This is an optimization exercise on Yosys and OpenROAD, whose aim is small area, not a production implementation.
At most, simulation tests tie the RTL to the original design; equivalence was not proved.
Not every run is shown, and edits may drop behaviour that the tests do not exercise.
The RTL of runs 2 and 13 was laid out without a check of its function.
In runs 7 to 10 and 12 to 14 the design's own scripts or RTL, not TritonCTS, make the clock network.
The flow treats the clock pin as an ideal source. Dropping or thinning the clock tree relies on that and would not hold on a real chip.
Power figures rest on the tool's default switching activity, not on a simulated workload.

==> design.v <==
module flash_dri
(
    input   wire        clk,
    input   wire        rst_n,
    output  reg         fls_sck,
    output  reg         fls_ncs,
    output  reg         fls_sdo,
    input   wire        fls_sdi,
    input   wire        start,
    input   wire [2:0]  mod_sel,
    input   wire [23:0] fls_addr,
    input   wire [7:0]  fls_write,
    output  reg  [7:0]  fls_read,
    output  reg         frd_en,
    output  reg  [23:0] frd_addr,
    output  reg  [7:0]  frd_data,
    output  reg  [15:0] id,
    output  reg         busy
);
localparam C_WFREE  = 3'd0;
localparam C_WEN    = 3'd1;
localparam C_ERASE  = 3'd2;
localparam C_WR     = 3'd3;
localparam C_RD     = 3'd4;
localparam C_FRD    = 3'd5;
localparam C_ID     = 3'd6;
localparam C_SECTOR = 3'd7;
reg  [8:0] f;
reg  [7:0] rx;
wire [2:0] fbyte = f[8:6];
wire [2:0] fbit  = f[5:3];
wire is_wfree = (mod_sel == C_WFREE);
wire is_frd   = (mod_sel == C_FRD);
wire is_rd    = (mod_sel == C_RD);
wire is_id    = (mod_sel == C_ID);
localparam [63:0] OPS   = {8'h20, 8'h90, 8'h0b, 8'h03, 8'h02, 8'hc7, 8'h06, 8'h05};
localparam [23:0] LASTS = {3'd5, 3'd7, 3'd7, 3'd6, 3'd6, 3'd2, 3'd2, 3'd3};
wire [7:0] op   = OPS[{mod_sel, 3'b000} +: 8];
wire [2:0] last = LASTS[mod_sel * 3 +: 3];
wire has_addr = (mod_sel == C_WR) | (mod_sel == C_RD) | (mod_sel == C_SECTOR);
wire has_data = (mod_sel == C_WR);
wire [7:0] addr_byte = (fbyte == 3'd2) ? fls_addr[23:16] :
                       (fbyte == 3'd3) ? fls_addr[15:8]  : fls_addr[7:0];
wire tx_bit = (fbyte == 3'd0) ? op[7] :
              (fbyte == 3'd1) ? op[~fbit] :
              (fbyte == 3'd5) ? (has_data & fls_write[~fbit]) :
              (fbyte[2:1] == 2'b11) ? 1'b0 :
              (has_addr & addr_byte[~fbit]);
wire idle    = (f == 9'd0);
wire f_pre   = (fbyte == 3'd0) & (f[5:0] == 6'd62);       
wire at_cap  = (f[5:0] == 6'd61);                        
wire at_end  = (f[5:0] == 6'd0) & (fbyte == last) &
               (is_wfree ? ~rx[0] : is_frd ? (&frd_addr) : 1'b1);
wire hold_hi = (is_wfree & (fbyte == 3'd3)) | (is_frd & (fbyte == 3'd7));
wire frd_load = is_frd & at_cap & (fbyte == 3'd0);
wire frd_cap  = is_frd & at_cap & fbyte[2] & fbyte[1];
wire rd_cap   = is_rd  & at_cap & (fbyte == 3'd5);
wire id_cap   = is_id  & at_cap & ((fbyte == 3'd5) | (fbyte == 3'd6));
always @(posedge clk) begin
    if (!rst_n)
        f <= 9'd0;
    else if (start)
        f <= 9'd61;
    else if (idle | at_end)
        f <= 9'd0;
    else begin
        f[5:0] <= f[5:0] + 6'd1;
        if ((&f[5:0]) & ~hold_hi)
            f[8:6] <= f[8:6] + 3'd1;
    end
end
always @(posedge clk) begin
    if (f[2:0] == 3'd2)
        rx <= {rx[6:0], fls_sdi};
end
always @(posedge clk) begin
    if (!rst_n) begin
        busy     <= 1'b0;
        fls_ncs  <= 1'b1;
        fls_sck  <= 1'b0;
        fls_sdo  <= 1'b0;
        frd_en   <= 1'b0;
        fls_read <= 8'd0;
        frd_data <= 8'd0;
        frd_addr <= 24'd0;
        id       <= 16'd0;
    end else begin
        busy    <= f_pre | (busy & ~at_end);
        fls_ncs <= ~busy;
        fls_sck <= busy & (f[2] ^ (f[1] & f[0]));
        fls_sdo <= busy & tx_bit;
        frd_en  <= frd_cap;
        if (rd_cap)
            fls_read <= rx;
        if (id_cap)
            id <= {id[7:0], rx};
        if (frd_cap)
            frd_data <= rx;
        if (frd_load)
            frd_addr <= 24'hff_ffff;
        else if (frd_cap)
            frd_addr <= frd_addr + 24'd1;
    end
end
endmodule
==> run.sh <==
#!/bin/bash
# synth_recipe.tcl (not shown) runs the flow's synth.tcl, then flattens the netlist and writes it again
# the make line also repeats each setting of config.mk as NAME=value (left out here)
make -C /OpenROAD-flow-scripts/flow DESIGN_CONFIG=/design/flow/config.mk WORK_HOME=/design/flow/orfs CLKGATE_MAP_FILE= SYNTH_SCRIPT=/design/flow/synth_recipe.tcl finish
==> config.mk <==
export PLATFORM = sky130hd
export DESIGN_NAME = flash_dri
export DESIGN_NICKNAME = flash_dri
export VERILOG_FILES = /design/flow/design.v
export SDC_FILE = /design/flow/constraint.sdc
export NUM_CORES = 4
export LEC_CHECK = 0
export CAP_MARGIN = 20
export CORE_MARGIN = 2
export CORE_UTILIZATION = 40
export PLACE_DENSITY = 0.6
export SLEW_MARGIN = 20
==> constraint.sdc <==
create_clock -name core_clock -period 5.0 [get_ports {clk}]
set_input_delay 1.0000 -clock core_clock [delete_from_list [all_inputs] [get_ports {clk}]]
set_output_delay 1.0000 -clock core_clock [all_outputs]
set_load 0.01 [all_outputs]
==> run_1/layer_met1.png <==
Drawn at 6 px/um. Supply wires on this layer in grey. Cells faint in the background.
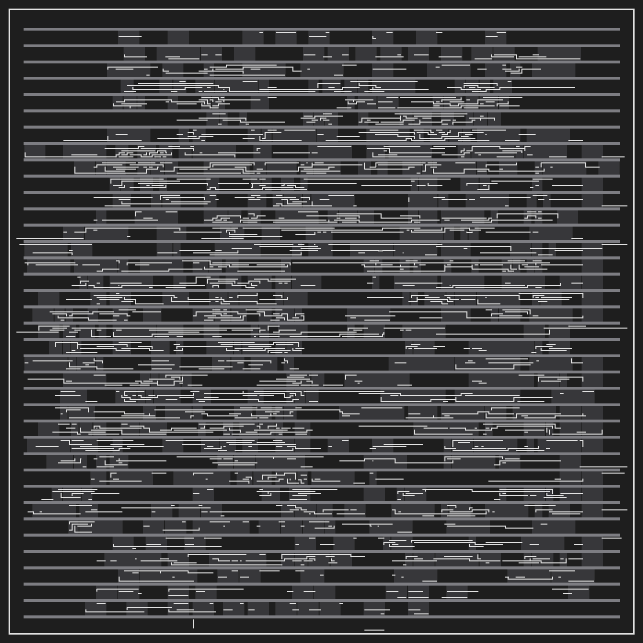
The longest straight run is 42.8 um. 492 nets have wire on it.
via count: 3405
grt met1 use: 25.0%
final wirelength: 10.1 mm

==> run_1/layer_met2.png <==
Drawn at 4 px/um.
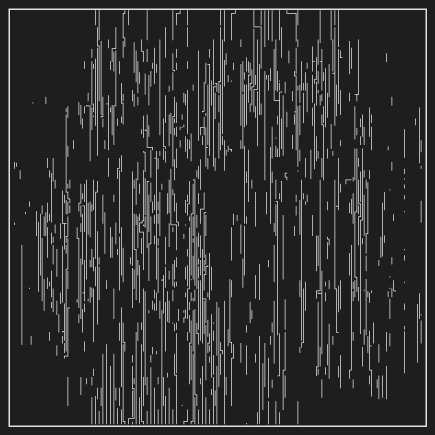
The longest straight run is 40.1 um. 464 nets have wire on it. The layer carries 4870 um of wire. The layer holds 48% of the routed length.

==> flow_summary.yaml, run 1 <==
layout:
  syn2layout_area_growth_pct: 31.0
  drive_above_1_share_pct: 6.52
  layout.nets: 551
  utilization_pct: 53.7
  top_register: "frd_addr"
  reg_top3: "frd_addr: 24 flops, id: 16 flops, f: 9 flops"
  final_cell_mix: "clkdlybuf4s50_1 (99), dfxtp_1 (70), a21oi_1 (38)"
  design_area_um2: 5230
  instances_no_fill: 639
  largest_reg_flops: 24
  multi_input_area_um2: 2170
  final-seq-area_um2: 1640
  diodes: 0
  fillers: 899
  mostFrequentLayoutCell: "clkdlybuf4s50_1"
timing:
  finClkSkew_ps: 11.1
  tns_ps: 0
  rsz0062_at_grt: "no"
  setup_viol: 0
  relSlewSlack_pct: 35.4
  max_freq_mhz: 327
  min_period_over_period_pct: 61.1
  worst_slack_ps: 1950
  tightest_slew_ps: 969
  hold_viol: 0
  period_needed_ps: 3050
  maxSlewViolCount: 0
  worst_hold_slack_ps: 458
yosys:
  netlist.top_cell.by_area: "dfxtp_1"
  synth-seq-cells: 78
  syn_area_per_cell_um2: 9.61
  synth_top_area_share_pct: 35.1
  ys_top_cells_by_area: "dfxtp_1 (35%), mux2i_1 (7.5%), edfxtp_1 (6.0%)"
  synth_commonest_cells: "dfxtp_1 (70), a21oi_1 (38), nor2_1 (33)"
  yosysSeqAreaShare_pct: 41.2
  syn-instance-count: 415
  synth.cell_area_um2: 3990
  synth_warnings: 1
  async_flop_share_pct: 0
  yosysMostFrequentCell: "dfxtp_1"
  syn_nets: 465
  synthDistinctLibCells: 58
  ys.flop_type: "dfxtp_1"
  synth_edf_count: 8
place:
  dpl.hpwl_mm: 7.26
  gp_congestion: 0.765
  dp_cells: 623
  place_area_um2: 5020
  portBuffers: 99
  pre_cts_ws_ps: 1620
worst_hold_path:
  min_to: "frd_data[6]$_SDFFE_PN0P_"
  holdCritPathClass: "flop to flop"
  worstHoldStart: "frd_data[6]$_SDFFE_PN0P_"
  whs_path_depth: 2
route:
  routedWlPerCell_um: 15.8
  drtIter0Drc: 176
  viasPerCell: 5.33
  dr.pass1.iters: 4
  drc: 0
  ant_nets: 0
critical_path:
  crit_type: "input port to flop"
  r2r-end: "id[11]$_SDFFE_PN0P_"
  r2r-start: "f[3]$_SDFF_PN0_"
  worstPathRequired_ps: 5210
  worst_ep_arrival_time_ps: 3260
  cp-endpoint: "frd_addr[14]$_SDFFE_PN0P_"
  reg2reg_depth: 5
  path_max_fanout: 17
  r2r_slack_ps: 2080
  endpoint_kind: "flop"
  critPathLaunch: "mod_sel[1]"
  critPathLaunchType: "input port"
job:
  drv_cap: 0
floorplanning:
  die_area_um2: 10800
  num_io_pins: 100
  fp.dieH_um: 104
  core.rowCount: 36
  fp.dieW_um: 104
  coreArea_um2: 9730
  start_util_pct: 41.0
cts:
  clk_pin_slew_ps: 80
  numCtsBuffers: 9
  cts_hold_buffers: 0
  h-tree-depth: 3
  cts_setup_buffers: 0
  cts_tree: "yes"
  numClockSinks: 78
  cts_resized: 0
  cts-root-buf: "clkbuf_8"
  clk_latency_ps: 350
  cts_buffer_depth: 2
grt:
  use_met2_pct: 31.3
  grt_pass1_wl_mm: 16.8
  antenna_found_initial: 0
  grt_use_total_pct: 18.9
  overflow: 0
  grt_start_max_net_pins: 61
  grt.busiest_layer: "met2"
  grt_pass1_vias: 3299
power_and_ir_drop:
  power_density_nw_per_um2: 238
  vdd_ir_drop_max_mv: 0.153
  p_leak_nw: 1.79
  finalPower_mw: 1.24
outcome:
  status: "finished clean"
==> run_1/layer_met3.png <==
Drawn at 4 px/um.
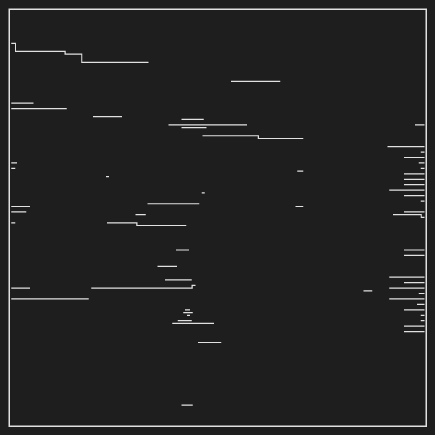
The longest straight run is 25.1 um. The layer holds 3.9% of the routed length. 52 nets have wire on it. The wires run mostly horizontal. The layer carries 390 um of wire.
met3 Use GR: 3.70%

## run 1: logic make-up after synthesis
family	after synthesis	share of synthesized area, %
DFF	78	41.2
xor gates and xnor gates	25	5.49
adders and majority gates	11	3.45
AOI/OAI and AO/OA	82	13.0
and+or+nand+nor	146	20.9
buffers and inverters	36	4.42
muxes	37	11.7
## run 1: where the power goes
part / internal, mW / switching, mW / leakage [nW]
clock: 0.238 / 0.262 / 0.102
combinational: 0.0522 / 0.0395 / 1.05
sequential: 0.636 / 0.0143 / 0.638
total: 0.926 / 0.316 / 1.79
## run 1: per-layer routing
layer / part of all wire (%) / wire length, um
met1: 47 / 4700
met2: 48 / 4860
met3: 3.9 / 390
met4: 1.2 / 121
met5: 0 / 0
## run 1: final cells by class
type,instances,area share (%)
Clock inverter,7,1.53
Clock buffer,9,2.37
Timing Repair Buffer,101,19.2
Tap cell,133,3.18
Inverter,10,0.718
Multi-Input combinational cell,301,41.5
Sequential cell,78,31.4
## run 1: critical path, stage by stage
cell and delay [ps]:
clkdlybuf4s50_1 700, nand3b_2 420, nor3_1 690, nand3_1 190
xnor2_1 180, a21oi_1 80
==> run_1/layer_met4.png <==
Drawn at 6 px/um. Supply wires on this layer in grey.
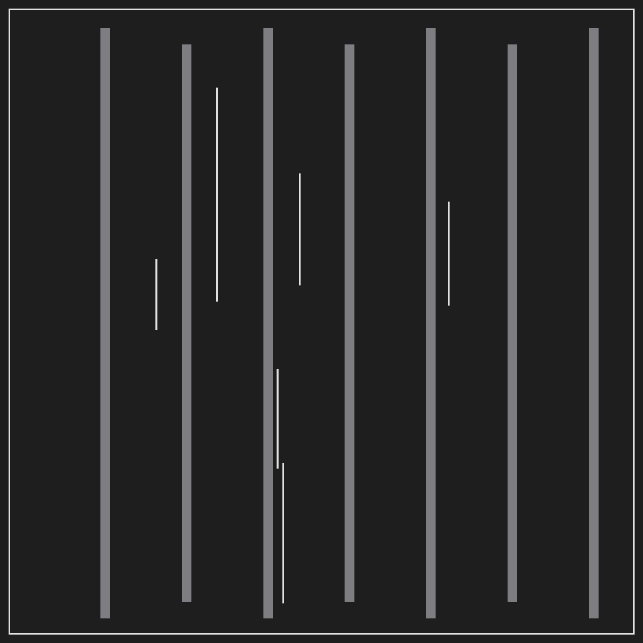

==> inputs of run 2 (changes only) <==
--- a/design.v
+++ b/design.v
@@ -41,9 +41,14 @@
 wire has_data = (mod_sel == C_WR);
-wire [7:0] addr_byte = (fbyte == 3'd2) ? fls_addr[23:16] :
-                       (fbyte == 3'd3) ? fls_addr[15:8]  : fls_addr[7:0];
-wire tx_bit = (fbyte == 3'd0) ? op[7] :
-              (fbyte == 3'd1) ? op[~fbit] :
-              (fbyte == 3'd5) ? (has_data & fls_write[~fbit]) :
-              (fbyte[2:1] == 2'b11) ? 1'b0 :
-              (has_addr & addr_byte[~fbit]);
+wire [7:0] pay_byte;
+genvar bi;
+generate
+    for (bi = 0; bi < 8; bi = bi + 1) begin : g_pay
+        wire [3:0] col = {fls_write[bi], fls_addr[bi], fls_addr[8+bi], fls_addr[16+bi]};
+        assign pay_byte[bi] = col[{fbyte[2], fbyte[0]}];
+    end
+endgenerate
+wire pay_bit = pay_byte[~fbit];
+wire pay_ok  = (fbyte[2] ? ~fbyte[1] : fbyte[1]) &
+               (fbyte[2] & fbyte[0] ? has_data : has_addr);
+wire tx_bit  = (fbyte[2:1] == 2'b00) ? op[fbyte[0] ? ~fbit : 3'd7] : (pay_ok & pay_bit);
 wire idle    = (f == 9'd0);
@@ -82,6 +87,2 @@
         frd_en   <= 1'b0;
-        fls_read <= 8'd0;
-        frd_data <= 8'd0;
-        frd_addr <= 24'd0;
-        id       <= 16'd0;
     end else begin
@@ -92,14 +93,27 @@
         frd_en  <= frd_cap;
-        if (rd_cap)
-            fls_read <= rx;
-        if (id_cap)
-            id <= {id[7:0], rx};
-        if (frd_cap)
-            frd_data <= rx;
-        if (frd_load)
-            frd_addr <= 24'hff_ffff;
-        else if (frd_cap)
-            frd_addr <= frd_addr + 24'd1;
     end
 end
+wire       rd_en  = rd_cap  | ~rst_n;
+wire       id_en  = id_cap  | ~rst_n;
+wire       frd_en_w = frd_cap | ~rst_n;
+wire [7:0] rx_r   = rx & {8{rst_n}};
+wire [7:0] idl_r  = id[7:0] & {8{rst_n}};
+always @(posedge clk) begin
+    if (rd_en)
+        fls_read <= rx_r;
+    if (frd_en_w)
+        frd_data <= rx_r;
+    if (id_en)
+        id <= {idl_r, rx_r};
+end
+wire [24:0] addr_c;
+assign addr_c[0] = frd_cap;
+genvar gi;
+generate
+    for (gi = 0; gi < 24; gi = gi + 1) begin : g_addr
+        assign addr_c[gi+1] = addr_c[gi] & frd_addr[gi];
+        always @(posedge clk)
+            frd_addr[gi] <= rst_n & (frd_load | (frd_addr[gi] ^ addr_c[gi]));
+    end
+endgenerate
 endmodule
==> flow/run.sh (new file) <==
#!/bin/bash
# Own layout flow: the standard layout (standard.sh), with two changes:
#  - synthesis is the standard synthesis script, except that ABC maps the
#    logic with an area-oriented script (flow/abc_area.script);
#  - the port buffers that global placement inserts are buf_1 cells.
set -euo pipefail
W=$(pwd)
FL=$W/flow

# standard synthesis script, with the ABC mapping script swapped
{
  cat <<'TCL'
proc abc {args} {
  set i [lsearch -exact $args -script]
  if { $i >= 0 } { lset args [expr {$i + 1}] $::env(MY_ABC_SCRIPT) }
  yosys abc {*}$args
}
TCL
  cat "$W/synth_recipe.tcl"
} > "$W/own_synth.tcl"

export MY_ABC_SCRIPT="$FL/abc_area.script"
export BUFFER_PORTS_ARGS="-buffer_cell sky130_fd_sc_hd__buf_1"

bash "$W/standard.sh" SYNTH_SCRIPT="$W/own_synth.tcl" finish > "$W/flow_make.log" 2>&1
==> flow/abc_area.script (new file) <==
strash
dch
amap
topo
==> standard.sh (new file) <==
#!/bin/bash
# synth_recipe.tcl (not shown) runs the flow's synth.tcl, then flattens the netlist and writes it again
# the make line also repeats each setting of config.mk as NAME=value (left out here)
make -C /OpenROAD-flow-scripts/flow DESIGN_CONFIG=/design/flow/config.mk WORK_HOME=/design/flow/orfs CLKGATE_MAP_FILE= SYNTH_SCRIPT=/design/flow/synth_recipe.tcl "${@:-finish}"
removed: run.sh
==> run_2/layer_met4.png <==
Drawn at 6 px/um. Supply wires on this layer in grey.
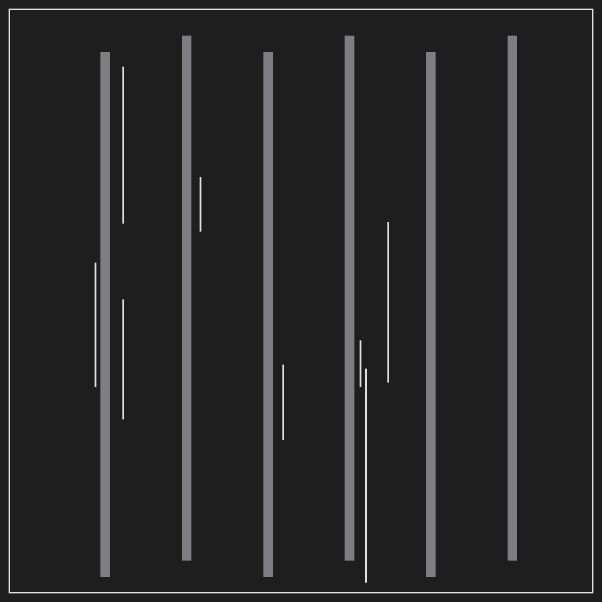
6 nets have wire on it. The wires run mostly vertical. The layer carries 156 um of wire. The layer holds 2.0% of the routed length.

==> run_2/layer_met1.png <==
Drawn at 6 px/um. Supply wires on this layer in grey. Cells faint in the background.
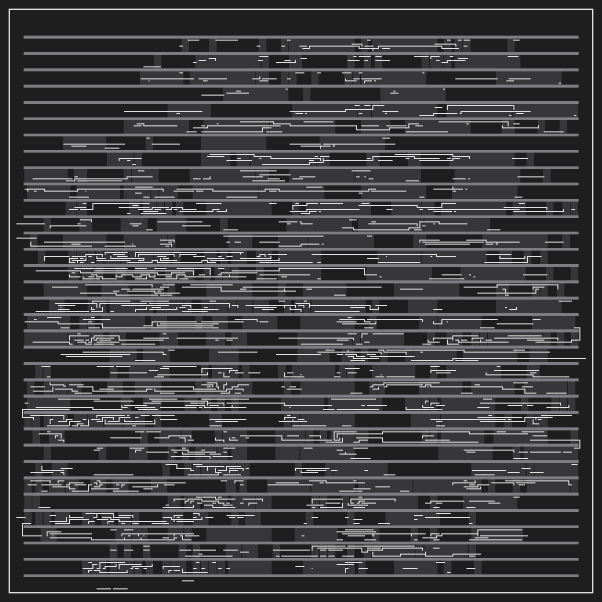
The layer holds 44% of the routed length. The wires run mostly horizontal. The layer carries 3420 um of wire. 445 nets have wire on it.

==> flow_summary.yaml, run 2 <==
yosys:
  async_flop_share_pct: 0
  synth_edf_count: 40
  netlist.top_cell.by_area: "edfxtp_1"
  synth_top_area_share_pct: 34.7
  ys_top_cells_by_area: "edfxtp_1 (35%), dfxtp_1 (22%), ha_1 (12%)"
  synth.cell_area_um2: 3460
  synth_commonest_cells: "nor2_1 (71), edfxtp_1 (40), dfxtp_1 (38)"
  yosysSeqAreaShare_pct: 56.7
  ys.flop_type: "edfxtp_1"
  synth-seq-cells: 78
  syn-instance-count: 322
  syn_area_per_cell_um2: 10.7
  synth_warnings: 1
  synthDistinctLibCells: 30
  yosysMostFrequentCell: "nor2_1"
  syn_nets: 395
critical_path:
  r2r-end: "frd_addr[23]$_DFF_P_"
  critPathLaunch: "mod_sel[2]"
  r2r-start: "f[1]$_SDFF_PP0_"
  crit_top_cell: "ha_4"
  r2r_slack_ps: 100
  crit_cells: 33
  worstPathRequired_ps: 5220
  slowest_delay_ps: 190
  path_max_fanout: 2
  endpoint_kind: "flop"
  cp_num_buf_inv: 3
  reg2reg_depth: 31
  crit_type: "input port to flop"
  cp_top_family: "adder cells"
  cpMaxStageDelayCell: "ha_2"
  cp-endpoint: "frd_addr[23]$_DFF_P_"
  worst_ep_arrival_time_ps: 5240
  critPathLaunchType: "input port"
place:
  dp_cells: 537
  pre_cts_ws_ps: -588
  gp_congestion: 0.828
  portBuffers: 99
  dpl.hpwl_mm: 5.71
power_and_ir_drop:
  internal_power_mw: 1.02
  pwr-share-comb_pct: 7.6
  finalPower_mw: 1.33
  pwr.group.clock_mw: 0.528
  vdd_ir_drop_max_mv: 0.152
  pg_seq_mw: 0.704
  power_frac_clock_pct: 39.6
  p_comb_mw: 0.101
  p_switching_mw: 0.313
  top_power_group: "registers"
  pwr-share-seq_pct: 52.8
  power_density_nw_per_um2: 286
  p_leak_nw: 1.71
  sw_frac_of_total_pct: 23.5
cts:
  cts-root-buf: "clkbuf_8"
  h-tree-depth: 3
  numCtsBuffers: 9
  cts_setup_buffers: 1
  cts_tree: "yes"
  clk_pin_slew_ps: 80
  cts_hold_buffers: 0
  clk_latency_ps: 350
  numClockSinks: 78
  cts_resized: 4
  cts_buffer_depth: 2
grt:
  grt_use_met1_pct: 20.9
  antenna_found_initial: 0
  grt_start_max_net_pins: 44
  grt_util_met3_pct: 4.19
  grt.busiest_layer: "met2"
  grt_pass1_vias: 2742
  use_met2_pct: 28.8
  grt_pass1_wl_mm: 13.0
  overflow: 0
  grt_use_total_pct: 17.0
layout:
  buffer_area_share_pct: 10.3
  instances_no_fill: 554
  largest_class: "flip-flops and latches"
  largest_reg_flops: 24
  reg_top3: "frd_addr: 24 flops, id: 16 flops, f: 9 flops"
  utilization_pct: 56.1
  seq_cells: 78
  drive_above_1_share_pct: 13.6
  layout.nets: 517
  syn2layout_area_growth_pct: 34.6
  top_register: "frd_addr"
  seq_share_pct: 42.1
  final_cell_mix: "buf_1 (97), nor2_1 (70), edfxtp_1 (40)"
  multi_input_area_share_pct: 37.3
  mostFrequentLayoutCell: "buf_1"
  final-seq-area_um2: 1960
  inverters_excl_clock: 23
  multi_input_area_um2: 1740
  multi_input_gates: 221
  fillers: 745
  clkbuf_count: 9
  buffers: 111
  diodes: 0
  clk_share_pct: 4.92
floorplanning:
  num_tap_cells: 105
  start_util_pct: 41.7
  fp.dieH_um: 97
  num_io_pins: 100
  coreArea_um2: 8300
  core.rowCount: 33
  fp.dieW_um: 97
  die_area_um2: 9410
outcome:
  violatedChecks: "setup timing"
  status: "finished with violations"
route:
  drtIter0Drc: 126
  drc: 0
  viasPerCell: 5.08
  dr.pass1.iters: 4
  vias: 2813
  routedWlPerCell_um: 14.0
  ant_nets: 0
  routed_wl_mm: 7.73
timing:
  setup_viol: 1
  hold_viol: 0
  period_needed_ps: 5020
  tightest_slew_ps: 899
  maxSlewViolCount: 0
  min_period_over_period_pct: 100
  rsz0062_at_grt: "yes"
  relSlewSlack_pct: 40.0
  max_freq_mhz: 199
  finClkSkew_ps: 9.04
  worst_slack_ps: -24.4
  tns_ps: -24.4
worst_hold_path:
  whs_path_depth: 0
  worstHoldStart: "rx[5]$_DFFE_PN_"
  holdCritPathClass: "flop to flop"
  min_to: "rx[6]$_DFFE_PN_"
job:
  drv_cap: 0
==> run 2: cell types whose count changed after synthesis, moves of 12 or more <==
cell / change
dfxtp_1: -32
nor2_1: +38
nor2b_1: +12
mux2i_1: -30
clkinv_1: +23
xnor2_1: -14
edfxtp_1: +32
ha_1: +23
nand2_1: -16
a22oi_1: +22
a21oi_1: -29
o22ai_1: +12
==> run 2: routing by layer <==
layer,vias to the layer above,wire length [um]
met3,18,344
met2,74,3810
met1,1294,3420
met4,0,156
met5,-,0
li1,1427,-
==> run 2: per-stage QoR <==
step / cell area, um^2 / hold WS (ps)
2_1_floorplan: 3780 / 418
3_3_place_gp: 4380 / 425
3_5_place_dp: 4380 / 427
4_1_cts: 4630 / 455
5_1_grt: 4660 / 464
6_report: 4660 / 454
==> run 2: cells by family (layout without fill, tap and decap cells) <==
kind of cell | Yosys count | count (layout) | share of synthesized area [%]
AO/OA/AOI/OAI | 60 | 60 | 11.8
XOR/XNOR | 1 | 1 | 0.253
adder cells (fa/ha/maj) | 34 | 34 | 12.3
buffers and inverters | 23 | 150 | 2.50
flip-flops | 78 | 78 | 56.7
AND/OR/NAND/NOR | 126 | 126 | 16.4
==> run_2/layer_met2.png <==
Drawn at 4 px/um.
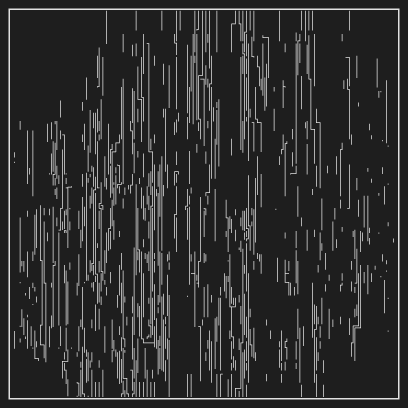

==> inputs of run 3 (changes only) <==
--- a/design.v
+++ b/design.v
@@ -108,4 +108,7 @@
 end
+wire [2:0] blk_c;
+assign blk_c[0] = frd_cap;
+assign blk_c[1] = blk_c[0] & (&frd_addr[7:0]);
+assign blk_c[2] = blk_c[1] & (&frd_addr[15:8]);
 wire [24:0] addr_c;
-assign addr_c[0] = frd_cap;
 genvar gi;
@@ -113,5 +116,11 @@
     for (gi = 0; gi < 24; gi = gi + 1) begin : g_addr
-        assign addr_c[gi+1] = addr_c[gi] & frd_addr[gi];
-        always @(posedge clk)
-            frd_addr[gi] <= rst_n & (frd_load | (frd_addr[gi] ^ addr_c[gi]));
+        if (gi % 8 == 0) begin : g_blk
+            assign addr_c[gi+1] = blk_c[gi/8] & frd_addr[gi];
+            always @(posedge clk)
+                frd_addr[gi] <= rst_n & (frd_load | (frd_addr[gi] ^ blk_c[gi/8]));
+        end else begin : g_rip
+            assign addr_c[gi+1] = addr_c[gi] & frd_addr[gi];
+            always @(posedge clk)
+                frd_addr[gi] <= rst_n & (frd_load | (frd_addr[gi] ^ addr_c[gi]));
+        end
     end
--- a/flow/run.sh
+++ b/flow/run.sh
@@ -23,2 +23,3 @@
 export BUFFER_PORTS_ARGS="-buffer_cell sky130_fd_sc_hd__buf_1"
+export CTS_ARGS="-sink_clustering_enable -repair_clock_nets -dont_use_dummy_load -buf_list sky130_fd_sc_hd__clkbuf_16 -sink_clustering_size 100 -sink_clustering_max_diameter 500"
 
==> run_3/layer_met2.png <==
Drawn at 4 px/um.
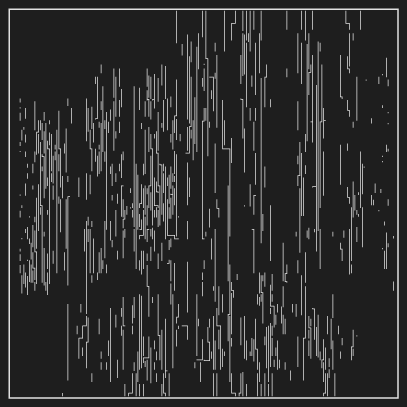
The longest straight run is 47.3 um. The layer holds 47% of the routed length.

==> run_3/layer_met1.png <==
Drawn at 6 px/um. Supply wires on this layer in grey. Cells faint in the background.
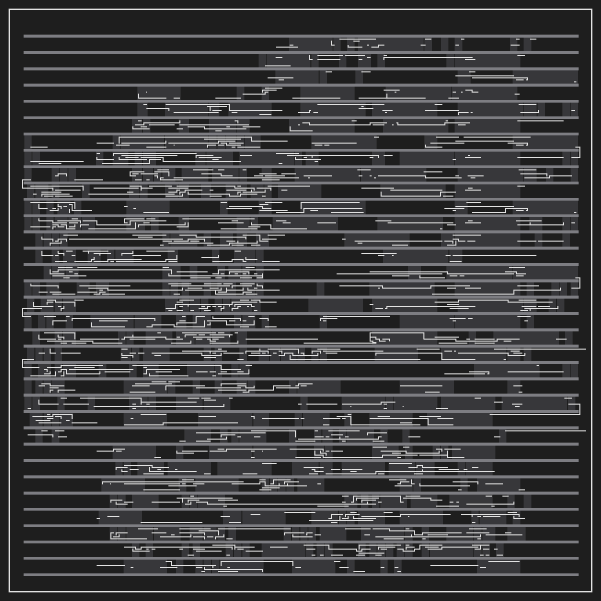
The longest straight run is 28.1 um. The wires run mostly horizontal. 429 nets have wire on it.
final wirelength: 7.37 mm
grt met1 use: 19.5%
via count: 2727

==> flow_summary.yaml, run 3 <==
outcome:
  status: "finished clean"
cts:
  clk_latency_ps: 330
  cts_hold_buffers: 0
  h-tree-depth: 3
  clk_pin_slew_ps: 50
  cts_buffer_depth: 2
  cts-root-buf: "clkbuf_16"
  numCtsBuffers: 9
  cts_tree: "yes"
  cts_resized: 0
  cts_setup_buffers: 0
  numClockSinks: 78
layout:
  multi_input_area_um2: 1400
  instances_no_fill: 549
  multi_input_area_share_pct: 33.3
  seq_share_pct: 46.7
  clkbuf_count: 9
  buffer_area_share_pct: 9.39
  largest_reg_flops: 24
  final_cell_mix: "buf_1 (99), nor2_1 (75), edfxtp_1 (40)"
  final-seq-area_um2: 1960
  design_area_um2: 4200
  mostFrequentLayoutCell: "buf_1"
  largest_class: "flip-flops and latches"
  seq_cells: 78
  multi_input_gates: 232
  fillers: 784
  utilization_pct: 50.6
  buffers: 102
  top_register: "frd_addr"
  clk_share_pct: 5.37
  inverters_excl_clock: 23
  drive_above_1_share_pct: 2.70
  layout.nets: 517
  syn2layout_area_growth_pct: 21.8
  diodes: 0
  reg_top3: "frd_addr: 24 flops, id: 16 flops, f: 9 flops"
timing:
  tightest_slew_ps: 851
  worst_hold_slack_ps: 438
  finClkSkew_ps: 13.0
  min_period_over_period_pct: 72.2
  setup_viol: 0
  rsz0062_at_grt: "no"
  period_needed_ps: 3610
  maxSlewViolCount: 0
  relSlewSlack_pct: 41.8
  hold_viol: 0
  max_freq_mhz: 277
  worst_slack_ps: 1390
  tns_ps: 0
yosys:
  synth_top_area_share_pct: 34.8
  synthDistinctLibCells: 28
  synth-seq-cells: 78
  synth_edf_count: 40
  ys.flop_type: "edfxtp_1"
  syn_area_per_cell_um2: 10.4
  synth_commonest_cells: "nor2_1 (75), edfxtp_1 (40), dfxtp_1 (38)"
  async_flop_share_pct: 0
  synth.cell_area_um2: 3450
  syn-instance-count: 333
  yosysMostFrequentCell: "nor2_1"
  netlist.top_cell.by_area: "edfxtp_1"
  syn_nets: 404
  yosysSeqAreaShare_pct: 56.9
  ys_top_cells_by_area: "edfxtp_1 (35%), dfxtp_1 (22%), ha_1 (12%)"
  synth_warnings: 1
critical_path:
  cpMaxStageDelayCell: "nor3_1"
  path_max_fanout: 8
  worstPathRequired_ps: 5250
  r2r-start: "f[3]$_SDFF_PN0_"
  reg2reg_depth: 16
  crit_top_cell: "ha_1"
  critPathLaunchType: "input port"
  r2r_slack_ps: 1910
  path_cells: "buf_1, clkinv_1, nor2_1, and2_0, nand2_1, nor3_1, nand2_1, nor3_1, ha_1, ha_1, ha_1, ha_1, ha_1, ha_1, ha_1, xor2_1, nor2_1, nor2_1"
  r2r-end: "frd_addr[23]$_DFF_P_"
  slowest_delay_ps: 330
  crit_type: "input port to flop"
  worst_ep_arrival_time_ps: 3860
  cp_num_buf_inv: 2
  cp_top_family: "simple AND/OR/NAND/NOR gates"
  endpoint_kind: "flop"
grt:
  use_met2_pct: 26.5
  antenna_found_initial: 0
  grt_util_met3_pct: 4.55
  grt_pass1_wl_mm: 12.0
  grt_use_total_pct: 15.9
  grt_start_max_net_pins: 44
  grt.busiest_layer: "met2"
  grt_pass1_vias: 2592
  overflow: 0
power_and_ir_drop:
  finalPower_mw: 1.31
  p_leak_nw: 1.63
  vdd_ir_drop_max_mv: 0.162
  power_density_nw_per_um2: 313
place:
  dpl.hpwl_mm: 5.41
  portBuffers: 99
  pre_cts_ws_ps: 1070
  gp_congestion: 0.908
  place_area_um2: 3970
  dp_cells: 540
job:
  drv_cap: 0
floorplanning:
  coreArea_um2: 8300
  core.rowCount: 33
  start_util_pct: 41.5
  fp.dieH_um: 96.8
  num_tap_cells: 105
  die_area_um2: 9380
  num_io_pins: 100
  fp.dieW_um: 96.8
route:
  maxUsedRoutingLayer: "met4"
  ant_nets: 0
  met1_length_mm: 3.35
  routedWlPerCell_um: 13.4
  drtIter0Drc: 98
  drc: 0
  viasPerCell: 4.97
  wl_met2_mm: 3.47
  dr.pass1.iters: 4
  met3_length_um: 396
worst_hold_path:
  whs_path_depth: 0
  holdCritPathClass: "flop to flop"
  worstHoldStart: "rx[2]$_DFFE_PN_"
  min_to: "rx[3]$_DFFE_PN_"
-- run 3: changes by cell type in the layout (fill, tap and decap cells not counted), moves of 10 or more --
cell,before,now
ha_1,11,32
buf_4,13,3
ha_4,22,0
a22oi_1,22,2
nand2_1,11,29
-- run 3: power breakdown --
part	internal (mW)	total, mW	switching [mW]
Combinational	0.0309	0.0851	0.0542
Clock	0.315	0.522	0.207
Sequential	0.695	0.706	0.0114
Total	1.04	1.31	0.272
-- run 3: worst max path at each step --
stage / cells after the start / start / slack [ps] / endpoint
5_1_grt: 18 / mod_sel[2] / 1070 / frd_addr[23]$_DFF_P_
6_report: 18 / mod_sel[2] / 1390 / frd_addr[23]$_DFF_P_
4_1_cts: 18 / mod_sel[2] / 1390 / frd_addr[23]$_DFF_P_
3_5_place_dp: 17 / mod_sel[2] / 1070 / frd_addr[22]$_DFF_P_
3_3_place_gp: 17 / mod_sel[2] / 1280 / frd_addr[22]$_DFF_P_
2_1_floorplan: 17 / mod_sel[2] / 1660 / frd_addr[23]$_DFF_P_
-- run 3: cells by family after synthesis --
family / share of synthesized area, %
compound gates: 9.66
xor+xnor: 0.762
fa+ha+maj: 11.6
buf+inv: 2.50
flops: 56.9
simple gates: 18.5
==> run_3/congestion.png <==
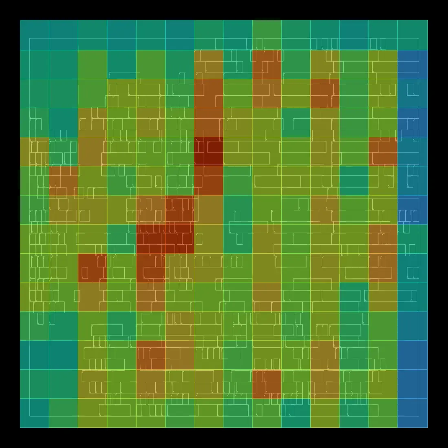

==> inputs of run 4 (changes only) <==
--- a/flow/run.sh
+++ b/flow/run.sh
@@ -23,3 +23,3 @@
 export BUFFER_PORTS_ARGS="-buffer_cell sky130_fd_sc_hd__buf_1"
-export CTS_ARGS="-sink_clustering_enable -repair_clock_nets -dont_use_dummy_load -buf_list sky130_fd_sc_hd__clkbuf_16 -sink_clustering_size 100 -sink_clustering_max_diameter 500"
+export CTS_ARGS="-sink_clustering_enable -repair_clock_nets -dont_use_dummy_load"
 
==> run_4/congestion.png <==
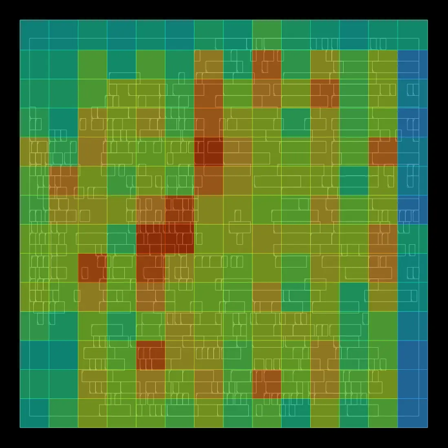
DR WL/cell: 13.5 um
grt met1 use: 19.5%
gr usage total: 16.1%

==> flow_summary.yaml, run 4 <==
power_and_ir_drop:
  p_switching_mw: 0.254
  power_frac_clock_pct: 30.7
  power_density_nw_per_um2: 278
  pwr-share-comb_pct: 7.5
  vdd_ir_drop_max_mv: 0.118
  p_leak_nw: 1.58
  finalPower_mw: 1.14
  sw_frac_of_total_pct: 22.3
route:
  maxUsedRoutingLayer: "met4"
  routed_wl_mm: 7.40
  ant_nets: 0
  dr.pass1.iters: 5
  met1_length_mm: 3.32
grt:
  grt_pass1_wl_mm: 12.1
  grt_util_met3_pct: 4.70
  grt_start_max_net_pins: 44
  overflow: 0
  grt.busiest_layer: "met2"
  use_met2_pct: 26.9
  grt_pass1_vias: 2597
  antenna_found_initial: 0
floorplanning:
  fp.dieH_um: 96.8
  die_area_um2: 9380
  fp.dieW_um: 96.8
cts:
  cts-root-buf: "clkbuf_8"
  cts_hold_buffers: 0
  cts_buffer_depth: 2
  numCtsBuffers: 9
  cts_resized: 0
  clk_pin_slew_ps: 90
  cts_setup_buffers: 0
  clk_latency_ps: 350
timing:
  min_period_over_period_pct: 71.9
  relSlewSlack_pct: 41.8
  tns_ps: 0
  maxSlewViolCount: 0
  finClkSkew_ps: 20.9
  setup_viol: 0
  hold_viol: 0
  tightest_slew_ps: 851
outcome:
  status: "finished clean"
worst_hold_path:
  holdCritPathClass: "flop to flop"
  worstHoldStart: "rx[3]$_DFFE_PN_"
  whs_path_depth: 0
  min_to: "rx[4]$_DFFE_PN_"
layout:
  utilization_pct: 49.4
  layout.nets: 517
  mostFrequentLayoutCell: "buf_1"
  final_cell_mix: "buf_1 (99), nor2_1 (75), edfxtp_1 (40)"
  syn2layout_area_growth_pct: 18.8
  reg_top3: "frd_addr: 24 flops, id: 16 flops, f: 9 flops"
  instances_no_fill: 549
  design_area_um2: 4100
yosys:
  ys_top_cells_by_area: "edfxtp_1 (35%), dfxtp_1 (22%), ha_1 (12%)"
  syn_nets: 404
  yosysSeqAreaShare_pct: 56.9
  async_flop_share_pct: 0
  synth_commonest_cells: "nor2_1 (75), edfxtp_1 (40), dfxtp_1 (38)"
  synth-seq-cells: 78
  synth.cell_area_um2: 3450
  syn_area_per_cell_um2: 10.4
  synth_warnings: 1
  synth_edf_count: 40
place:
  gp_congestion: 0.908
  pre_cts_ws_ps: 1070
  portBuffers: 99
  dp_cells: 540
  dpl.hpwl_mm: 5.41
critical_path:
  path_max_fanout: 8
  cpMaxStageDelayCell: "nor3_1"
  slowest_delay_ps: 330
  cp_top_family: "simple AND/OR/NAND/NOR gates"
  cp-endpoint: "frd_addr[23]$_DFF_P_"
  crit_type: "input port to flop"
  crit_top_cell: "ha_1"
  reg2reg_depth: 16
  worst_ep_arrival_time_ps: 3860
job:
  drv_cap: 0
==> run_4/layer_met1.png <==
Drawn at 6 px/um. Supply wires on this layer in grey. Cells faint in the background.
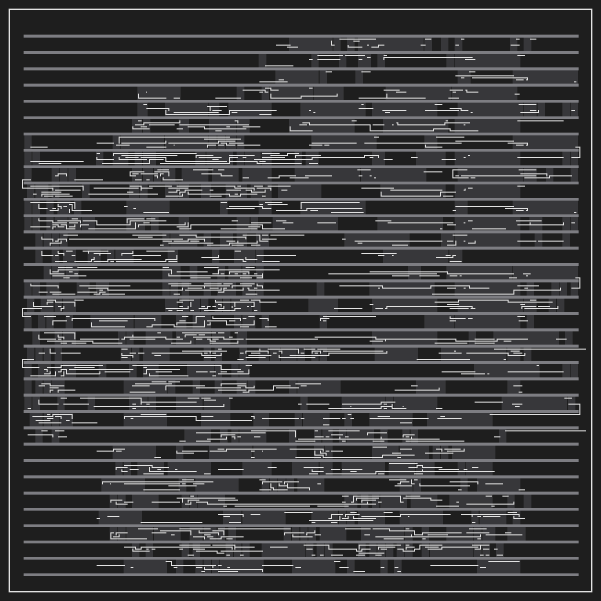
The wires run mostly horizontal. The longest straight run is 28.1 um. 431 nets have wire on it. The layer carries 3320 um of wire.

==> run 4: cell types whose count changed in the layout (fill, tap and decap cells not counted) <==
cell and change:
clkbuf_16 -9, clkbuf_8 +9
==> run 4: area by class of cell <==
cell class	instances	area (um^2)
multi-input combinational	232	1400
timing repair buffer	102	394
inverter	23	86.3
sequential	78	1960
clock buffer	9	124
tap	105	131
fill	792	4200
==> run 4: cells by family (layout without fill, tap and decap cells) <==
kind of cell / count (synthesis) / in the layout / synth area share [%]
DFF: 78 / 78 / 56.9
xor gates and xnor gates: 3 / 3 / 0.762
adders and majority gates: 32 / 32 / 11.6
buffers and inverters: 23 / 134 / 2.50
AOI/OAI and AO/OA: 51 / 51 / 9.66
and+or+nand+nor: 146 / 146 / 18.5
==> run 4: power by group through the flow <==
stage / Combinational, mW / Sequential, mW / Clock [mW]
final: 0.0851 / 0.705 / 0.349
after CTS: 0.0862 / 0.705 / 0.368
after global routing: 0.0966 / 0.708 / 0.394
after detailed placement: 0.0858 / 0.719 / 0
after floorplan: 0.0420 / 0.725 / 0
after global placement: 0.0846 / 0.719 / 0
==> inputs of run 5 (changes only) <==
--- a/config.mk
+++ b/config.mk
@@ -7,3 +7,3 @@
 export LEC_CHECK = 0
-export CAP_MARGIN = 20
+export CAP_MARGIN = 0
 export CORE_MARGIN = 2
@@ -11,2 +11,2 @@
 export PLACE_DENSITY = 0.6
-export SLEW_MARGIN = 20
+export SLEW_MARGIN = 0
==> run_5/placement_by_type.png <==
Drawn at 6 px/um.
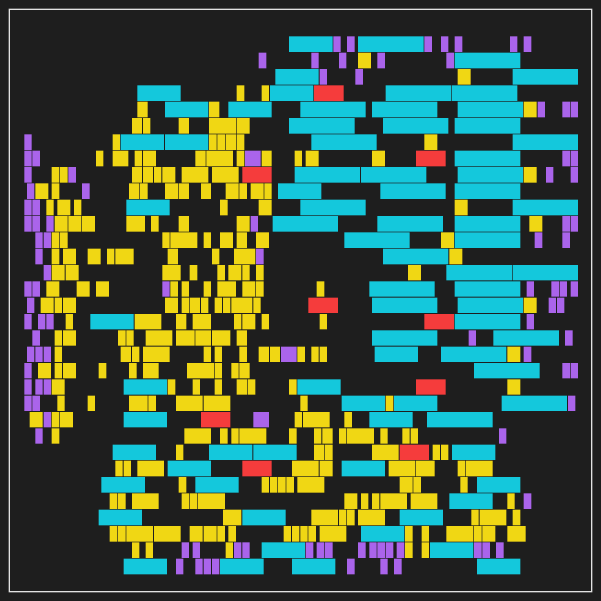
Red marks clock drivers, cells 9, share of their area 3.1%. Cyan marks sequential cells, cells 78, share of their area 49%. Purple marks remaining buffers and delay cells, cells 102, share of their area 9.9%. Yellow marks combinational and other logic, cells 255, share of their area 37%.
sequential share of cell area: 47.9%
Core Area: 8300 um^2

==> flow_summary.yaml, run 5 <==
place:
  dpl.hpwl_mm: 5.41
  gp_congestion: 0.908
  dp_cells: 540
  portBuffers: 99
  place_area_um2: 3970
  pre_cts_ws_ps: 1070
worst_hold_path:
  worstHoldStart: "rx[3]$_DFFE_PN_"
  whs_path_depth: 0
  holdCritPathClass: "flop to flop"
timing:
  relSlewSlack_pct: 41.8
  period_needed_ps: 3590
  worst_slack_ps: 1410
  maxSlewViolCount: 0
  rsz0062_at_grt: "no"
  hold_viol: 0
  finClkSkew_ps: 20.9
  setup_viol: 0
  min_period_over_period_pct: 71.9
  worst_hold_slack_ps: 437
  tightest_slew_ps: 851
  max_freq_mhz: 278
  tns_ps: 0
critical_path:
  cp_top_family: "simple AND/OR/NAND/NOR gates"
  crit_cells: 18
  critPathLaunch: "mod_sel[2]"
  slowest_delay_ps: 330
  worstPathRequired_ps: 5270
  cpMaxStageDelayCell: "nor3_1"
  path_cells: "buf_1, clkinv_1, nor2_1, and2_0, nand2_1, nor3_1, nand2_1, nor3_1, ha_1, ha_1, ha_1, ha_1, ha_1, ha_1, ha_1, xor2_1, nor2_1, nor2_1"
  reg2reg_depth: 16
  r2r-start: "f[3]$_SDFF_PN0_"
  cp_num_buf_inv: 2
  endpoint_kind: "flop"
  crit_top_cell: "ha_1"
  path_max_fanout: 8
  worst_ep_arrival_time_ps: 3860
  crit_type: "input port to flop"
  critPathLaunchType: "input port"
yosys:
  ys.flop_type: "edfxtp_1"
  syn_area_per_cell_um2: 10.4
  synth-seq-cells: 78
  syn-instance-count: 333
  ys_top_cells_by_area: "edfxtp_1 (35%), dfxtp_1 (22%), ha_1 (12%)"
  synthDistinctLibCells: 28
  syn_nets: 404
  synth.cell_area_um2: 3450
  netlist.top_cell.by_area: "edfxtp_1"
  synth_warnings: 1
  synth_top_area_share_pct: 34.8
  synth_edf_count: 40
  yosysSeqAreaShare_pct: 56.9
  yosysMostFrequentCell: "nor2_1"
  synth_commonest_cells: "nor2_1 (75), edfxtp_1 (40), dfxtp_1 (38)"
  async_flop_share_pct: 0
grt:
  grt_pass1_wl_mm: 12.1
  grt_start_max_net_pins: 44
  grt_use_total_pct: 16.1
  grt_pass1_vias: 2597
  antenna_found_initial: 0
  overflow: 0
route:
  routedWlPerCell_um: 13.5
  dr.pass1.iters: 5
  vias: 2729
  drc: 0
  viasPerCell: 4.97
  met1_length_mm: 3.32
  ant_nets: 0
  met3_length_um: 400
  drtIter0Drc: 78
  maxUsedRoutingLayer: "met4"
  wl_met2_mm: 3.57
power_and_ir_drop:
  sw_frac_of_total_pct: 22.3
  top_power_group: "registers"
  p_leak_nw: 1.58
  power_frac_clock_pct: 30.7
  power_density_nw_per_um2: 278
  pwr-share-comb_pct: 7.5
  pwr-share-seq_pct: 61.9
  finalPower_mw: 1.14
  p_comb_mw: 0.0851
  internal_power_mw: 0.885
  vdd_ir_drop_max_mv: 0.118
  pg_seq_mw: 0.705
  pwr.group.clock_mw: 0.349
  p_switching_mw: 0.254
layout:
  largest_reg_flops: 24
  drive_above_1_share_pct: 2.70
  final_cell_mix: "buf_1 (99), nor2_1 (75), edfxtp_1 (40)"
  mostFrequentLayoutCell: "buf_1"
  layout.nets: 517
  diodes: 0
  syn2layout_area_growth_pct: 18.8
  top_register: "frd_addr"
  reg_top3: "frd_addr: 24 flops, id: 16 flops, f: 9 flops"
cts:
  h-tree-depth: 3
  numClockSinks: 78
  cts-root-buf: "clkbuf_8"
  clk_pin_slew_ps: 90
  cts_buffer_depth: 2
  cts_resized: 0
  cts_setup_buffers: 0
  cts_tree: "yes"
  cts_hold_buffers: 0
  numCtsBuffers: 9
  clk_latency_ps: 350
job:
  drv_cap: 0
outcome:
  status: "finished clean"
floorplanning:
  num_io_pins: 100
  start_util_pct: 41.5
  fp.dieW_um: 96.8
  die_area_um2: 9380
  core.rowCount: 33
==> run_5/chip.png <==
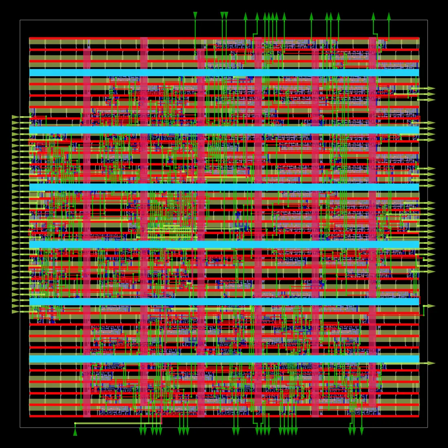
fin area: 4100 um^2
Layout Cells excl Fill: 549
Die H: 96.8 um
final wirelength: 7.40 mm
fin util: 49.4%

## run 5: cell counts after synthesis
No cell type changed its count.
## run 5: cell type report
type                       instances  area [um^2]
tap                              105          131
fill                             792         4200
clock buffer                       9          124
inverter                          23         86.3
timing repair buffer             102          394
multi-input combinational        232         1400
sequential                        78         1960
## run 5: worst reg2reg max path: cells and delay by family, from the launching register on
kind                       cells  cell delay [ps]
DFF                            1              480
adders and majority gates      7             1040
xor gates and xnor gates       1              140
and+or+nand+nor                8             1380
## run 5: metal layers
metal / vias to the layer above / global-route usage, %
met5: - / 0
li1: 1410 / -
met3: 8 / 4.70
met1: 1229 / 19.5
met4: 0 / 6.28
met2: 82 / 26.9
## run 5: logic make-up (layout without fill, tap and decap cells)
group	count (synthesis)	count (layout)	share of synthesized area [%]
flops	78	78	56.9
fa+ha+maj	32	32	11.6
simple gates	146	146	18.5
xor+xnor	3	3	0.762
buf+inv	23	134	2.50
compound gates	51	51	9.66
## run 5: final timing paths
check                               to  slack (ps)
setup / recovery  frd_addr[23]$_DFF_P_        1410
hold / removal         rx[4]$_DFFE_PN_         440
setup reg to reg  frd_addr[23]$_DFF_P_        1910
hold reg to reg        rx[4]$_DFFE_PN_         440
==> run_5/layer_met2.png <==
Drawn at 4 px/um.
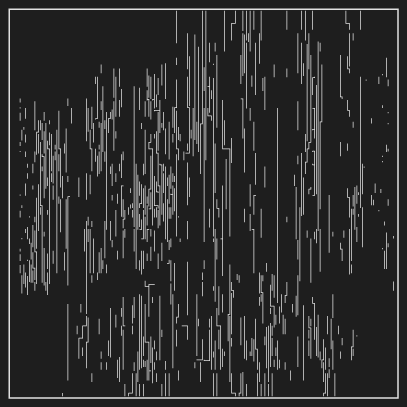

==> inputs of run 6 (changes only) <==
--- a/flow/run.sh
+++ b/flow/run.sh
@@ -23,3 +23,2 @@
 export BUFFER_PORTS_ARGS="-buffer_cell sky130_fd_sc_hd__buf_1"
-export CTS_ARGS="-sink_clustering_enable -repair_clock_nets -dont_use_dummy_load"
 
--- a/config.mk
+++ b/config.mk
@@ -7,3 +7,3 @@
 export LEC_CHECK = 0
-export CAP_MARGIN = 0
+export CAP_MARGIN = 20
 export CORE_MARGIN = 2
@@ -11,2 +11,2 @@
 export PLACE_DENSITY = 0.6
-export SLEW_MARGIN = 0
+export SLEW_MARGIN = 20
==> run_6/layer_met2.png <==
Drawn at 4 px/um.
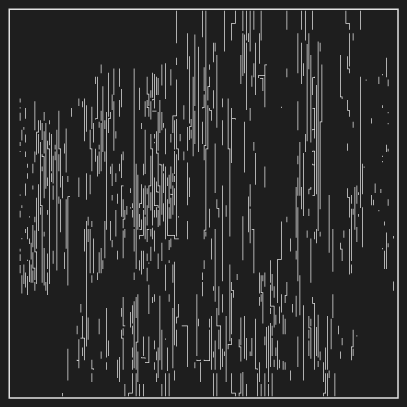
The layer holds 47% of the routed length. The layer carries 3480 um of wire. 402 nets have wire on it. The longest straight run is 47.3 um. The wires run mostly vertical.

==> run_6/layer_met1.png <==
Drawn at 6 px/um. Supply wires on this layer in grey. Cells faint in the background.
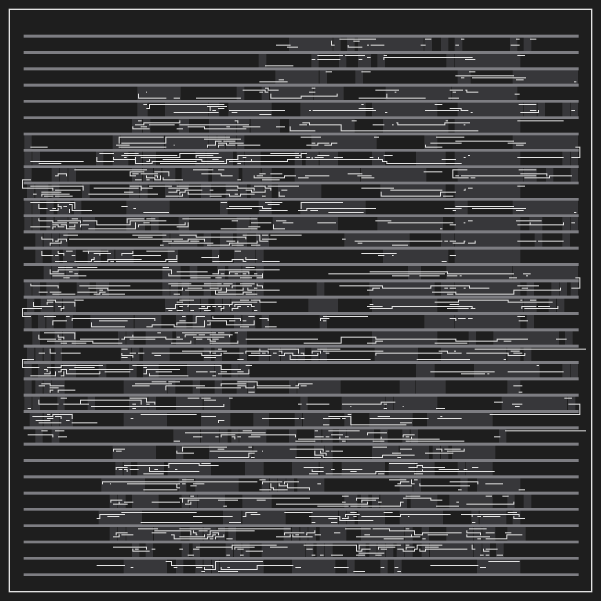
The layer carries 3310 um of wire. The wires run mostly horizontal. The layer holds 45% of the routed length. The longest straight run is 25.8 um.
via count: 2753
final wirelength: 7.37 mm
grt met1 use: 19.7%

==> flow_summary.yaml, run 6 <==
outcome:
  status: "finished clean"
layout:
  top_register: "frd_addr"
  largest_reg_flops: 24
  reg_top3: "frd_addr: 24 flops, id: 16 flops, f: 9 flops"
  utilization_pct: 50.3
  final_cell_mix: "buf_1 (99), nor2_1 (75), edfxtp_1 (40)"
  mostFrequentLayoutCell: "buf_1"
  layout.nets: 517
  multi_input_area_um2: 1400
  diodes: 0
  final-seq-area_um2: 1960
  fillers: 784
grt:
  overflow: 0
  grt_start_max_net_pins: 44
  grt_pass1_vias: 2594
  grt_pass1_wl_mm: 12.1
yosys:
  netlist.top_cell.by_area: "edfxtp_1"
  synth.cell_area_um2: 3450
  syn-instance-count: 333
  synth_commonest_cells: "nor2_1 (75), edfxtp_1 (40), dfxtp_1 (38)"
  syn_area_per_cell_um2: 10.4
  synth_warnings: 1
  synth-seq-cells: 78
  synth_edf_count: 40
  synthDistinctLibCells: 28
  yosysMostFrequentCell: "nor2_1"
  synth_top_area_share_pct: 34.8
  ys.flop_type: "edfxtp_1"
  syn_nets: 404
  ys_top_cells_by_area: "edfxtp_1 (35%), dfxtp_1 (22%), ha_1 (12%)"
critical_path:
  reg2reg_depth: 16
  cp-endpoint: "frd_addr[23]$_DFF_P_"
  worstPathRequired_ps: 5280
  r2r_slack_ps: 1900
  r2r-end: "frd_addr[23]$_DFF_P_"
  worst_ep_arrival_time_ps: 3870
  critPathLaunch: "mod_sel[2]"
  endpoint_kind: "flop"
  slowest_delay_ps: 330
  path_max_fanout: 8
  crit_type: "input port to flop"
timing:
  period_needed_ps: 3580
  tns_ps: 0
  max_freq_mhz: 279
  relSlewSlack_pct: 41.9
  finClkSkew_ps: 9.04
  worst_hold_slack_ps: 451
  worst_slack_ps: 1420
  setup_viol: 0
  tightest_slew_ps: 850
  rsz0062_at_grt: "no"
place:
  dp_cells: 540
  portBuffers: 99
  dpl.hpwl_mm: 5.41
  place_area_um2: 3970
  pre_cts_ws_ps: 1070
  gp_congestion: 0.908
cts:
  clk_pin_slew_ps: 80
  cts_tree: "yes"
  clk_latency_ps: 350
  cts_setup_buffers: 0
  numCtsBuffers: 9
  cts_buffer_depth: 2
  cts-root-buf: "clkbuf_8"
  h-tree-depth: 3
  cts_resized: 0
  cts_hold_buffers: 0
route:
  wl_met2_mm: 3.48
  drtIter0Drc: 97
  maxUsedRoutingLayer: "met4"
  viasPerCell: 4.95
  ant_nets: 0
  routedWlPerCell_um: 13.3
  met1_length_mm: 3.31
  dr.pass1.iters: 4
  drc: 0
power_and_ir_drop:
  pwr-share-comb_pct: 6.7
  pg_seq_mw: 0.704
  sw_frac_of_total_pct: 24.2
  vdd_ir_drop_max_mv: 0.113
  top_power_group: "registers"
  power_frac_clock_pct: 37.7
  p_comb_mw: 0.0849
  finalPower_mw: 1.27
  pwr.group.clock_mw: 0.477
floorplanning:
  start_util_pct: 41.5
  fp.dieW_um: 96.8
  fp.dieH_um: 96.8
  core.rowCount: 33
  num_io_pins: 100
  coreArea_um2: 8300
worst_hold_path:
  worstHoldStart: "rx[2]$_DFFE_PN_"
  whs_path_depth: 0
job:
  drv_cap: 0
[run 6: cell counts after synthesis]
No cell type changed its count.
[run 6: critical path: cells and delay by family]
| kind | cells | cell delay [ps] |
|---|---|---|
| simple gates | 8 | 1290 |
| xor+xnor | 1 | 140 |
| buf+inv | 2 | 390 |
| fa+ha+maj | 7 | 1040 |
[run 6: final cells by class]
cell class	instances	share of cell area (%)
clock inverters	7	1.95
multi-input cells	232	33.5
flip-flops and latches	78	47.0
clock buffers	9	2.96
repair buffers	102	9.43
inverters	23	2.07
well taps	105	3.14
[run 6: logic make-up (layout without fill, tap and decap cells)]
| family | count (synthesis) | after routing | synth area share [%] |
|---|---|---|---|
| simple gates | 146 | 146 | 18.5 |
| xor+xnor | 3 | 3 | 0.762 |
| flops | 78 | 78 | 56.9 |
| buf+inv | 23 | 141 | 2.50 |
| fa+ha+maj | 32 | 32 | 11.6 |
| compound gates | 51 | 51 | 9.66 |
[run 6: per-layer routing]
layer | vias up | global-route usage [%]
met5 | - | 0
met4 | 0 | 6.83
met3 | 14 | 4.77
met2 | 85 | 26.4
met1 | 1237 | 19.7
li1 | 1417 | -
==> run_6/congestion.png <==
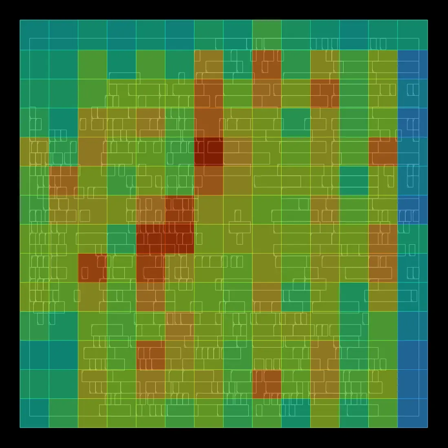

==> inputs of run 7 (changes only) <==
--- a/flow/run.sh
+++ b/flow/run.sh
@@ -4,3 +4,5 @@
 #    logic with an area-oriented script (flow/abc_area.script);
-#  - the port buffers that global placement inserts are buf_1 cells.
+#  - the port buffers that global placement inserts are buf_1 cells;
+#  - the clock tree is a few clock buffers fed by the clock port
+#    (flow/cts_groups.tcl).
 set -euo pipefail
@@ -23,2 +25,7 @@
 export BUFFER_PORTS_ARGS="-buffer_cell sky130_fd_sc_hd__buf_1"
+# clock tree: a few clock buffers, each fed by the clock port
+export PRE_CTS_TCL="$FL/cts_groups.tcl"
+export CLKBUF_CELL=${CLKBUF_CELL:-sky130_fd_sc_hd__clkbuf_16}
+export CLKBUF_GROUPS=${CLKBUF_GROUPS:-3}
+export CLOCK_PORT_NET=clk
 
==> flow/cts_groups.tcl (new file) <==
# PRE_CTS hook: the clock tree is CLKBUF_GROUPS clock buffers, each driven
# directly by the clock port and each driving one group of registers.  The
# groups are balanced: the registers are split recursively across their
# wider spread, in proportion to the number of groups on each side.  Each
# buffer sits at its group's centroid.
proc cts_groups { pts k } {
  if { $k <= 1 } { return [list $pts] }
  set xs [lsort -real [lmap p $pts { lindex $p 1 }]]
  set ys [lsort -real [lmap p $pts { lindex $p 2 }]]
  set axis [expr { ([lindex $xs end] - [lindex $xs 0]) >= ([lindex $ys end] - [lindex $ys 0]) ? 1 : 2 }]
  set pts [lsort -real -index $axis $pts]
  set k1 [expr { $k / 2 }]
  set n1 [expr { round([llength $pts] * double($k1) / $k) }]
  return [concat [cts_groups [lrange $pts 0 [expr { $n1 - 1 }]] $k1] \
    [cts_groups [lrange $pts $n1 end] [expr { $k - $k1 }]]]
}
proc clock_tree_synthesis {args} {
  set block [ord::get_db_block]
  set dbu [$block getDbUnitsPerMicron]
  set pts {}
  foreach inst [$block getInsts] {
    if { [string match "*df*" [[$inst getMaster] getName]] } {
      set box [$inst getBBox]
      lappend pts [list [$inst getName] [expr { ([$box xMin] + [$box xMax]) / 2.0 / $dbu }] \
        [expr { ([$box yMin] + [$box yMax]) / 2.0 / $dbu }]]
    }
  }
  set c 0
  foreach g [cts_groups $pts $::env(CLKBUF_GROUPS)] {
    set sx 0.0
    set sy 0.0
    set pins {}
    foreach p $g {
      set sx [expr { $sx + [lindex $p 1] }]
      set sy [expr { $sy + [lindex $p 2] }]
      lappend pins [get_pins "[lindex $p 0]/CLK"]
    }
    set x [expr { $sx / [llength $g] }]
    set y [expr { $sy / [llength $g] }]
    puts "clock buffer $c at ($x, $y) for [llength $g] registers"
    insert_buffer -buffer_cell $::env(CLKBUF_CELL) -net [get_nets $::env(CLOCK_PORT_NET)] \
      -load_pins $pins -location [list $x $y] -buffer_name clkbuf_${c}_clk -net_name clknet_${c}_clk
    incr c
  }
  set_propagated_clock [all_clocks]
}
==> run_7/congestion.png <==
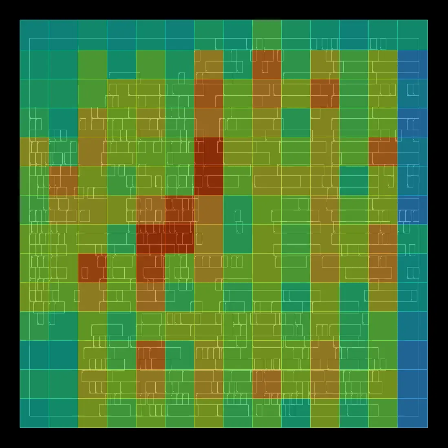
gr busiest metal: met2
DR WL/cell: 13.4 um

==> flow_summary.yaml, run 7 <==
critical_path:
  slowest_delay_ps: 320
  endpoint_kind: "flop"
  crit_type: "input port to flop"
  cpMaxStageDelayCell: "nor3_1"
  cp_top_family: "simple AND/OR/NAND/NOR gates"
  cp_num_buf_inv: 2
  worst_ep_arrival_time_ps: 3850
  path_max_fanout: 8
  crit_top_cell: "ha_1"
  worstPathRequired_ps: 5110
  path_cells: "buf_1, clkinv_1, nor2_1, and2_0, nand2_1, nor3_1, nand2_1, nor3_1, ha_1, ha_1, ha_1, ha_1, ha_1, ha_1, ha_1, xor2_1, nor2_1, nor2_1"
yosys:
  synthDistinctLibCells: 28
  syn_nets: 404
  yosysSeqAreaShare_pct: 56.9
  synth_top_area_share_pct: 34.8
  synth_commonest_cells: "nor2_1 (75), edfxtp_1 (40), dfxtp_1 (38)"
  synth.cell_area_um2: 3450
  muxShareOfSynthArea_pct: 0
  synth_adder_area_share_pct: 11.6
  synth_warnings: 1
  netlist.top_cell.by_area: "edfxtp_1"
  ys_top_cells_by_area: "edfxtp_1 (35%), dfxtp_1 (22%), ha_1 (12%)"
  syn-instance-count: 333
  async_flop_share_pct: 0
  synth-seq-cells: 78
  ys.flop_type: "edfxtp_1"
  syn_area_per_cell_um2: 10.4
  synthSimpleGateAreaFrac_pct: 18.5
  yosysMostFrequentCell: "nor2_1"
  synth_edf_count: 40
  synth_top_family_by_area: "simple AND/OR/NAND/NOR gates"
layout:
  mostFrequentLayoutCell: "buf_1"
  instances_no_fill: 543
  syn2layout_area_growth_pct: 17.4
  fillers: 799
  utilization_pct: 48.8
  largest_reg_flops: 24
  layout.nets: 511
  top_register: "frd_addr"
  drive_above_1_share_pct: 1.37
  design_area_um2: 4050
  diodes: 0
  final_cell_mix: "buf_1 (99), nor2_1 (75), edfxtp_1 (40)"
place:
  dpl.hpwl_mm: 5.41
  portBuffers: 99
  place_area_um2: 3970
  gp_congestion: 0.908
  pre_cts_ws_ps: 1070
  dp_cells: 540
timing:
  period_needed_ps: 3750
  min_period_over_period_pct: 74.9
  worst_hold_slack_ps: 450
  maxSlewViolCount: 0
  setup_viol: 0
  tightest_slew_ps: 848
  worst_slack_ps: 1250
  relSlewSlack_pct: 42.0
  tns_ps: 0
  max_freq_mhz: 267
  rsz0062_at_grt: "no"
  finClkSkew_ps: 11.3
cts:
  cts_resized: 0
  clk_pin_slew_ps: 100
  clk_latency_ps: 160
  cts_hold_buffers: 0
  cts_setup_buffers: 0
power_and_ir_drop:
  finalPower_mw: 1.05
  power_density_nw_per_um2: 260
  p_leak_nw: 1.55
  vdd_ir_drop_max_mv: 0.138
grt:
  grt_start_max_net_pins: 44
  overflow: 0
  antenna_found_initial: 0
  grt_use_total_pct: 14.7
  grt_pass1_vias: 2548
  use_met2_pct: 26.8
  grt_util_met3_pct: 1.52
  grt_use_met1_pct: 19.5
  grt_pass1_wl_mm: 11.9
outcome:
  status: "finished clean"
floorplanning:
  num_io_pins: 100
  core.rowCount: 33
  die_area_um2: 9380
  start_util_pct: 41.5
  fp.dieW_um: 96.8
  fp.dieH_um: 96.8
  coreArea_um2: 8300
route:
  wl_met2_mm: 3.48
  routed_wl_mm: 7.26
  vias: 2738
  drc: 0
  ant_nets: 0
  met1_length_mm: 3.32
  viasPerCell: 5.04
  met3_length_um: 385
  maxUsedRoutingLayer: "met4"
  drtIter0Drc: 113
worst_hold_path:
  holdCritPathClass: "flop to flop"
job:
  drv_cap: 0
==> run_7/layer_met3.png <==
Drawn at 4 px/um.
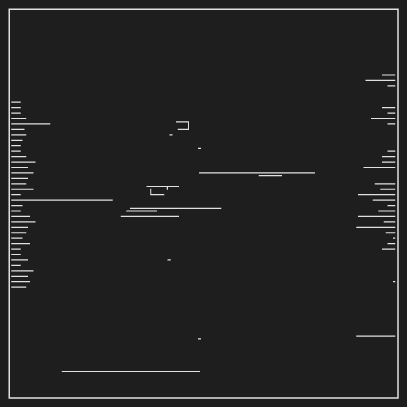
The layer carries 385 um of wire. The layer holds 5.3% of the routed length. The wires run mostly horizontal.

run 7: path summary, 6_finish.rpt:
| kind | startpoint | endpoint | slack (ps) | cells after the start |
|---|---|---|---|---|
| worst min register to register | rx[2]$_DFFE_PN_ | rx[3]$_DFFE_PN_ | 450 | 0 |
| worst max register to register | f[3]$_SDFF_PN0_ | frd_addr[23]$_DFF_P_ | 1920 | 16 |
| worst max-delay path | mod_sel[2] | frd_addr[23]$_DFF_P_ | 1250 | 18 |
| worst min-delay path | rx[2]$_DFFE_PN_ | rx[3]$_DFFE_PN_ | 450 | 0 |
run 7: layout make-up, without the clock buffers:
class                   instances  area [um^2]  share of cell area [%]
inverters                      23         86.3                    2.13
multi-input cells             232         1400                    34.6
flip-flops and latches         78         1960                    48.5
repair buffers                102          394                    9.74
well taps                     105          131                    3.25
run 7: report_power, final:
| group | internal (mW) | switching (mW) | total, mW | leakage, nW |
|---|---|---|---|---|
| combinational | 0.0309 | 0.0542 | 0.0851 | 0.811 |
| clock | 0.111 | 0.153 | 0.264 | 0.0370 |
| sequential | 0.693 | 0.0115 | 0.704 | 0.706 |
| total | 0.834 | 0.219 | 1.05 | 1.55 |
==> run_7/chip.png <==
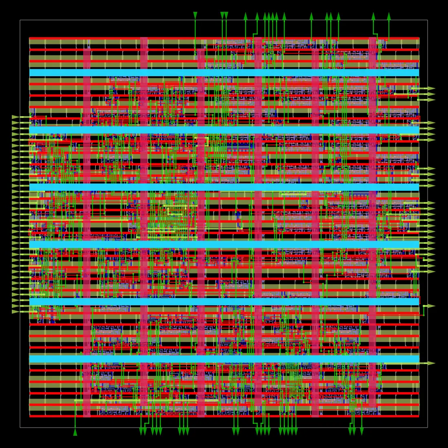

==> inputs of run 8 (changes only) <==
--- a/flow/run.sh
+++ b/flow/run.sh
@@ -27,4 +27,4 @@
 export PRE_CTS_TCL="$FL/cts_groups.tcl"
-export CLKBUF_CELL=${CLKBUF_CELL:-sky130_fd_sc_hd__clkbuf_16}
-export CLKBUF_GROUPS=${CLKBUF_GROUPS:-3}
+export CLKBUF_CELL=${CLKBUF_CELL:-sky130_fd_sc_hd__clkbuf_8}
+export CLKBUF_GROUPS=${CLKBUF_GROUPS:-4}
 export CLOCK_PORT_NET=clk
--- a/config.mk
+++ b/config.mk
@@ -9,4 +9,4 @@
 export CORE_MARGIN = 2
-export CORE_UTILIZATION = 40
-export PLACE_DENSITY = 0.6
+export CORE_UTILIZATION = 70
+export PLACE_DENSITY = 0.85
 export SLEW_MARGIN = 20
==> run_8/chip.png <==
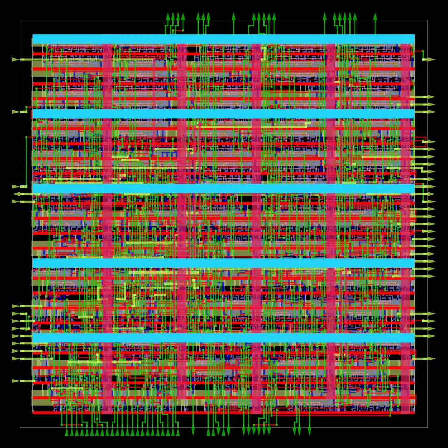
fin area: 3980 um^2
die area: 5500 um^2
num ports: 100
std cell rows: 25
Layout Cells excl Fill: 506

==> flow_summary.yaml, run 8 <==
outcome:
  status: "finished clean"
timing:
  setup_viol: 0
  period_needed_ps: 3680
  tightest_slew_ps: 858
  worst_slack_ps: 1320
  max_freq_mhz: 272
  min_period_over_period_pct: 73.6
  worst_hold_slack_ps: 452
  maxSlewViolCount: 0
  tns_ps: 0
  relSlewSlack_pct: 41.4
  finClkSkew_ps: 15.9
  hold_viol: 0
  rsz0062_at_grt: "no"
layout:
  mostFrequentLayoutCell: "buf_1"
  top_register: "frd_addr"
  largest_reg_flops: 24
  final-seq-area_um2: 1960
  fillers: 284
  multi_input_area_um2: 1400
  reg_top3: "frd_addr: 24 flops, id: 16 flops, f: 9 flops"
  drive_above_1_share_pct: 1.59
  syn2layout_area_growth_pct: 15.5
  diodes: 0
  layout.nets: 512
  final_cell_mix: "buf_1 (99), nor2_1 (75), edfxtp_1 (40)"
place:
  pre_cts_ws_ps: 1210
  dpl.hpwl_mm: 5.48
  portBuffers: 99
  dp_cells: 502
  place_area_um2: 3930
  gp_congestion: 1.07
worst_hold_path:
  whs_path_depth: 0
  worstHoldStart: "rx[3]$_DFFE_PN_"
  min_to: "rx[4]$_DFFE_PN_"
  holdCritPathClass: "flop to flop"
cts:
  cts_setup_buffers: 0
  clk_pin_slew_ps: 110
  clk_latency_ps: 170
  cts_resized: 0
  cts_hold_buffers: 0
yosys:
  syn_area_per_cell_um2: 10.4
  netlist.top_cell.by_area: "edfxtp_1"
  synth-seq-cells: 78
  syn_nets: 404
  synth_warnings: 1
  synth_top_area_share_pct: 34.8
  synth_edf_count: 40
  syn-instance-count: 333
  ys.flop_type: "edfxtp_1"
  yosysSeqAreaShare_pct: 56.9
  ys_top_cells_by_area: "edfxtp_1 (35%), dfxtp_1 (22%), ha_1 (12%)"
  yosysMostFrequentCell: "nor2_1"
  synthDistinctLibCells: 28
  synth.cell_area_um2: 3450
  async_flop_share_pct: 0
  synth_commonest_cells: "nor2_1 (75), edfxtp_1 (40), dfxtp_1 (38)"
power_and_ir_drop:
  pg_seq_mw: 0.706
  p_comb_mw: 0.0867
  pwr-share-comb_pct: 8.6
  vdd_ir_drop_max_mv: 0.218
  p_switching_mw: 0.214
  internal_power_mw: 0.799
  p_leak_nw: 1.55
  power_frac_clock_pct: 21.8
  sw_frac_of_total_pct: 21.1
  power_density_nw_per_um2: 255
  finalPower_mw: 1.01
  pwr.group.clock_mw: 0.221
  pwr-share-seq_pct: 69.7
  top_power_group: "registers"
critical_path:
  path_cells: "buf_1, clkinv_1, nor2_1, and2_0, nand2_1, nor3_1, nand2_1, nor3_1, ha_1, ha_1, ha_1, ha_1, ha_1, ha_1, ha_1, xor2_1, nor2_1, nor2_1"
  cp_top_family: "simple AND/OR/NAND/NOR gates"
  worstPathRequired_ps: 5110
  crit_top_cell: "ha_1"
  reg2reg_depth: 16
  r2r_slack_ps: 1940
  r2r-end: "frd_addr[23]$_DFF_P_"
  critPathLaunchType: "input port"
  slowest_delay_ps: 290
  endpoint_kind: "flop"
  path_max_fanout: 8
  cpMaxStageDelayCell: "nor3_1"
  crit_type: "input port to flop"
  worst_ep_arrival_time_ps: 3790
  r2r-start: "f[3]$_SDFF_PN0_"
  cp_num_buf_inv: 2
route:
  drc: 0
  dr.pass1.iters: 4
  viasPerCell: 5.66
  routed_wl_mm: 7.49
  ant_nets: 0
  drtIter0Drc: 255
  vias: 2863
floorplanning:
  fp.dieH_um: 74.2
  coreArea_um2: 4720
  fp.dieW_um: 74.2
  start_util_pct: 73.0
job:
  drv_cap: 0
grt:
  grt_pass1_wl_mm: 11.8
  grt_use_total_pct: 27.4
  grt_start_max_net_pins: 44
  overflow: 0
  antenna_found_initial: 0
  grt_pass1_vias: 2670
==> run_8/congestion.png <==
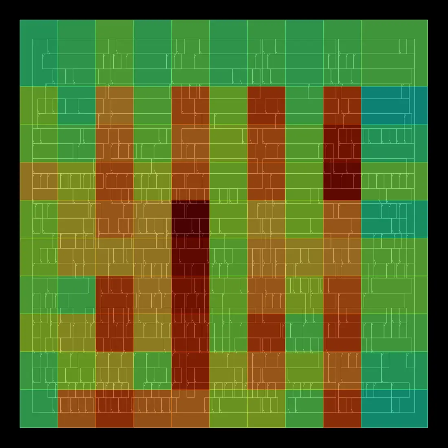
GRT met2 Usage: 50.1%
grt met1 use: 35.8%
DR WL/cell: 14.8 um
fin util: 84.3%
met3 Use GR: 1.76%

==> run 8: cell counts after synthesis <==
No cell type changed its count.
==> run 8: how the worst max path moves through the flow <==
stage	start	end	slack, ps	cells past startpoint
floorplan	mod_sel[2]	frd_addr[23]$_DFF_P_	1660	17
finish	mod_sel[2]	frd_addr[23]$_DFF_P_	1320	18
detailed placement	mod_sel[2]	frd_addr[23]$_DFF_P_	1210	18
global placement	mod_sel[2]	frd_addr[22]$_DFF_P_	1350	17
CTS	mod_sel[2]	frd_addr[23]$_DFF_P_	1350	18
global route	mod_sel[2]	frd_addr[23]$_DFF_P_	1010	18
==> run 8: area by class of cell, without the clock buffers <==
class / instances / area share [%]
repair buffers: 102 / 9.90
multi-input cells: 232 / 35.1
flip-flops and latches: 78 / 49.3
inverters: 23 / 2.17
well taps: 67 / 2.11
==> run 8: cells by family after synthesis <==
group           after synthesis  synth area share, %
fa+ha+maj                    32                 11.6
buf+inv                      23                 2.50
flops                        78                 56.9
compound gates               51                 9.66
simple gates                146                 18.5
xor+xnor                      3                0.762
==> run 8: per-layer routing <==
layer	track usage [%]	share of wire, %
met5	0	0
met4	6.67	2.2
met3	1.76	5.4
met2	50.1	52
met1	35.8	41
==> run_8/layer_met2.png <==
Drawn at 6 px/um.
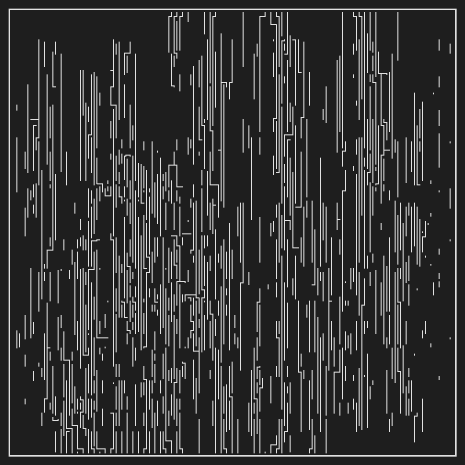

==> inputs of run 9 (changes only) <==
--- a/design.v
+++ b/design.v
@@ -53,12 +53,12 @@
 wire tx_bit  = (fbyte[2:1] == 2'b00) ? op[fbyte[0] ? ~fbit : 3'd7] : (pay_ok & pay_bit);
-wire idle    = (f == 9'd0);
-wire f_pre   = (fbyte == 3'd0) & (f[5:0] == 6'd62);       
+wire pre     = ~busy & f[5];
+wire f_pre   = pre & f[1];                                
 wire at_cap  = (f[5:0] == 6'd61);                        
-wire at_end  = (f[5:0] == 6'd0) & (fbyte == last) &
+wire at_end  = (f[5:0] == 6'd0) & (fbyte >= last) &
                (is_wfree ? ~rx[0] : is_frd ? (&frd_addr) : 1'b1);
-wire hold_hi = (is_wfree & (fbyte == 3'd3)) | (is_frd & (fbyte == 3'd7));
-wire frd_load = is_frd & at_cap & (fbyte == 3'd0);
+wire hold_hi = &fbyte;
+wire frd_load = is_frd & pre & f[0];                     
 wire frd_cap  = is_frd & at_cap & fbyte[2] & fbyte[1];
-wire rd_cap   = is_rd  & at_cap & (fbyte == 3'd5);
-wire id_cap   = is_id  & at_cap & ((fbyte == 3'd5) | (fbyte == 3'd6));
+wire rd_cap   = is_rd  & at_cap & fbyte[2] & fbyte[0];
+wire id_cap   = is_id  & at_cap & fbyte[2] & (fbyte[1] | fbyte[0]);
 always @(posedge clk) begin
@@ -68,3 +68,3 @@
         f <= 9'd61;
-    else if (idle | at_end)
+    else if (at_end | ~(busy | f[5]))
         f <= 9'd0;
--- a/flow/run.sh
+++ b/flow/run.sh
@@ -27,4 +27,4 @@
 export PRE_CTS_TCL="$FL/cts_groups.tcl"
-export CLKBUF_CELL=${CLKBUF_CELL:-sky130_fd_sc_hd__clkbuf_8}
-export CLKBUF_GROUPS=${CLKBUF_GROUPS:-4}
+export CLKBUF_CELL=${CLKBUF_CELL:-sky130_fd_sc_hd__clkbuf_16}
+export CLKBUF_GROUPS=${CLKBUF_GROUPS:-3}
 export CLOCK_PORT_NET=clk
==> flow/abc_area.script (replaced) <==
strash
balance
rewrite
refactor
balance
rewrite
rewrite -z
balance
refactor -z
rewrite -z
balance
dch
amap
topo
--- a/config.mk
+++ b/config.mk
@@ -10,2 +10,3 @@
 export CORE_UTILIZATION = 70
+export GPL_TIMING_DRIVEN = 0
 export PLACE_DENSITY = 0.85
==> run_9/layer_met2.png <==
Drawn at 6 px/um.
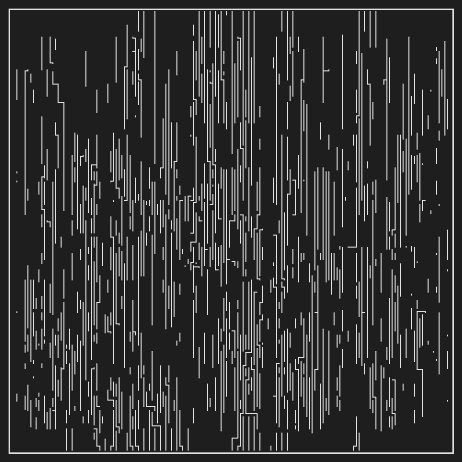
The layer holds 52% of the routed length. The wires run mostly vertical. 419 nets have wire on it. The layer carries 3670 um of wire.

==> run_9/placement_by_type.png <==
Drawn at 8 px/um.
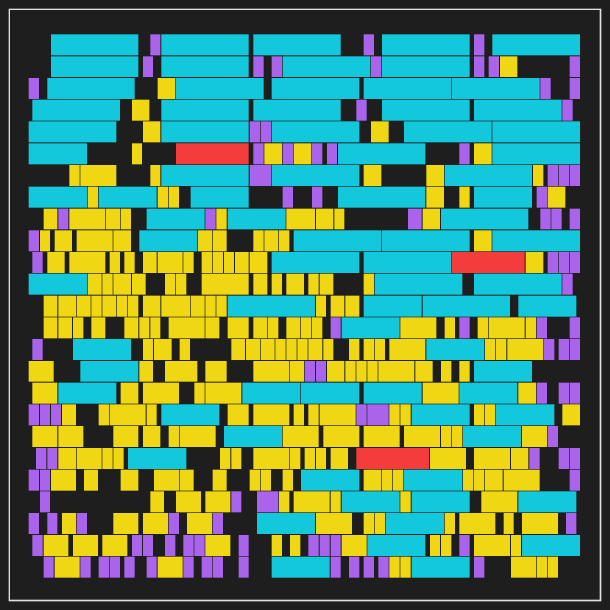
Purple marks remaining buffers and delay cells, cells 103, share of their area 10%. Yellow marks combinational and other logic, cells 234, share of their area 37%. Red marks clock drivers, cells 3, share of their area 1.9%. Cyan marks sequential cells, cells 78, share of their area 50%.

==> flow_summary.yaml, run 9 <==
critical_path:
  path_max_fanout: 23
  crit_type: "flop to flop"
  worstPathRequired_ps: 5070
  slowest_delay_ps: 710
  crit_top_cell: "o21a_1"
  cpMaxStageDelayCell: "dfxtp_1"
  cp_top_family: "compound AO/OA/AOI/OAI gates"
  endpoint_kind: "flop"
  cp_num_buf_inv: 1
  path_cells: "clkinv_1, ha_1, o21a_1, o21a_1, o221a_1, nor2_1, o21ai_0, or2_0, a221oi_1"
  critPathLaunchType: "flop"
  worst_ep_arrival_time_ps: 3560
route:
  ant_nets: 0
  drtIter0Drc: 169
  routedWlPerCell_um: 15.0
  maxUsedRoutingLayer: "met4"
  wl_met2_mm: 3.67
  drc: 0
  met1_length_mm: 2.95
  viasPerCell: 5.81
  dr.pass1.iters: 4
  vias: 2744
  routed_wl_mm: 7.08
  met3_length_um: 351
timing:
  max_freq_mhz: 287
  tightest_slew_ps: 759
  finClkSkew_ps: 11.1
  worst_hold_slack_ps: 442
  setup_viol: 0
  hold_viol: 0
  rsz0062_at_grt: "no"
  worst_slack_ps: 1510
  tns_ps: 0
  relSlewSlack_pct: 49.3
  maxSlewViolCount: 0
  min_period_over_period_pct: 69.8
  period_needed_ps: 3490
yosys:
  synth.cell_area_um2: 3400
  synthDistinctLibCells: 26
  synth-seq-cells: 78
  syn_nets: 383
  syn_area_per_cell_um2: 10.9
  ys.flop_type: "edfxtp_1"
  synth_edf_count: 40
  synth_warnings: 1
  yosysMostFrequentCell: "nor2_1"
  ys_top_cells_by_area: "edfxtp_1 (35%), dfxtp_1 (22%), ha_1 (12%)"
  async_flop_share_pct: 0
  synth_top_area_share_pct: 35.3
  yosysSeqAreaShare_pct: 57.6
  syn-instance-count: 312
  netlist.top_cell.by_area: "edfxtp_1"
  synth_commonest_cells: "nor2_1 (67), edfxtp_1 (40), dfxtp_1 (38)"
layout:
  mostFrequentLayoutCell: "buf_1"
  diodes: 0
  fillers: 235
  multi_input_area_um2: 1380
  utilization_pct: 84.4
  reg_top3: "frd_addr: 24 flops, id: 16 flops, f: 9 flops"
  final_cell_mix: "buf_1 (99), nor2_1 (67), edfxtp_1 (40)"
  largest_reg_flops: 24
  seq_share_pct: 49.6
  drive_above_1_share_pct: 2.39
  design_area_um2: 3960
  syn2layout_area_growth_pct: 16.3
  multi_input_gates: 213
  final-seq-area_um2: 1960
  layout.nets: 491
  largest_class: "flip-flops and latches"
  multi_input_area_share_pct: 34.7
  instances_no_fill: 472
  seq_cells: 78
  top_register: "frd_addr"
  inverters_excl_clock: 21
floorplanning:
  core.rowCount: 25
  num_io_pins: 100
  fp.dieH_um: 73.7
  fp.dieW_um: 73.7
  start_util_pct: 72.5
  die_area_um2: 5440
  num_tap_cells: 54
  coreArea_um2: 4690
cts:
  cts_resized: 0
  clk_latency_ps: 160
  cts_hold_buffers: 0
  cts_setup_buffers: 0
  clk_pin_slew_ps: 100
power_and_ir_drop:
  pg_seq_mw: 0.701
  internal_power_mw: 0.831
  top_power_group: "registers"
  vdd_ir_drop_max_mv: 0.207
  power_frac_clock_pct: 24.7
  sw_frac_of_total_pct: 20.3
  p_comb_mw: 0.0837
  pwr.group.clock_mw: 0.258
  pwr-share-seq_pct: 67.3
  finalPower_mw: 1.04
  pwr-share-comb_pct: 8.0
  power_density_nw_per_um2: 263
  p_switching_mw: 0.212
  p_leak_nw: 1.51
place:
  gp_congestion: 0.890
  portBuffers: 99
  place_area_um2: 3880
  pre_cts_ws_ps: 1460
  dpl.hpwl_mm: 5.29
  dp_cells: 469
worst_hold_path:
  holdCritPathClass: "flop to flop"
outcome:
  status: "finished clean"
grt:
  grt_pass1_vias: 2445
  antenna_found_initial: 0
  grt_use_total_pct: 24.8
  grt_start_max_net_pins: 43
  overflow: 0
  grt_pass1_wl_mm: 10.7
job:
  drv_cap: 0
## run 9: cell types whose count changed after synthesis, moves of 3 or more
cell and delta:
nand2_1 -17, nand3_1 +6, or3_1 -3, nor4_1 +3, o221ai_1 +14, o22ai_1 -10, nor2_1 -8, a31oi_1 -6
o21ai_0 +5
## run 9: kinds of logic after synthesis
logic type | synth area share (%)
AOI/OAI and AO/OA | 10.4
adders and majority gates | 11.8
buffers and inverters | 2.32
and+or+nand+nor | 17.1
xor gates and xnor gates | 0.772
DFF | 57.6
## run 9: worst paths after layout
| check | start | endpoint | slack (ps) | cells past startpoint |
|---|---|---|---|---|
| setup / recovery | f[6]$_SDFFE_PP0P_ | f[6]$_SDFFE_PP0P_ | 1510 | 9 |
| hold / removal | rx[6]$_DFFE_PN_ | rx[7]$_DFFE_PN_ | 440 | 0 |
| setup reg to reg | f[6]$_SDFFE_PP0P_ | f[6]$_SDFFE_PP0P_ | 1510 | 9 |
| hold reg to reg | rx[6]$_DFFE_PN_ | rx[7]$_DFFE_PN_ | 440 | 0 |
## run 9: layer usage
metal	GRT usage [%]	vias to the layer above
li1	-	1353
met1	32.1	1280
met2	45.9	99
met3	1.51	12
met4	4.65	0
met5	0	-
==> run_9/chip.png <==
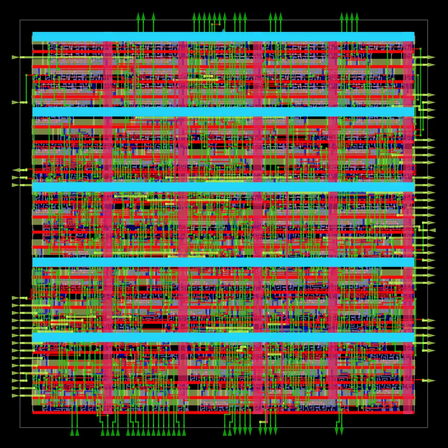

==> inputs of run 10 (changes only) <==
--- a/config.mk
+++ b/config.mk
@@ -10,3 +10,2 @@
 export CORE_UTILIZATION = 70
-export GPL_TIMING_DRIVEN = 0
 export PLACE_DENSITY = 0.85
==> run_10/chip.png <==
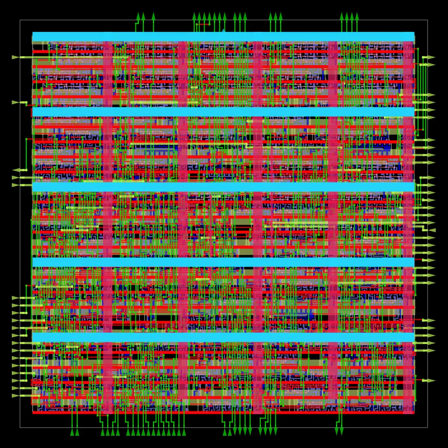
Die H: 73.7 um
Layout Cells excl Fill: 471
die area: 5440 um^2
Die Width: 73.7 um
fin area: 3950 um^2

==> flow_summary.yaml, run 10 <==
floorplanning:
  start_util_pct: 72.5
  core.rowCount: 25
route:
  viasPerCell: 5.90
  drtIter0Drc: 196
  dr.pass1.iters: 4
  routedWlPerCell_um: 15.4
layout:
  drive_above_1_share_pct: 1.92
  largest_reg_flops: 24
  top_register: "frd_addr"
  fillers: 286
  utilization_pct: 84.2
  final_cell_mix: "buf_1 (99), nor2_1 (67), edfxtp_1 (40)"
  diodes: 0
critical_path:
  endpoint_kind: "flop"
  worst_ep_arrival_time_ps: 3560
  crit_type: "flop to flop"
  cpMaxStageDelayCell: "dfxtp_1"
  path_cells: "clkinv_1, ha_1, o21a_1, o21a_1, o221a_1, nor2_1, o21ai_0, or2_0, a221oi_1"
  slowest_delay_ps: 720
  critPathLaunchType: "flop"
  crit_top_cell: "o21a_1"
  reg2reg_depth: 9
  r2r-end: "f[6]$_SDFFE_PP0P_"
  critPathLaunch: "f[6]$_SDFFE_PP0P_"
  r2r_slack_ps: 1520
  worstPathRequired_ps: 5070
timing:
  tightest_slew_ps: 683
  min_period_over_period_pct: 69.6
  setup_viol: 0
  hold_viol: 0
  worst_hold_slack_ps: 448
  max_freq_mhz: 287
  rsz0062_at_grt: "no"
  finClkSkew_ps: 16.2
  worst_slack_ps: 1520
  period_needed_ps: 3480
worst_hold_path:
  min_to: "rx[5]$_DFFE_PN_"
  holdCritPathClass: "flop to flop"
yosys:
  syn_nets: 383
  synth-seq-cells: 78
  ys_top_cells_by_area: "edfxtp_1 (35%), dfxtp_1 (22%), ha_1 (12%)"
  syn-instance-count: 312
  syn_area_per_cell_um2: 10.9
  synth_commonest_cells: "nor2_1 (67), edfxtp_1 (40), dfxtp_1 (38)"
  synthDistinctLibCells: 26
  yosysMostFrequentCell: "nor2_1"
  netlist.top_cell.by_area: "edfxtp_1"
  async_flop_share_pct: 0
  synth_top_area_share_pct: 35.3
  synth_edf_count: 40
power_and_ir_drop:
  finalPower_mw: 1.04
  power_density_nw_per_um2: 264
grt:
  overflow: 0
  grt_start_max_net_pins: 38
  antenna_found_initial: 0
  grt_pass1_vias: 2446
  grt_pass1_wl_mm: 11.2
cts:
  cts_setup_buffers: 0
  clk_latency_ps: 160
  cts_hold_buffers: 0
outcome:
  status: "finished clean"
job:
  drv_cap: 0
place:
  pre_cts_ws_ps: 1460
==> run_10/congestion.png <==
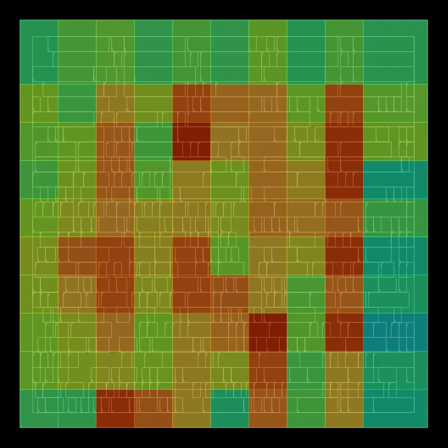
GRT met2 Usage: 49.0%
gr usage total: 25.9%
grt met1 use: 33.4%

-- run 10: cell count changes in the layout (fill, tap and decap cells not counted), sizes merged --
cell,before,now
buf,103,102
-- run 10: critical path, delay by kind of cell (launching register included) --
family	cells	cell delay (ps)
compound gates	5	990
fa+ha+maj	1	510
buf+inv	1	710
flops	1	720
simple gates	2	450
-- run 10: layout make-up, without the clock buffers --
cell class / count / area share, %
Sequential cell: 78 / 49.6
Multi-Input combinational cell: 213 / 34.8
Timing Repair Buffer: 102 / 9.97
Inverter: 21 / 1.99
Tap cell: 54 / 1.71
-- run 10: layer usage --
layer	wire length [um]	GRT usage, %	up-vias
met5	0	0	-
met1	3030	33.4	1331
met2	3810	49.0	90
met4	80	3.64	0
li1	-	-	1351
met3	322	1.51	8
-- run 10: cells by family after synthesis --
group	share of synthesized area (%)
AOI/OAI and AO/OA	10.4
DFF	57.6
buffers and inverters	2.32
adders and majority gates	11.8
xor gates and xnor gates	0.772
and+or+nand+nor	17.1
-- run 10: power breakdown --
group / leakage, nW / total, mW / internal (mW) / switching (mW)
logic: 0.760 / 0.0844 / 0.0299 / 0.0546
clock network: 0.0370 / 0.257 / 0.110 / 0.146
registers: 0.706 / 0.701 / 0.691 / 0.0108
==> inputs of run 11 (changes only) <==
--- a/flow/run.sh
+++ b/flow/run.sh
@@ -27,4 +27,4 @@
 export PRE_CTS_TCL="$FL/cts_groups.tcl"
-export CLKBUF_CELL=${CLKBUF_CELL:-sky130_fd_sc_hd__clkbuf_16}
-export CLKBUF_GROUPS=${CLKBUF_GROUPS:-3}
+export CLKBUF_CELL=${CLKBUF_CELL:-sky130_fd_sc_hd__clkbuf_8}
+export CLKBUF_GROUPS=${CLKBUF_GROUPS:-4}
 export CLOCK_PORT_NET=clk
--- a/config.mk
+++ b/config.mk
@@ -9,4 +9,4 @@
 export CORE_MARGIN = 2
-export CORE_UTILIZATION = 70
-export PLACE_DENSITY = 0.85
+export CORE_UTILIZATION = 85
+export PLACE_DENSITY = 0.92
 export SLEW_MARGIN = 20
==> flow_summary.yaml, run 11 <==
yosys:
  synth_warnings: 1
  synthDistinctLibCells: 26
  synth_top_area_share_pct: 35.3
  synth-seq-cells: 78
  ys.flop_type: "edfxtp_1"
  synth_commonest_cells: "nor2_1 (67), edfxtp_1 (40), dfxtp_1 (38)"
  syn_nets: 383
  synth_edf_count: 40
  yosysMostFrequentCell: "nor2_1"
  syn_area_per_cell_um2: 10.9
  async_flop_share_pct: 0
  synth.cell_area_um2: 3400
  yosysSeqAreaShare_pct: 57.6
  syn-instance-count: 312
  ys_top_cells_by_area: "edfxtp_1 (35%), dfxtp_1 (22%), ha_1 (12%)"
  netlist.top_cell.by_area: "edfxtp_1"
outcome:
  firstError: "[ERROR GPL-0301] Utilization 107.195 % exceeds 100%."
  status: "aborted with a tool error"
  stop_stage: "global placement (3_3_place_gp)"
floorplanning:
  num_io_pins: 100
  fp.dieH_um: 67.3
  core.rowCount: 22
  fp.dieW_um: 67.3
  start_util_pct: 90.9
place:
  portBuffers: 99
## run 11: logic make-up after synthesis
family	after synthesis	share of synthesized area, %
AND/OR/NAND/NOR	128	17.1
flip-flops	78	57.6
AO/OA/AOI/OAI	50	10.4
adder cells (fa/ha/maj)	32	11.8
buffers and inverters	21	2.32
XOR/XNOR	3	0.772
==> inputs of run 12 (changes only) <==
--- a/config.mk
+++ b/config.mk
@@ -9,4 +9,4 @@
 export CORE_MARGIN = 2
-export CORE_UTILIZATION = 85
-export PLACE_DENSITY = 0.92
+export CORE_UTILIZATION = 75
+export PLACE_DENSITY = 0.88
 export SLEW_MARGIN = 20
==> run_12/layer_met4.png <==
Drawn at 8 px/um. Supply wires on this layer in grey.
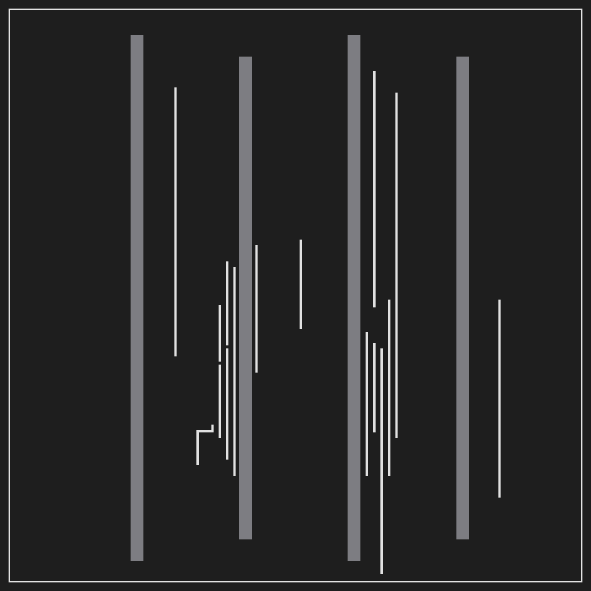
The layer carries 307 um of wire. The longest straight run is 42.8 um.

==> run_12/layer_met1.png <==
Drawn at 8 px/um. Supply wires on this layer in grey. Cells faint in the background.
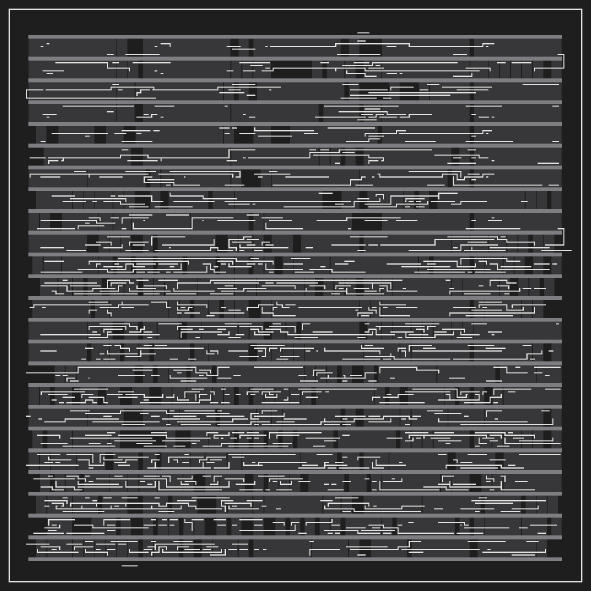
The layer carries 2900 um of wire. The longest straight run is 23.9 um. The wires run mostly horizontal.

==> flow_summary.yaml, run 12 <==
outcome:
  status: "finished clean"
grt:
  grt.busiest_layer: "met2"
  antenna_found_initial: 0
  grt_start_max_net_pins: 38
  overflow: 0
  use_met2_pct: 57.1
  grt_use_total_pct: 30.2
  grt_use_met1_pct: 37.4
  grt_pass1_vias: 2630
  grt_pass1_wl_mm: 12.4
yosys:
  syn_nets: 383
  synth_adder_area_share_pct: 11.8
  synth_xor_area_share_pct: 0.772
  synth.cell_area_um2: 3400
  synthSimpleGateAreaFrac_pct: 17.1
  yosysSeqAreaShare_pct: 57.6
  synth_compound_gate_area_share_pct: 10.4
  synth_edf_count: 40
  synth_warnings: 1
  synth_top_family_by_area: "simple AND/OR/NAND/NOR gates"
  synth_top_area_share_pct: 35.3
  syn_area_per_cell_um2: 10.9
  yosysMostFrequentCell: "nor2_1"
  muxShareOfSynthArea_pct: 0
  ys.flop_type: "edfxtp_1"
  synth-seq-cells: 78
  netlist.top_cell.by_area: "edfxtp_1"
  synthDistinctLibCells: 26
  ys_top_cells_by_area: "edfxtp_1 (35%), dfxtp_1 (22%), ha_1 (12%)"
  synth_commonest_cells: "nor2_1 (67), edfxtp_1 (40), dfxtp_1 (38)"
  syn-instance-count: 312
  async_flop_share_pct: 0
critical_path:
  worst_ep_arrival_time_ps: 3630
  reg2reg_depth: 9
  cp_top_family: "adder cells"
  worstPathRequired_ps: 5110
  cpMaxStageDelayCell: "nor3_1"
  crit_top_cell: "ha_1"
  crit_type: "input port to flop"
  critPathLaunchType: "input port"
  slowest_delay_ps: 280
  critPathLaunch: "mod_sel[0]"
  path_max_fanout: 5
  cp_num_buf_inv: 1
  crit_cells: 15
  path_cells: "buf_1, nand3_1, nor3_1, nand2_1, nor3_1, ha_1, ha_1, ha_1, ha_1, ha_1, ha_1, ha_1, xor2_1, nor2_1, nor2_1"
  r2r-start: "f[6]$_SDFFE_PP0P_"
timing:
  finClkSkew_ps: 15.1
  maxSlewViolCount: 0
  min_period_over_period_pct: 70.4
  tightest_slew_ps: 711
  relSlewSlack_pct: 52.5
  tns_ps: 0
  period_needed_ps: 3520
  rsz0062_at_grt: "no"
  max_freq_mhz: 284
  hold_viol: 0
route:
  ant_nets: 0
  routedWlPerCell_um: 16.8
  met1_length_mm: 2.90
  met3_length_um: 554
  drc: 0
  drtIter0Drc: 240
  wl_met2_mm: 4.12
  routed_wl_mm: 7.88
  viasPerCell: 6.08
  maxUsedRoutingLayer: "met4"
  dr.pass1.iters: 5
  vias: 2857
layout:
  largest_reg_flops: 24
  final_cell_mix: "buf_1 (99), nor2_1 (67), edfxtp_1 (40)"
  drive_above_1_share_pct: 2.15
  top_register: "frd_addr"
  mostFrequentLayoutCell: "buf_1"
  fillers: 202
  diodes: 0
  utilization_pct: 90.3
  reg_top3: "frd_addr: 24 flops, id: 16 flops, f: 9 flops"
  syn2layout_area_growth_pct: 15.5
worst_hold_path:
  holdCritPathClass: "flop to flop"
  whs_path_depth: 0
  worstHoldStart: "rx[4]$_DFFE_PN_"
cts:
  cts_setup_buffers: 0
  cts_hold_buffers: 0
  clk_latency_ps: 170
job:
  drv_cap: 0
power_and_ir_drop:
  p_comb_mw: 0.0859
  pwr-share-seq_pct: 69.5
  power_density_nw_per_um2: 257
  sw_frac_of_total_pct: 21.2
  power_frac_clock_pct: 22.0
  p_switching_mw: 0.214
  pwr-share-comb_pct: 8.5
  p_leak_nw: 1.49
  pg_seq_mw: 0.701
  pwr.group.clock_mw: 0.222
  internal_power_mw: 0.795
  finalPower_mw: 1.01
  vdd_ir_drop_max_mv: 0.215
floorplanning:
  fp.dieH_um: 71.4
  core.rowCount: 24
  coreArea_um2: 4350
  start_util_pct: 78.2
  fp.dieW_um: 71.4
  die_area_um2: 5090
place:
  portBuffers: 99
  gp_congestion: 0.982
  dpl.hpwl_mm: 5.77
run 12: cell counts after synthesis:
No cell type changed its count.
run 12: area by class of cell, without the clock buffers:
type                    count  area [um^2]  share of cell area, %
inverters                  21         78.8                   2.01
repair buffers            102          394                   10.0
well taps                  52         65.1                   1.66
flip-flops and latches     78         1960                   49.9
multi-input cells         213         1380                   35.0
run 12: worst paths after layout:
| kind | end | slack (ps) |
|---|---|---|
| worst min-delay path | rx[5]$_DFFE_PN_ | 450 |
| worst max register to register | f[6]$_SDFFE_PP0P_ | 1510 |
| worst max-delay path | frd_addr[23]$_DFF_P_ | 1480 |
| worst min register to register | rx[5]$_DFFE_PN_ | 450 |
run 12: metrics by stage:
| step | cell area, um^2 | setup slack [ps] | cells | hold WS, ps |
|---|---|---|---|---|
| after CTS | 3930 | 1520 | 470 | 457 |
| after global placement | 3870 | 1560 | 466 | 423 |
| after detailed placement | 3870 | 1400 | 466 | 432 |
| after floorplan | 3400 | 1340 | 312 | 418 |
| after global routing | 3930 | 1160 | 470 | 472 |
| final | 3930 | 1480 | 470 | 452 |
==> run_12/chip.png <==
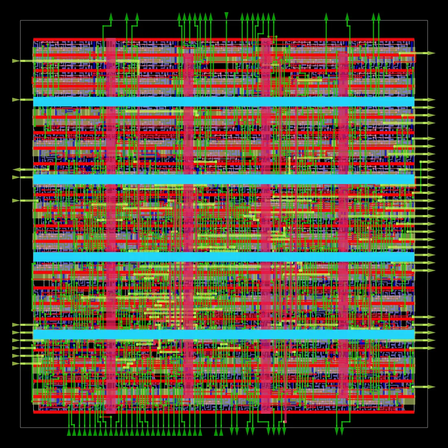

==> inputs of run 13 (changes only) <==
--- a/design.v
+++ b/design.v
@@ -36,5 +36,13 @@
 localparam [63:0] OPS   = {8'h20, 8'h90, 8'h0b, 8'h03, 8'h02, 8'hc7, 8'h06, 8'h05};
-localparam [23:0] LASTS = {3'd5, 3'd7, 3'd7, 3'd6, 3'd6, 3'd2, 3'd2, 3'd3};
 wire [7:0] op   = OPS[{mod_sel, 3'b000} +: 8];
-wire [2:0] last = LASTS[mod_sel * 3 +: 3];
+wire [7:0] end_byte = {
+    fbyte[2] & fbyte[0],                 
+    &fbyte,                              
+    &fbyte,                              
+    fbyte[2] & fbyte[1],                 
+    fbyte[2] & fbyte[1],                 
+    fbyte[1],                            
+    fbyte[1],                            
+    fbyte[2] | (fbyte[1] & fbyte[0])     
+};
 wire has_addr = (mod_sel == C_WR) | (mod_sel == C_RD) | (mod_sel == C_SECTOR);
@@ -56,4 +64,7 @@
 wire at_cap  = (f[5:0] == 6'd61);                        
-wire at_end  = (f[5:0] == 6'd0) & (fbyte >= last) &
-               (is_wfree ? ~rx[0] : is_frd ? (&frd_addr) : 1'b1);
+wire addr_g0 = &frd_addr[7:0];
+wire addr_g1 = &frd_addr[15:8];
+wire addr_g2 = &frd_addr[23:16];
+wire at_end  = (f[5:0] == 6'd0) & end_byte[mod_sel] &
+               (is_wfree ? ~rx[0] : is_frd ? (addr_g0 & addr_g1 & addr_g2) : 1'b1);
 wire hold_hi = &fbyte;
@@ -95,14 +106,12 @@
 end
-wire       rd_en  = rd_cap  | ~rst_n;
-wire       id_en  = id_cap  | ~rst_n;
-wire       frd_en_w = frd_cap | ~rst_n;
-wire [7:0] rx_r   = rx & {8{rst_n}};
-wire [7:0] idl_r  = id[7:0] & {8{rst_n}};
+wire       rd_ld  = rst_n & rd_cap;
+wire       rd_hd  = rst_n & ~rd_cap;
+wire       id_ld  = rst_n & id_cap;
+wire       id_hd  = rst_n & ~id_cap;
+wire       frd_ld = rst_n & frd_cap;
+wire       frd_hd = rst_n & ~frd_cap;
 always @(posedge clk) begin
-    if (rd_en)
-        fls_read <= rx_r;
-    if (frd_en_w)
-        frd_data <= rx_r;
-    if (id_en)
-        id <= {idl_r, rx_r};
+    fls_read <= ({8{rd_ld}}  & rx) | ({8{rd_hd}}  & fls_read);
+    frd_data <= ({8{frd_ld}} & rx) | ({8{frd_hd}} & frd_data);
+    id       <= ({16{id_ld}} & {id[7:0], rx}) | ({16{id_hd}} & id);
 end
@@ -110,4 +119,4 @@
 assign blk_c[0] = frd_cap;
-assign blk_c[1] = blk_c[0] & (&frd_addr[7:0]);
-assign blk_c[2] = blk_c[1] & (&frd_addr[15:8]);
+assign blk_c[1] = blk_c[0] & addr_g0;
+assign blk_c[2] = blk_c[1] & addr_g1;
 wire [24:0] addr_c;
==> flow/abc_area.script (replaced) <==
&get -n
&st
&dch -x
&nf -R 1000 -C 32 -F 20 -A 20 -E 100 -Q 100 -p
&put
==> run_13/chip.png <==
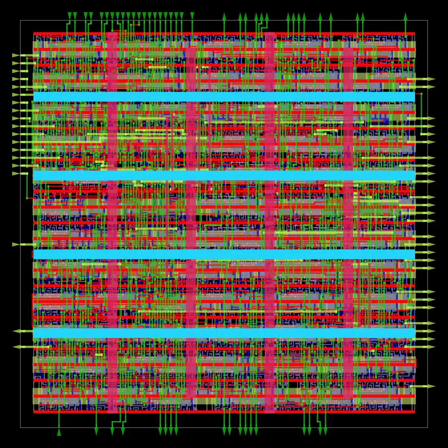
Die Width: 70.3 um
fin area: 3810 um^2
final wirelength: 7.21 mm
std cell rows: 24
fin util: 88.8%

==> run_13/congestion.png <==
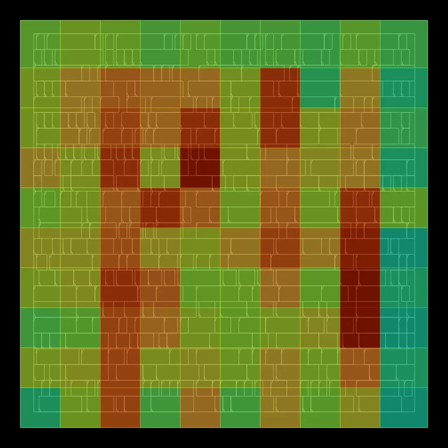
GRT met2 Usage: 51.6%
DR WL/cell: 16.8 um
met3 Use GR: 3.32%

==> flow_summary.yaml, run 13 <==
outcome:
  status: "finished clean"
grt:
  grt_pass1_wl_mm: 11.7
  grt_start_max_net_pins: 35
  grt.busiest_layer: "met2"
  antenna_found_initial: 0
  grt_use_total_pct: 28.7
route:
  wl_met2_mm: 3.71
  vias: 2638
  drc: 0
  ant_nets: 0
  met3_length_um: 402
  maxUsedRoutingLayer: "met4"
  viasPerCell: 6.15
floorplanning:
  start_util_pct: 76.8
  num_tap_cells: 52
layout:
  largest_class: "flip-flops and latches"
  final-seq-area_um2: 1640
  final_cell_mix: "buf_1 (99), dfxtp_1 (70), a22o_1 (32)"
  instances_no_fill: 429
  mostFrequentLayoutCell: "buf_1"
  multi_input_area_share_pct: 42.9
  layout.nets: 449
  fillers: 220
  drive_above_1_share_pct: 4.77
  multi_input_gates: 186
power_and_ir_drop:
  pwr-share-seq_pct: 69.6
  power_density_nw_per_um2: 243
  p_leak_nw: 1.51
  vdd_ir_drop_max_mv: 0.221
  p_switching_mw: 0.190
yosys:
  synth_warnings: 1
  syn_nets: 342
  yosysMostFrequentCell: "dfxtp_1"
  synth-seq-cells: 78
  synthDistinctLibCells: 38
  synth_xor_area_share_pct: 2.39
  syn-instance-count: 272
  yosysSeqAreaShare_pct: 49.8
  ys_top_cells_by_area: "dfxtp_1 (43%), ha_1 (12%), a22o_1 (8.5%)"
  synth_top_family_by_area: "compound AO/OA/AOI/OAI gates"
  synth_top_area_share_pct: 42.5
  async_flop_share_pct: 0
  synth_edf_count: 8
cts:
  cts_setup_buffers: 0
  cts_resized: 0
place:
  place_area_um2: 3750
  dpl.hpwl_mm: 5.37
  gp_congestion: 0.912
critical_path:
  cpMaxStageDelayCell: "nor4_1"
  slowest_delay_ps: 560
  path_cells: "buf_1, nand3_1, nor4_1, and3_1, ha_1, ha_1, ha_1, ha_1, ha_1, ha_1, ha_1, o21a_1"
  endpoint_kind: "flop"
  worst_ep_arrival_time_ps: 3690
timing:
  max_freq_mhz: 277
  setup_viol: 0
  worst_slack_ps: 1390
  finClkSkew_ps: 15.3
  rsz0062_at_grt: "no"
  tightest_slew_ps: 883
job:
  drv_cap: 0
worst_hold_path:
  holdCritPathClass: "flop to flop"
[run 13: cell count changes after synthesis, moves of 5 or more]
cell      delta
a22o_1      +32
o221ai_1    -15
o22ai_1      -5
nand3_1      -5
nor2b_1     -13
edfxtp_1    -32
dfxtp_1     +32
nor3_1       -7
nor2_1      -60
mux4_2      +10
and2_0       +5
clkinv_1    -13
o21a_1      +22
[run 13: power groups by stage]
stage,clock network (mW),registers (mW),logic (mW)
3_5_place_dp,0,0.660,0.0564
6_report,0.225,0.646,0.0573
2_1_floorplan,0,0.658,0.0292
3_3_place_gp,0,0.659,0.0530
4_1_cts,0.223,0.645,0.0568
5_1_grt,0.243,0.647,0.0632
[run 13: final timing paths]
check,start,end,slack [ps],cells after the start
worst max-delay path,mod_sel[2],frd_addr[22]$_DFF_P_,1390,12
worst min-delay path,id[8]$_DFF_P_,id[8]$_DFF_P_,490,1
worst max register to register,f[8]$_SDFFE_PP0P_,frd_addr[22]$_DFF_P_,1630,11
worst min register to register,id[8]$_DFF_P_,id[8]$_DFF_P_,490,1
[run 13: critical path: cells and delay by family]
kind / cells / cell delay [ps]
simple gates: 3 / 1080
fa+ha+maj: 7 / 1140
buf+inv: 1 / 300
compound gates: 1 / 180
==> run_13/layer_met1.png <==
Drawn at 8 px/um. Supply wires on this layer in grey. Cells faint in the background.
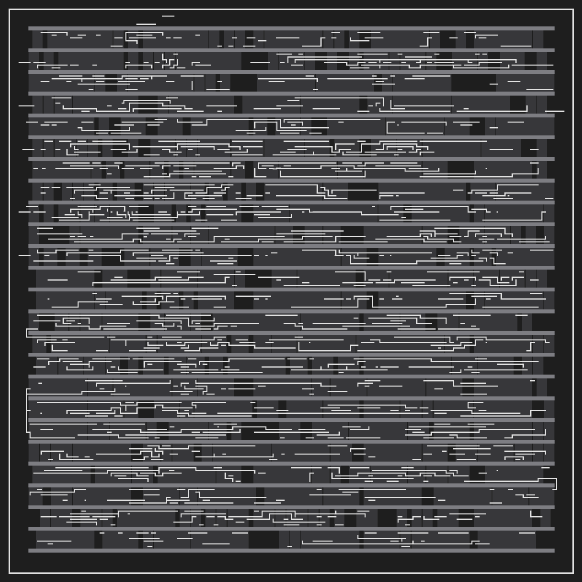

==> inputs of run 14 (changes only) <==
--- a/design.v
+++ b/design.v
@@ -49,14 +49,12 @@
 wire has_data = (mod_sel == C_WR);
-wire [7:0] pay_byte;
-genvar bi;
-generate
-    for (bi = 0; bi < 8; bi = bi + 1) begin : g_pay
-        wire [3:0] col = {fls_write[bi], fls_addr[bi], fls_addr[8+bi], fls_addr[16+bi]};
-        assign pay_byte[bi] = col[{fbyte[2], fbyte[0]}];
-    end
-endgenerate
-wire pay_bit = pay_byte[~fbit];
-wire pay_ok  = (fbyte[2] ? ~fbyte[1] : fbyte[1]) &
-               (fbyte[2] & fbyte[0] ? has_data : has_addr);
-wire tx_bit  = (fbyte[2:1] == 2'b00) ? op[fbyte[0] ? ~fbit : 3'd7] : (pay_ok & pay_bit);
+wire [7:0] bsel = 8'd1 << (~fbit);
+wire y_f  = (fbyte == 3'd0);
+wire y_op = (fbyte == 3'd1);
+wire y_a2 = (fbyte == 3'd2) & has_addr;
+wire y_a1 = (fbyte == 3'd3) & has_addr;
+wire y_a0 = (fbyte == 3'd4) & has_addr;
+wire y_d  = (fbyte == 3'd5) & has_data;
+wire [7:0] col = ({8{y_op}} & op) | ({8{y_a2}} & fls_addr[23:16]) | ({8{y_a1}} & fls_addr[15:8]) |
+                 ({8{y_a0}} & fls_addr[7:0]) | ({8{y_d}} & fls_write);
+wire tx_bit = (y_f & op[7]) | (|(bsel & col));
 wire pre     = ~busy & f[5];
@@ -74,15 +72,8 @@
 wire id_cap   = is_id  & at_cap & fbyte[2] & (fbyte[1] | fbyte[0]);
-always @(posedge clk) begin
-    if (!rst_n)
-        f <= 9'd0;
-    else if (start)
-        f <= 9'd61;
-    else if (at_end | ~(busy | f[5]))
-        f <= 9'd0;
-    else begin
-        f[5:0] <= f[5:0] + 6'd1;
-        if ((&f[5:0]) & ~hold_hi)
-            f[8:6] <= f[8:6] + 3'd1;
-    end
-end
+wire       f_ld   = rst_n & start;
+wire       f_keep = rst_n & ~start & ~at_end & (busy | f[5]);
+wire [5:0] f_lo   = f[5:0] + 6'd1;
+wire [2:0] f_hi   = f[8:6] + {2'd0, (&f[5:0]) & ~hold_hi};
+always @(posedge clk)
+    f <= ({9{f_keep}} & {f_hi, f_lo}) | ({9{f_ld}} & 9'd61);
 always @(posedge clk) begin
@@ -92,15 +83,7 @@
 always @(posedge clk) begin
-    if (!rst_n) begin
-        busy     <= 1'b0;
-        fls_ncs  <= 1'b1;
-        fls_sck  <= 1'b0;
-        fls_sdo  <= 1'b0;
-        frd_en   <= 1'b0;
-    end else begin
-        busy    <= f_pre | (busy & ~at_end);
-        fls_ncs <= ~busy;
-        fls_sck <= busy & (f[2] ^ (f[1] & f[0]));
-        fls_sdo <= busy & tx_bit;
-        frd_en  <= frd_cap;
-    end
+    busy    <= rst_n & (f_pre | (busy & ~at_end));
+    fls_ncs <= ~(rst_n & busy);
+    fls_sck <= rst_n & busy & (f[2] ^ (f[1] & f[0]));
+    fls_sdo <= rst_n & busy & tx_bit;
+    frd_en  <= rst_n & frd_cap;
 end
==> run_14/layer_met1.png <==
Drawn at 8 px/um. Supply wires on this layer in grey. Cells faint in the background.
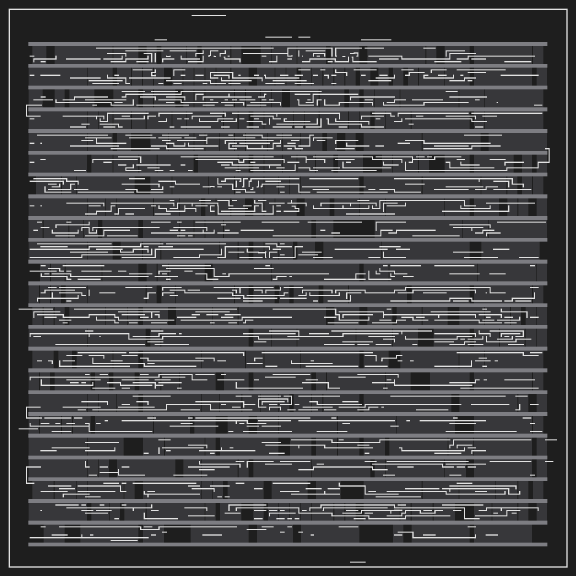
The wires run mostly horizontal. The layer holds 38% of the routed length. 403 nets have wire on it. The longest straight run is 22.1 um. The layer carries 3170 um of wire.

==> flow_summary.yaml, run 14 <==
critical_path:
  path_max_fanout: 11
  cp-endpoint: "frd_addr[22]$_DFF_P_"
  critPathLaunch: "mod_sel[2]"
  r2r-start: "f[5]$_DFF_P_"
  critPathLaunchType: "input port"
  r2r_slack_ps: 1810
  crit_type: "input port to flop"
  reg2reg_depth: 12
  r2r-end: "frd_addr[22]$_DFF_P_"
  worstPathRequired_ps: 5070
  cp_num_buf_inv: 1
  crit_cells: 12
  worst_ep_arrival_time_ps: 3630
  crit_top_cell: "ha_1"
  endpoint_kind: "flop"
  slowest_delay_ps: 450
  cpMaxStageDelayCell: "nor3_1"
  cp_top_family: "adder cells"
  path_cells: "buf_1, nand3b_1, nor3_1, and3_1, ha_1, ha_1, ha_1, ha_1, ha_1, ha_1, ha_1, o21a_1"
yosys:
  synth_edf_count: 8
  synth_adder_area_share_pct: 10.5
  synth_compound_gate_area_share_pct: 22.6
  synth_commonest_cells: "dfxtp_1 (70), a22o_1 (32), ha_1 (27)"
  synth_warnings: 1
  synth-seq-cells: 78
  syn-instance-count: 286
  synth.cell_area_um2: 3220
  synth_top_area_share_pct: 43.5
  yosysSeqAreaShare_pct: 51.0
  async_flop_share_pct: 0
  muxShareOfSynthArea_pct: 0
  ys_top_cells_by_area: "dfxtp_1 (44%), ha_1 (10%), a22o_1 (8.7%)"
  synthDistinctLibCells: 35
  synth_xor_area_share_pct: 2.18
  synth_top_family_by_area: "compound AO/OA/AOI/OAI gates"
  yosysMostFrequentCell: "dfxtp_1"
  ys.flop_type: "dfxtp_1"
  syn_area_per_cell_um2: 11.3
  netlist.top_cell.by_area: "dfxtp_1"
  synthSimpleGateAreaFrac_pct: 13.3
  syn_nets: 352
floorplanning:
  fp.dieW_um: 69.5
  die_area_um2: 4830
  start_util_pct: 79.4
  num_io_pins: 100
  coreArea_um2: 4060
  fp.dieH_um: 69.5
  core.rowCount: 23
layout:
  syn2layout_area_growth_pct: 16.3
  mostFrequentLayoutCell: "buf_1"
  instances_no_fill: 442
  largest_reg_flops: 24
  diodes: 0
  final_cell_mix: "buf_1 (99), dfxtp_1 (70), a22o_1 (32)"
  multi_input_area_um2: 1580
  fillers: 155
  utilization_pct: 92.3
  design_area_um2: 3740
  drive_above_1_share_pct: 2.30
  top_register: "frd_addr"
  final-seq-area_um2: 1640
  layout.nets: 460
  reg_top3: "frd_addr: 24 flops, id: 16 flops, f: 9 flops"
grt:
  grt_start_max_net_pins: 33
  grt_pass1_vias: 2834
  antenna_found_initial: 0
  grt_use_met1_pct: 41.1
  grt_pass1_wl_mm: 13.6
  grt_util_met3_pct: 3.05
  grt.busiest_layer: "met2"
  grt_use_total_pct: 33.8
  overflow: 0
route:
  drc: 0
  dr.pass1.iters: 5
  drtIter0Drc: 294
  viasPerCell: 6.50
  met3_length_um: 550
  maxUsedRoutingLayer: "met4"
  routedWlPerCell_um: 18.8
  met1_length_mm: 3.17
  wl_met2_mm: 4.40
  ant_nets: 0
timing:
  max_freq_mhz: 281
  finClkSkew_ps: 10.7
  worst_hold_slack_ps: 490
  tightest_slew_ps: 1080
  maxSlewViolCount: 0
  min_period_over_period_pct: 71.2
  period_needed_ps: 3560
  hold_viol: 0
  setup_viol: 0
  worst_slack_ps: 1440
  rsz0062_at_grt: "no"
  relSlewSlack_pct: 28.2
  tns_ps: 0
cts:
  cts_setup_buffers: 0
  clk_pin_slew_ps: 110
  clk_latency_ps: 170
  cts_hold_buffers: 0
  cts_resized: 0
place:
  dp_cells: 438
  portBuffers: 99
  place_area_um2: 3680
  dpl.hpwl_mm: 6.11
  pre_cts_ws_ps: 1280
  gp_congestion: 0.952
power_and_ir_drop:
  finalPower_mw: 0.916
  power_density_nw_per_um2: 244
  vdd_ir_drop_max_mv: 0.249
  pwr-share-seq_pct: 70.3
  internal_power_mw: 0.728
  p_leak_nw: 1.44
  p_switching_mw: 0.188
  sw_frac_of_total_pct: 20.5
  power_frac_clock_pct: 24.7
  pwr-share-comb_pct: 5.0
outcome:
  status: "finished clean"
worst_hold_path:
  holdCritPathClass: "flop to flop"
  worstHoldStart: "frd_data[4]$_DFF_P_"
  min_to: "frd_data[4]$_DFF_P_"
  whs_path_depth: 1
job:
  drv_cap: 0
==> run_14/layer_met2.png <==
Drawn at 6 px/um.
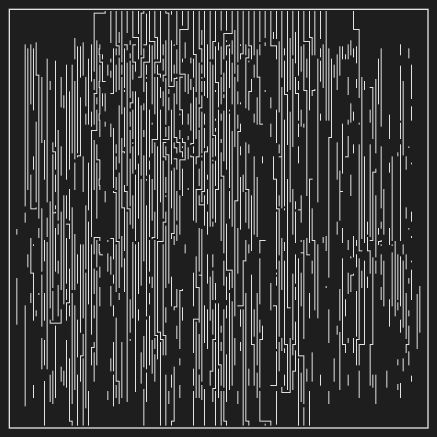
The longest straight run is 31.6 um. 414 nets have wire on it.
final wirelength: 8.30 mm
via count: 2875
GRT met2 Usage: 64.9%

## run 14: cell types whose count changed in the layout (fill, tap and decap cells not counted), moves of 2 or more
cell      change
nor3_1        +7
ha_1          -4
nor4b_1       +4
nor2_1        +4
nand3b_1      +2
a221oi_1      +5
a22oi_1       +2
a222oi_1      +2
a221o_1       +5
nor2b_1       +4
mux2i_1       -2
mux4_2       -10
clkinv_1      -4
## run 14: power by group through the flow
stage | registers (mW) | logic [mW] | clock network [mW]
after CTS | 0.643 | 0.0444 | 0.223
after global routing | 0.644 | 0.0500 | 0.245
after global placement | 0.657 | 0.0415 | 0
final | 0.643 | 0.0461 | 0.226
after floorplan | 0.656 | 0.0186 | 0
after detailed placement | 0.657 | 0.0441 | 0
## run 14: final cells by class, without the clock buffers
type / count / share of cell area, %
Inverter: 4 / 0.401
Sequential cell: 78 / 43.8
Timing Repair Buffer: 102 / 10.5
Tap cell: 50 / 1.67
Multi-Input combinational cell: 204 / 42.1
## run 14: cell families (layout without fill, tap and decap cells)
logic type,after synthesis,in the layout
compound gates,93,93
flops,78,78
simple gates,76,76
fa+ha+maj,27,27
xor+xnor,8,8
buf+inv,4,110

==> notes/layouts.md <==
Pictures saved along the way, in no particular order.

Metal 2.
panel A
Drawn at 6 px/um.
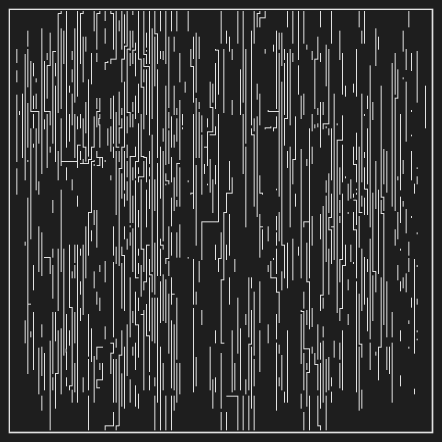
panel B
Drawn at 6 px/um.
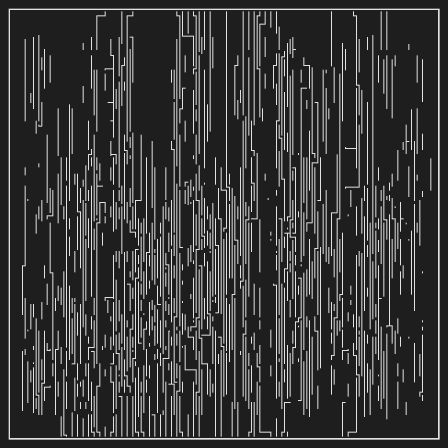
panel C
Drawn at 6 px/um.
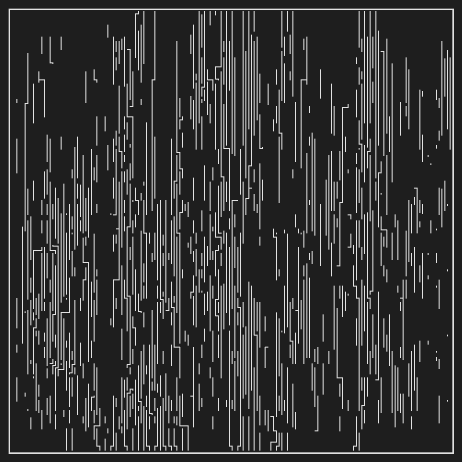
panel D
Drawn at 4 px/um.
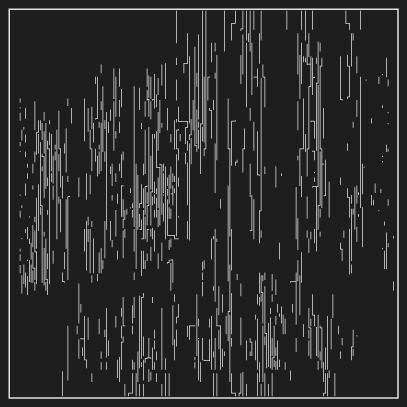
Of these, largest die: panel D
Run 7 is panel D.
Run 12 is panel B.
Run 10 is panel C.
Run 13 is panel A.

Key to panel A:
The wires run mostly vertical. The layer carries 3710 um of wire. 404 nets have wire on it. The longest straight run is 29.2 um. The layer holds 51% of the routed length.


==> layout pictures side by side <==
Track usage over the die.
picture 1
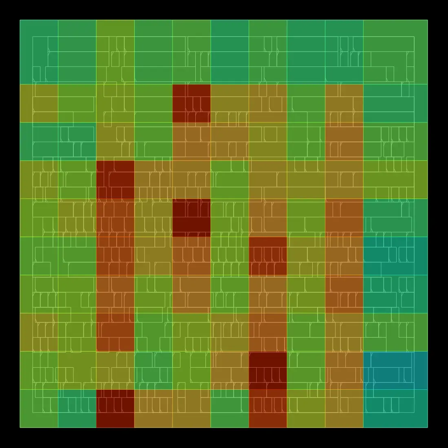
picture 2
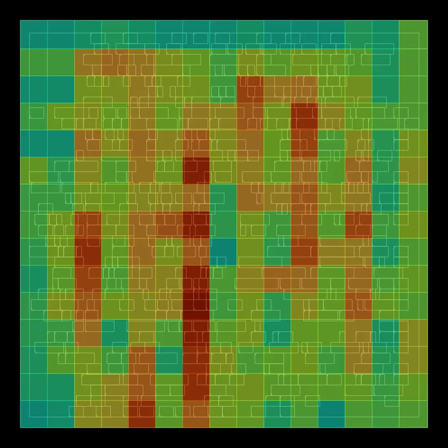
picture 3
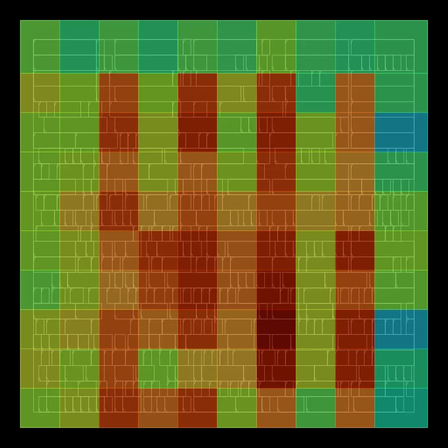
picture 4
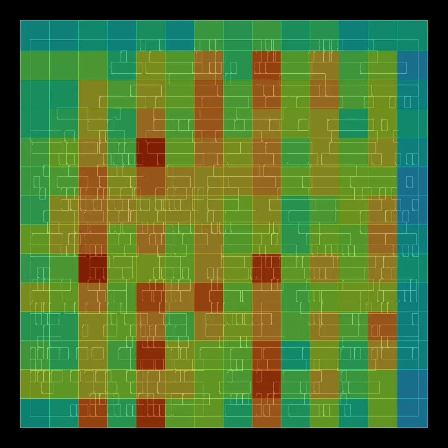
picture 5
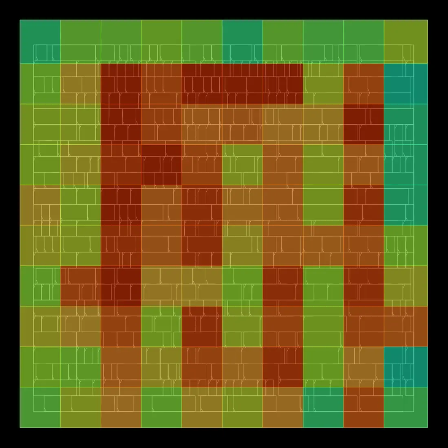
Picture 3 is run 12.
Picture 4 is run 2.
Picture 2 is run 1.
Picture 5 is run 14.
Picture 1 is run 9.

-- what the ideal ports hide --
Ports are ideal in the flow. The routed layouts listed here were re-timed in OpenROAD.
Step 1 sets driving cells, clkbuf_16 on the clock port and buf_2 on the other inputs (assumed; they add their load-dependent delay and slew).
Step 2 also shifts input and output timing later by t, the mid clock arrival at the registers, as if the neighbouring blocks saw the same clock.
Three values: no drivers, after step 1, after step 2; two values: the first two.
| run | t, ns | slack for setup (ns) | slew at the worst register clock pin (ns) | cell pins on the clock port's net |
|---|---|---|---|---|
| run 1 | 0.381 | 1.946 / 1.955 / 1.574 | 0.09 / 0.09 | 1 |
| run 2 | 0.372 | -0.024 / -0.040 / -0.412 | 0.09 / 0.09 | 1 |
| run 3 | 0.350 | 1.390 / 1.384 / 1.034 | 0.06 / 0.06 | 1 |
| run 4 | 0.365 | 1.405 / 1.396 / 1.030 | 0.09 / 0.09 | 1 |
| run 5 | 0.365 | 1.405 / 1.396 / 1.030 | 0.09 / 0.09 | 1 |
| run 6 | 0.372 | 1.416 / 1.406 / 1.034 | 0.09 / 0.09 | 1 |
| run 7 | 0.217 | 1.253 / 1.274 / 1.057 | 0.10 / 0.10 | 3 |
| run 8 | 0.222 | 1.321 / 1.346 / 1.124 | 0.12 / 0.12 | 4 |
| run 9 | 0.214 | 1.510 / 1.510 / 1.392 | 0.10 / 0.10 | 3 |
| run 10 | 0.214 | 1.518 / 1.518 / 1.409 | 0.10 / 0.10 | 3 |
| run 12 | 0.226 | 1.478 / 1.502 / 1.276 | 0.12 / 0.12 | 4 |
| run 13 | 0.224 | 1.392 / 1.427 / 1.203 | 0.12 / 0.12 | 4 |
| run 14 | 0.227 | 1.441 / 1.457 / 1.231 | 0.12 / 0.12 | 4 |
The setup slack of run 2, which loses most, moves by -0.016 ns with the drivers and by -0.388 ns with both steps.
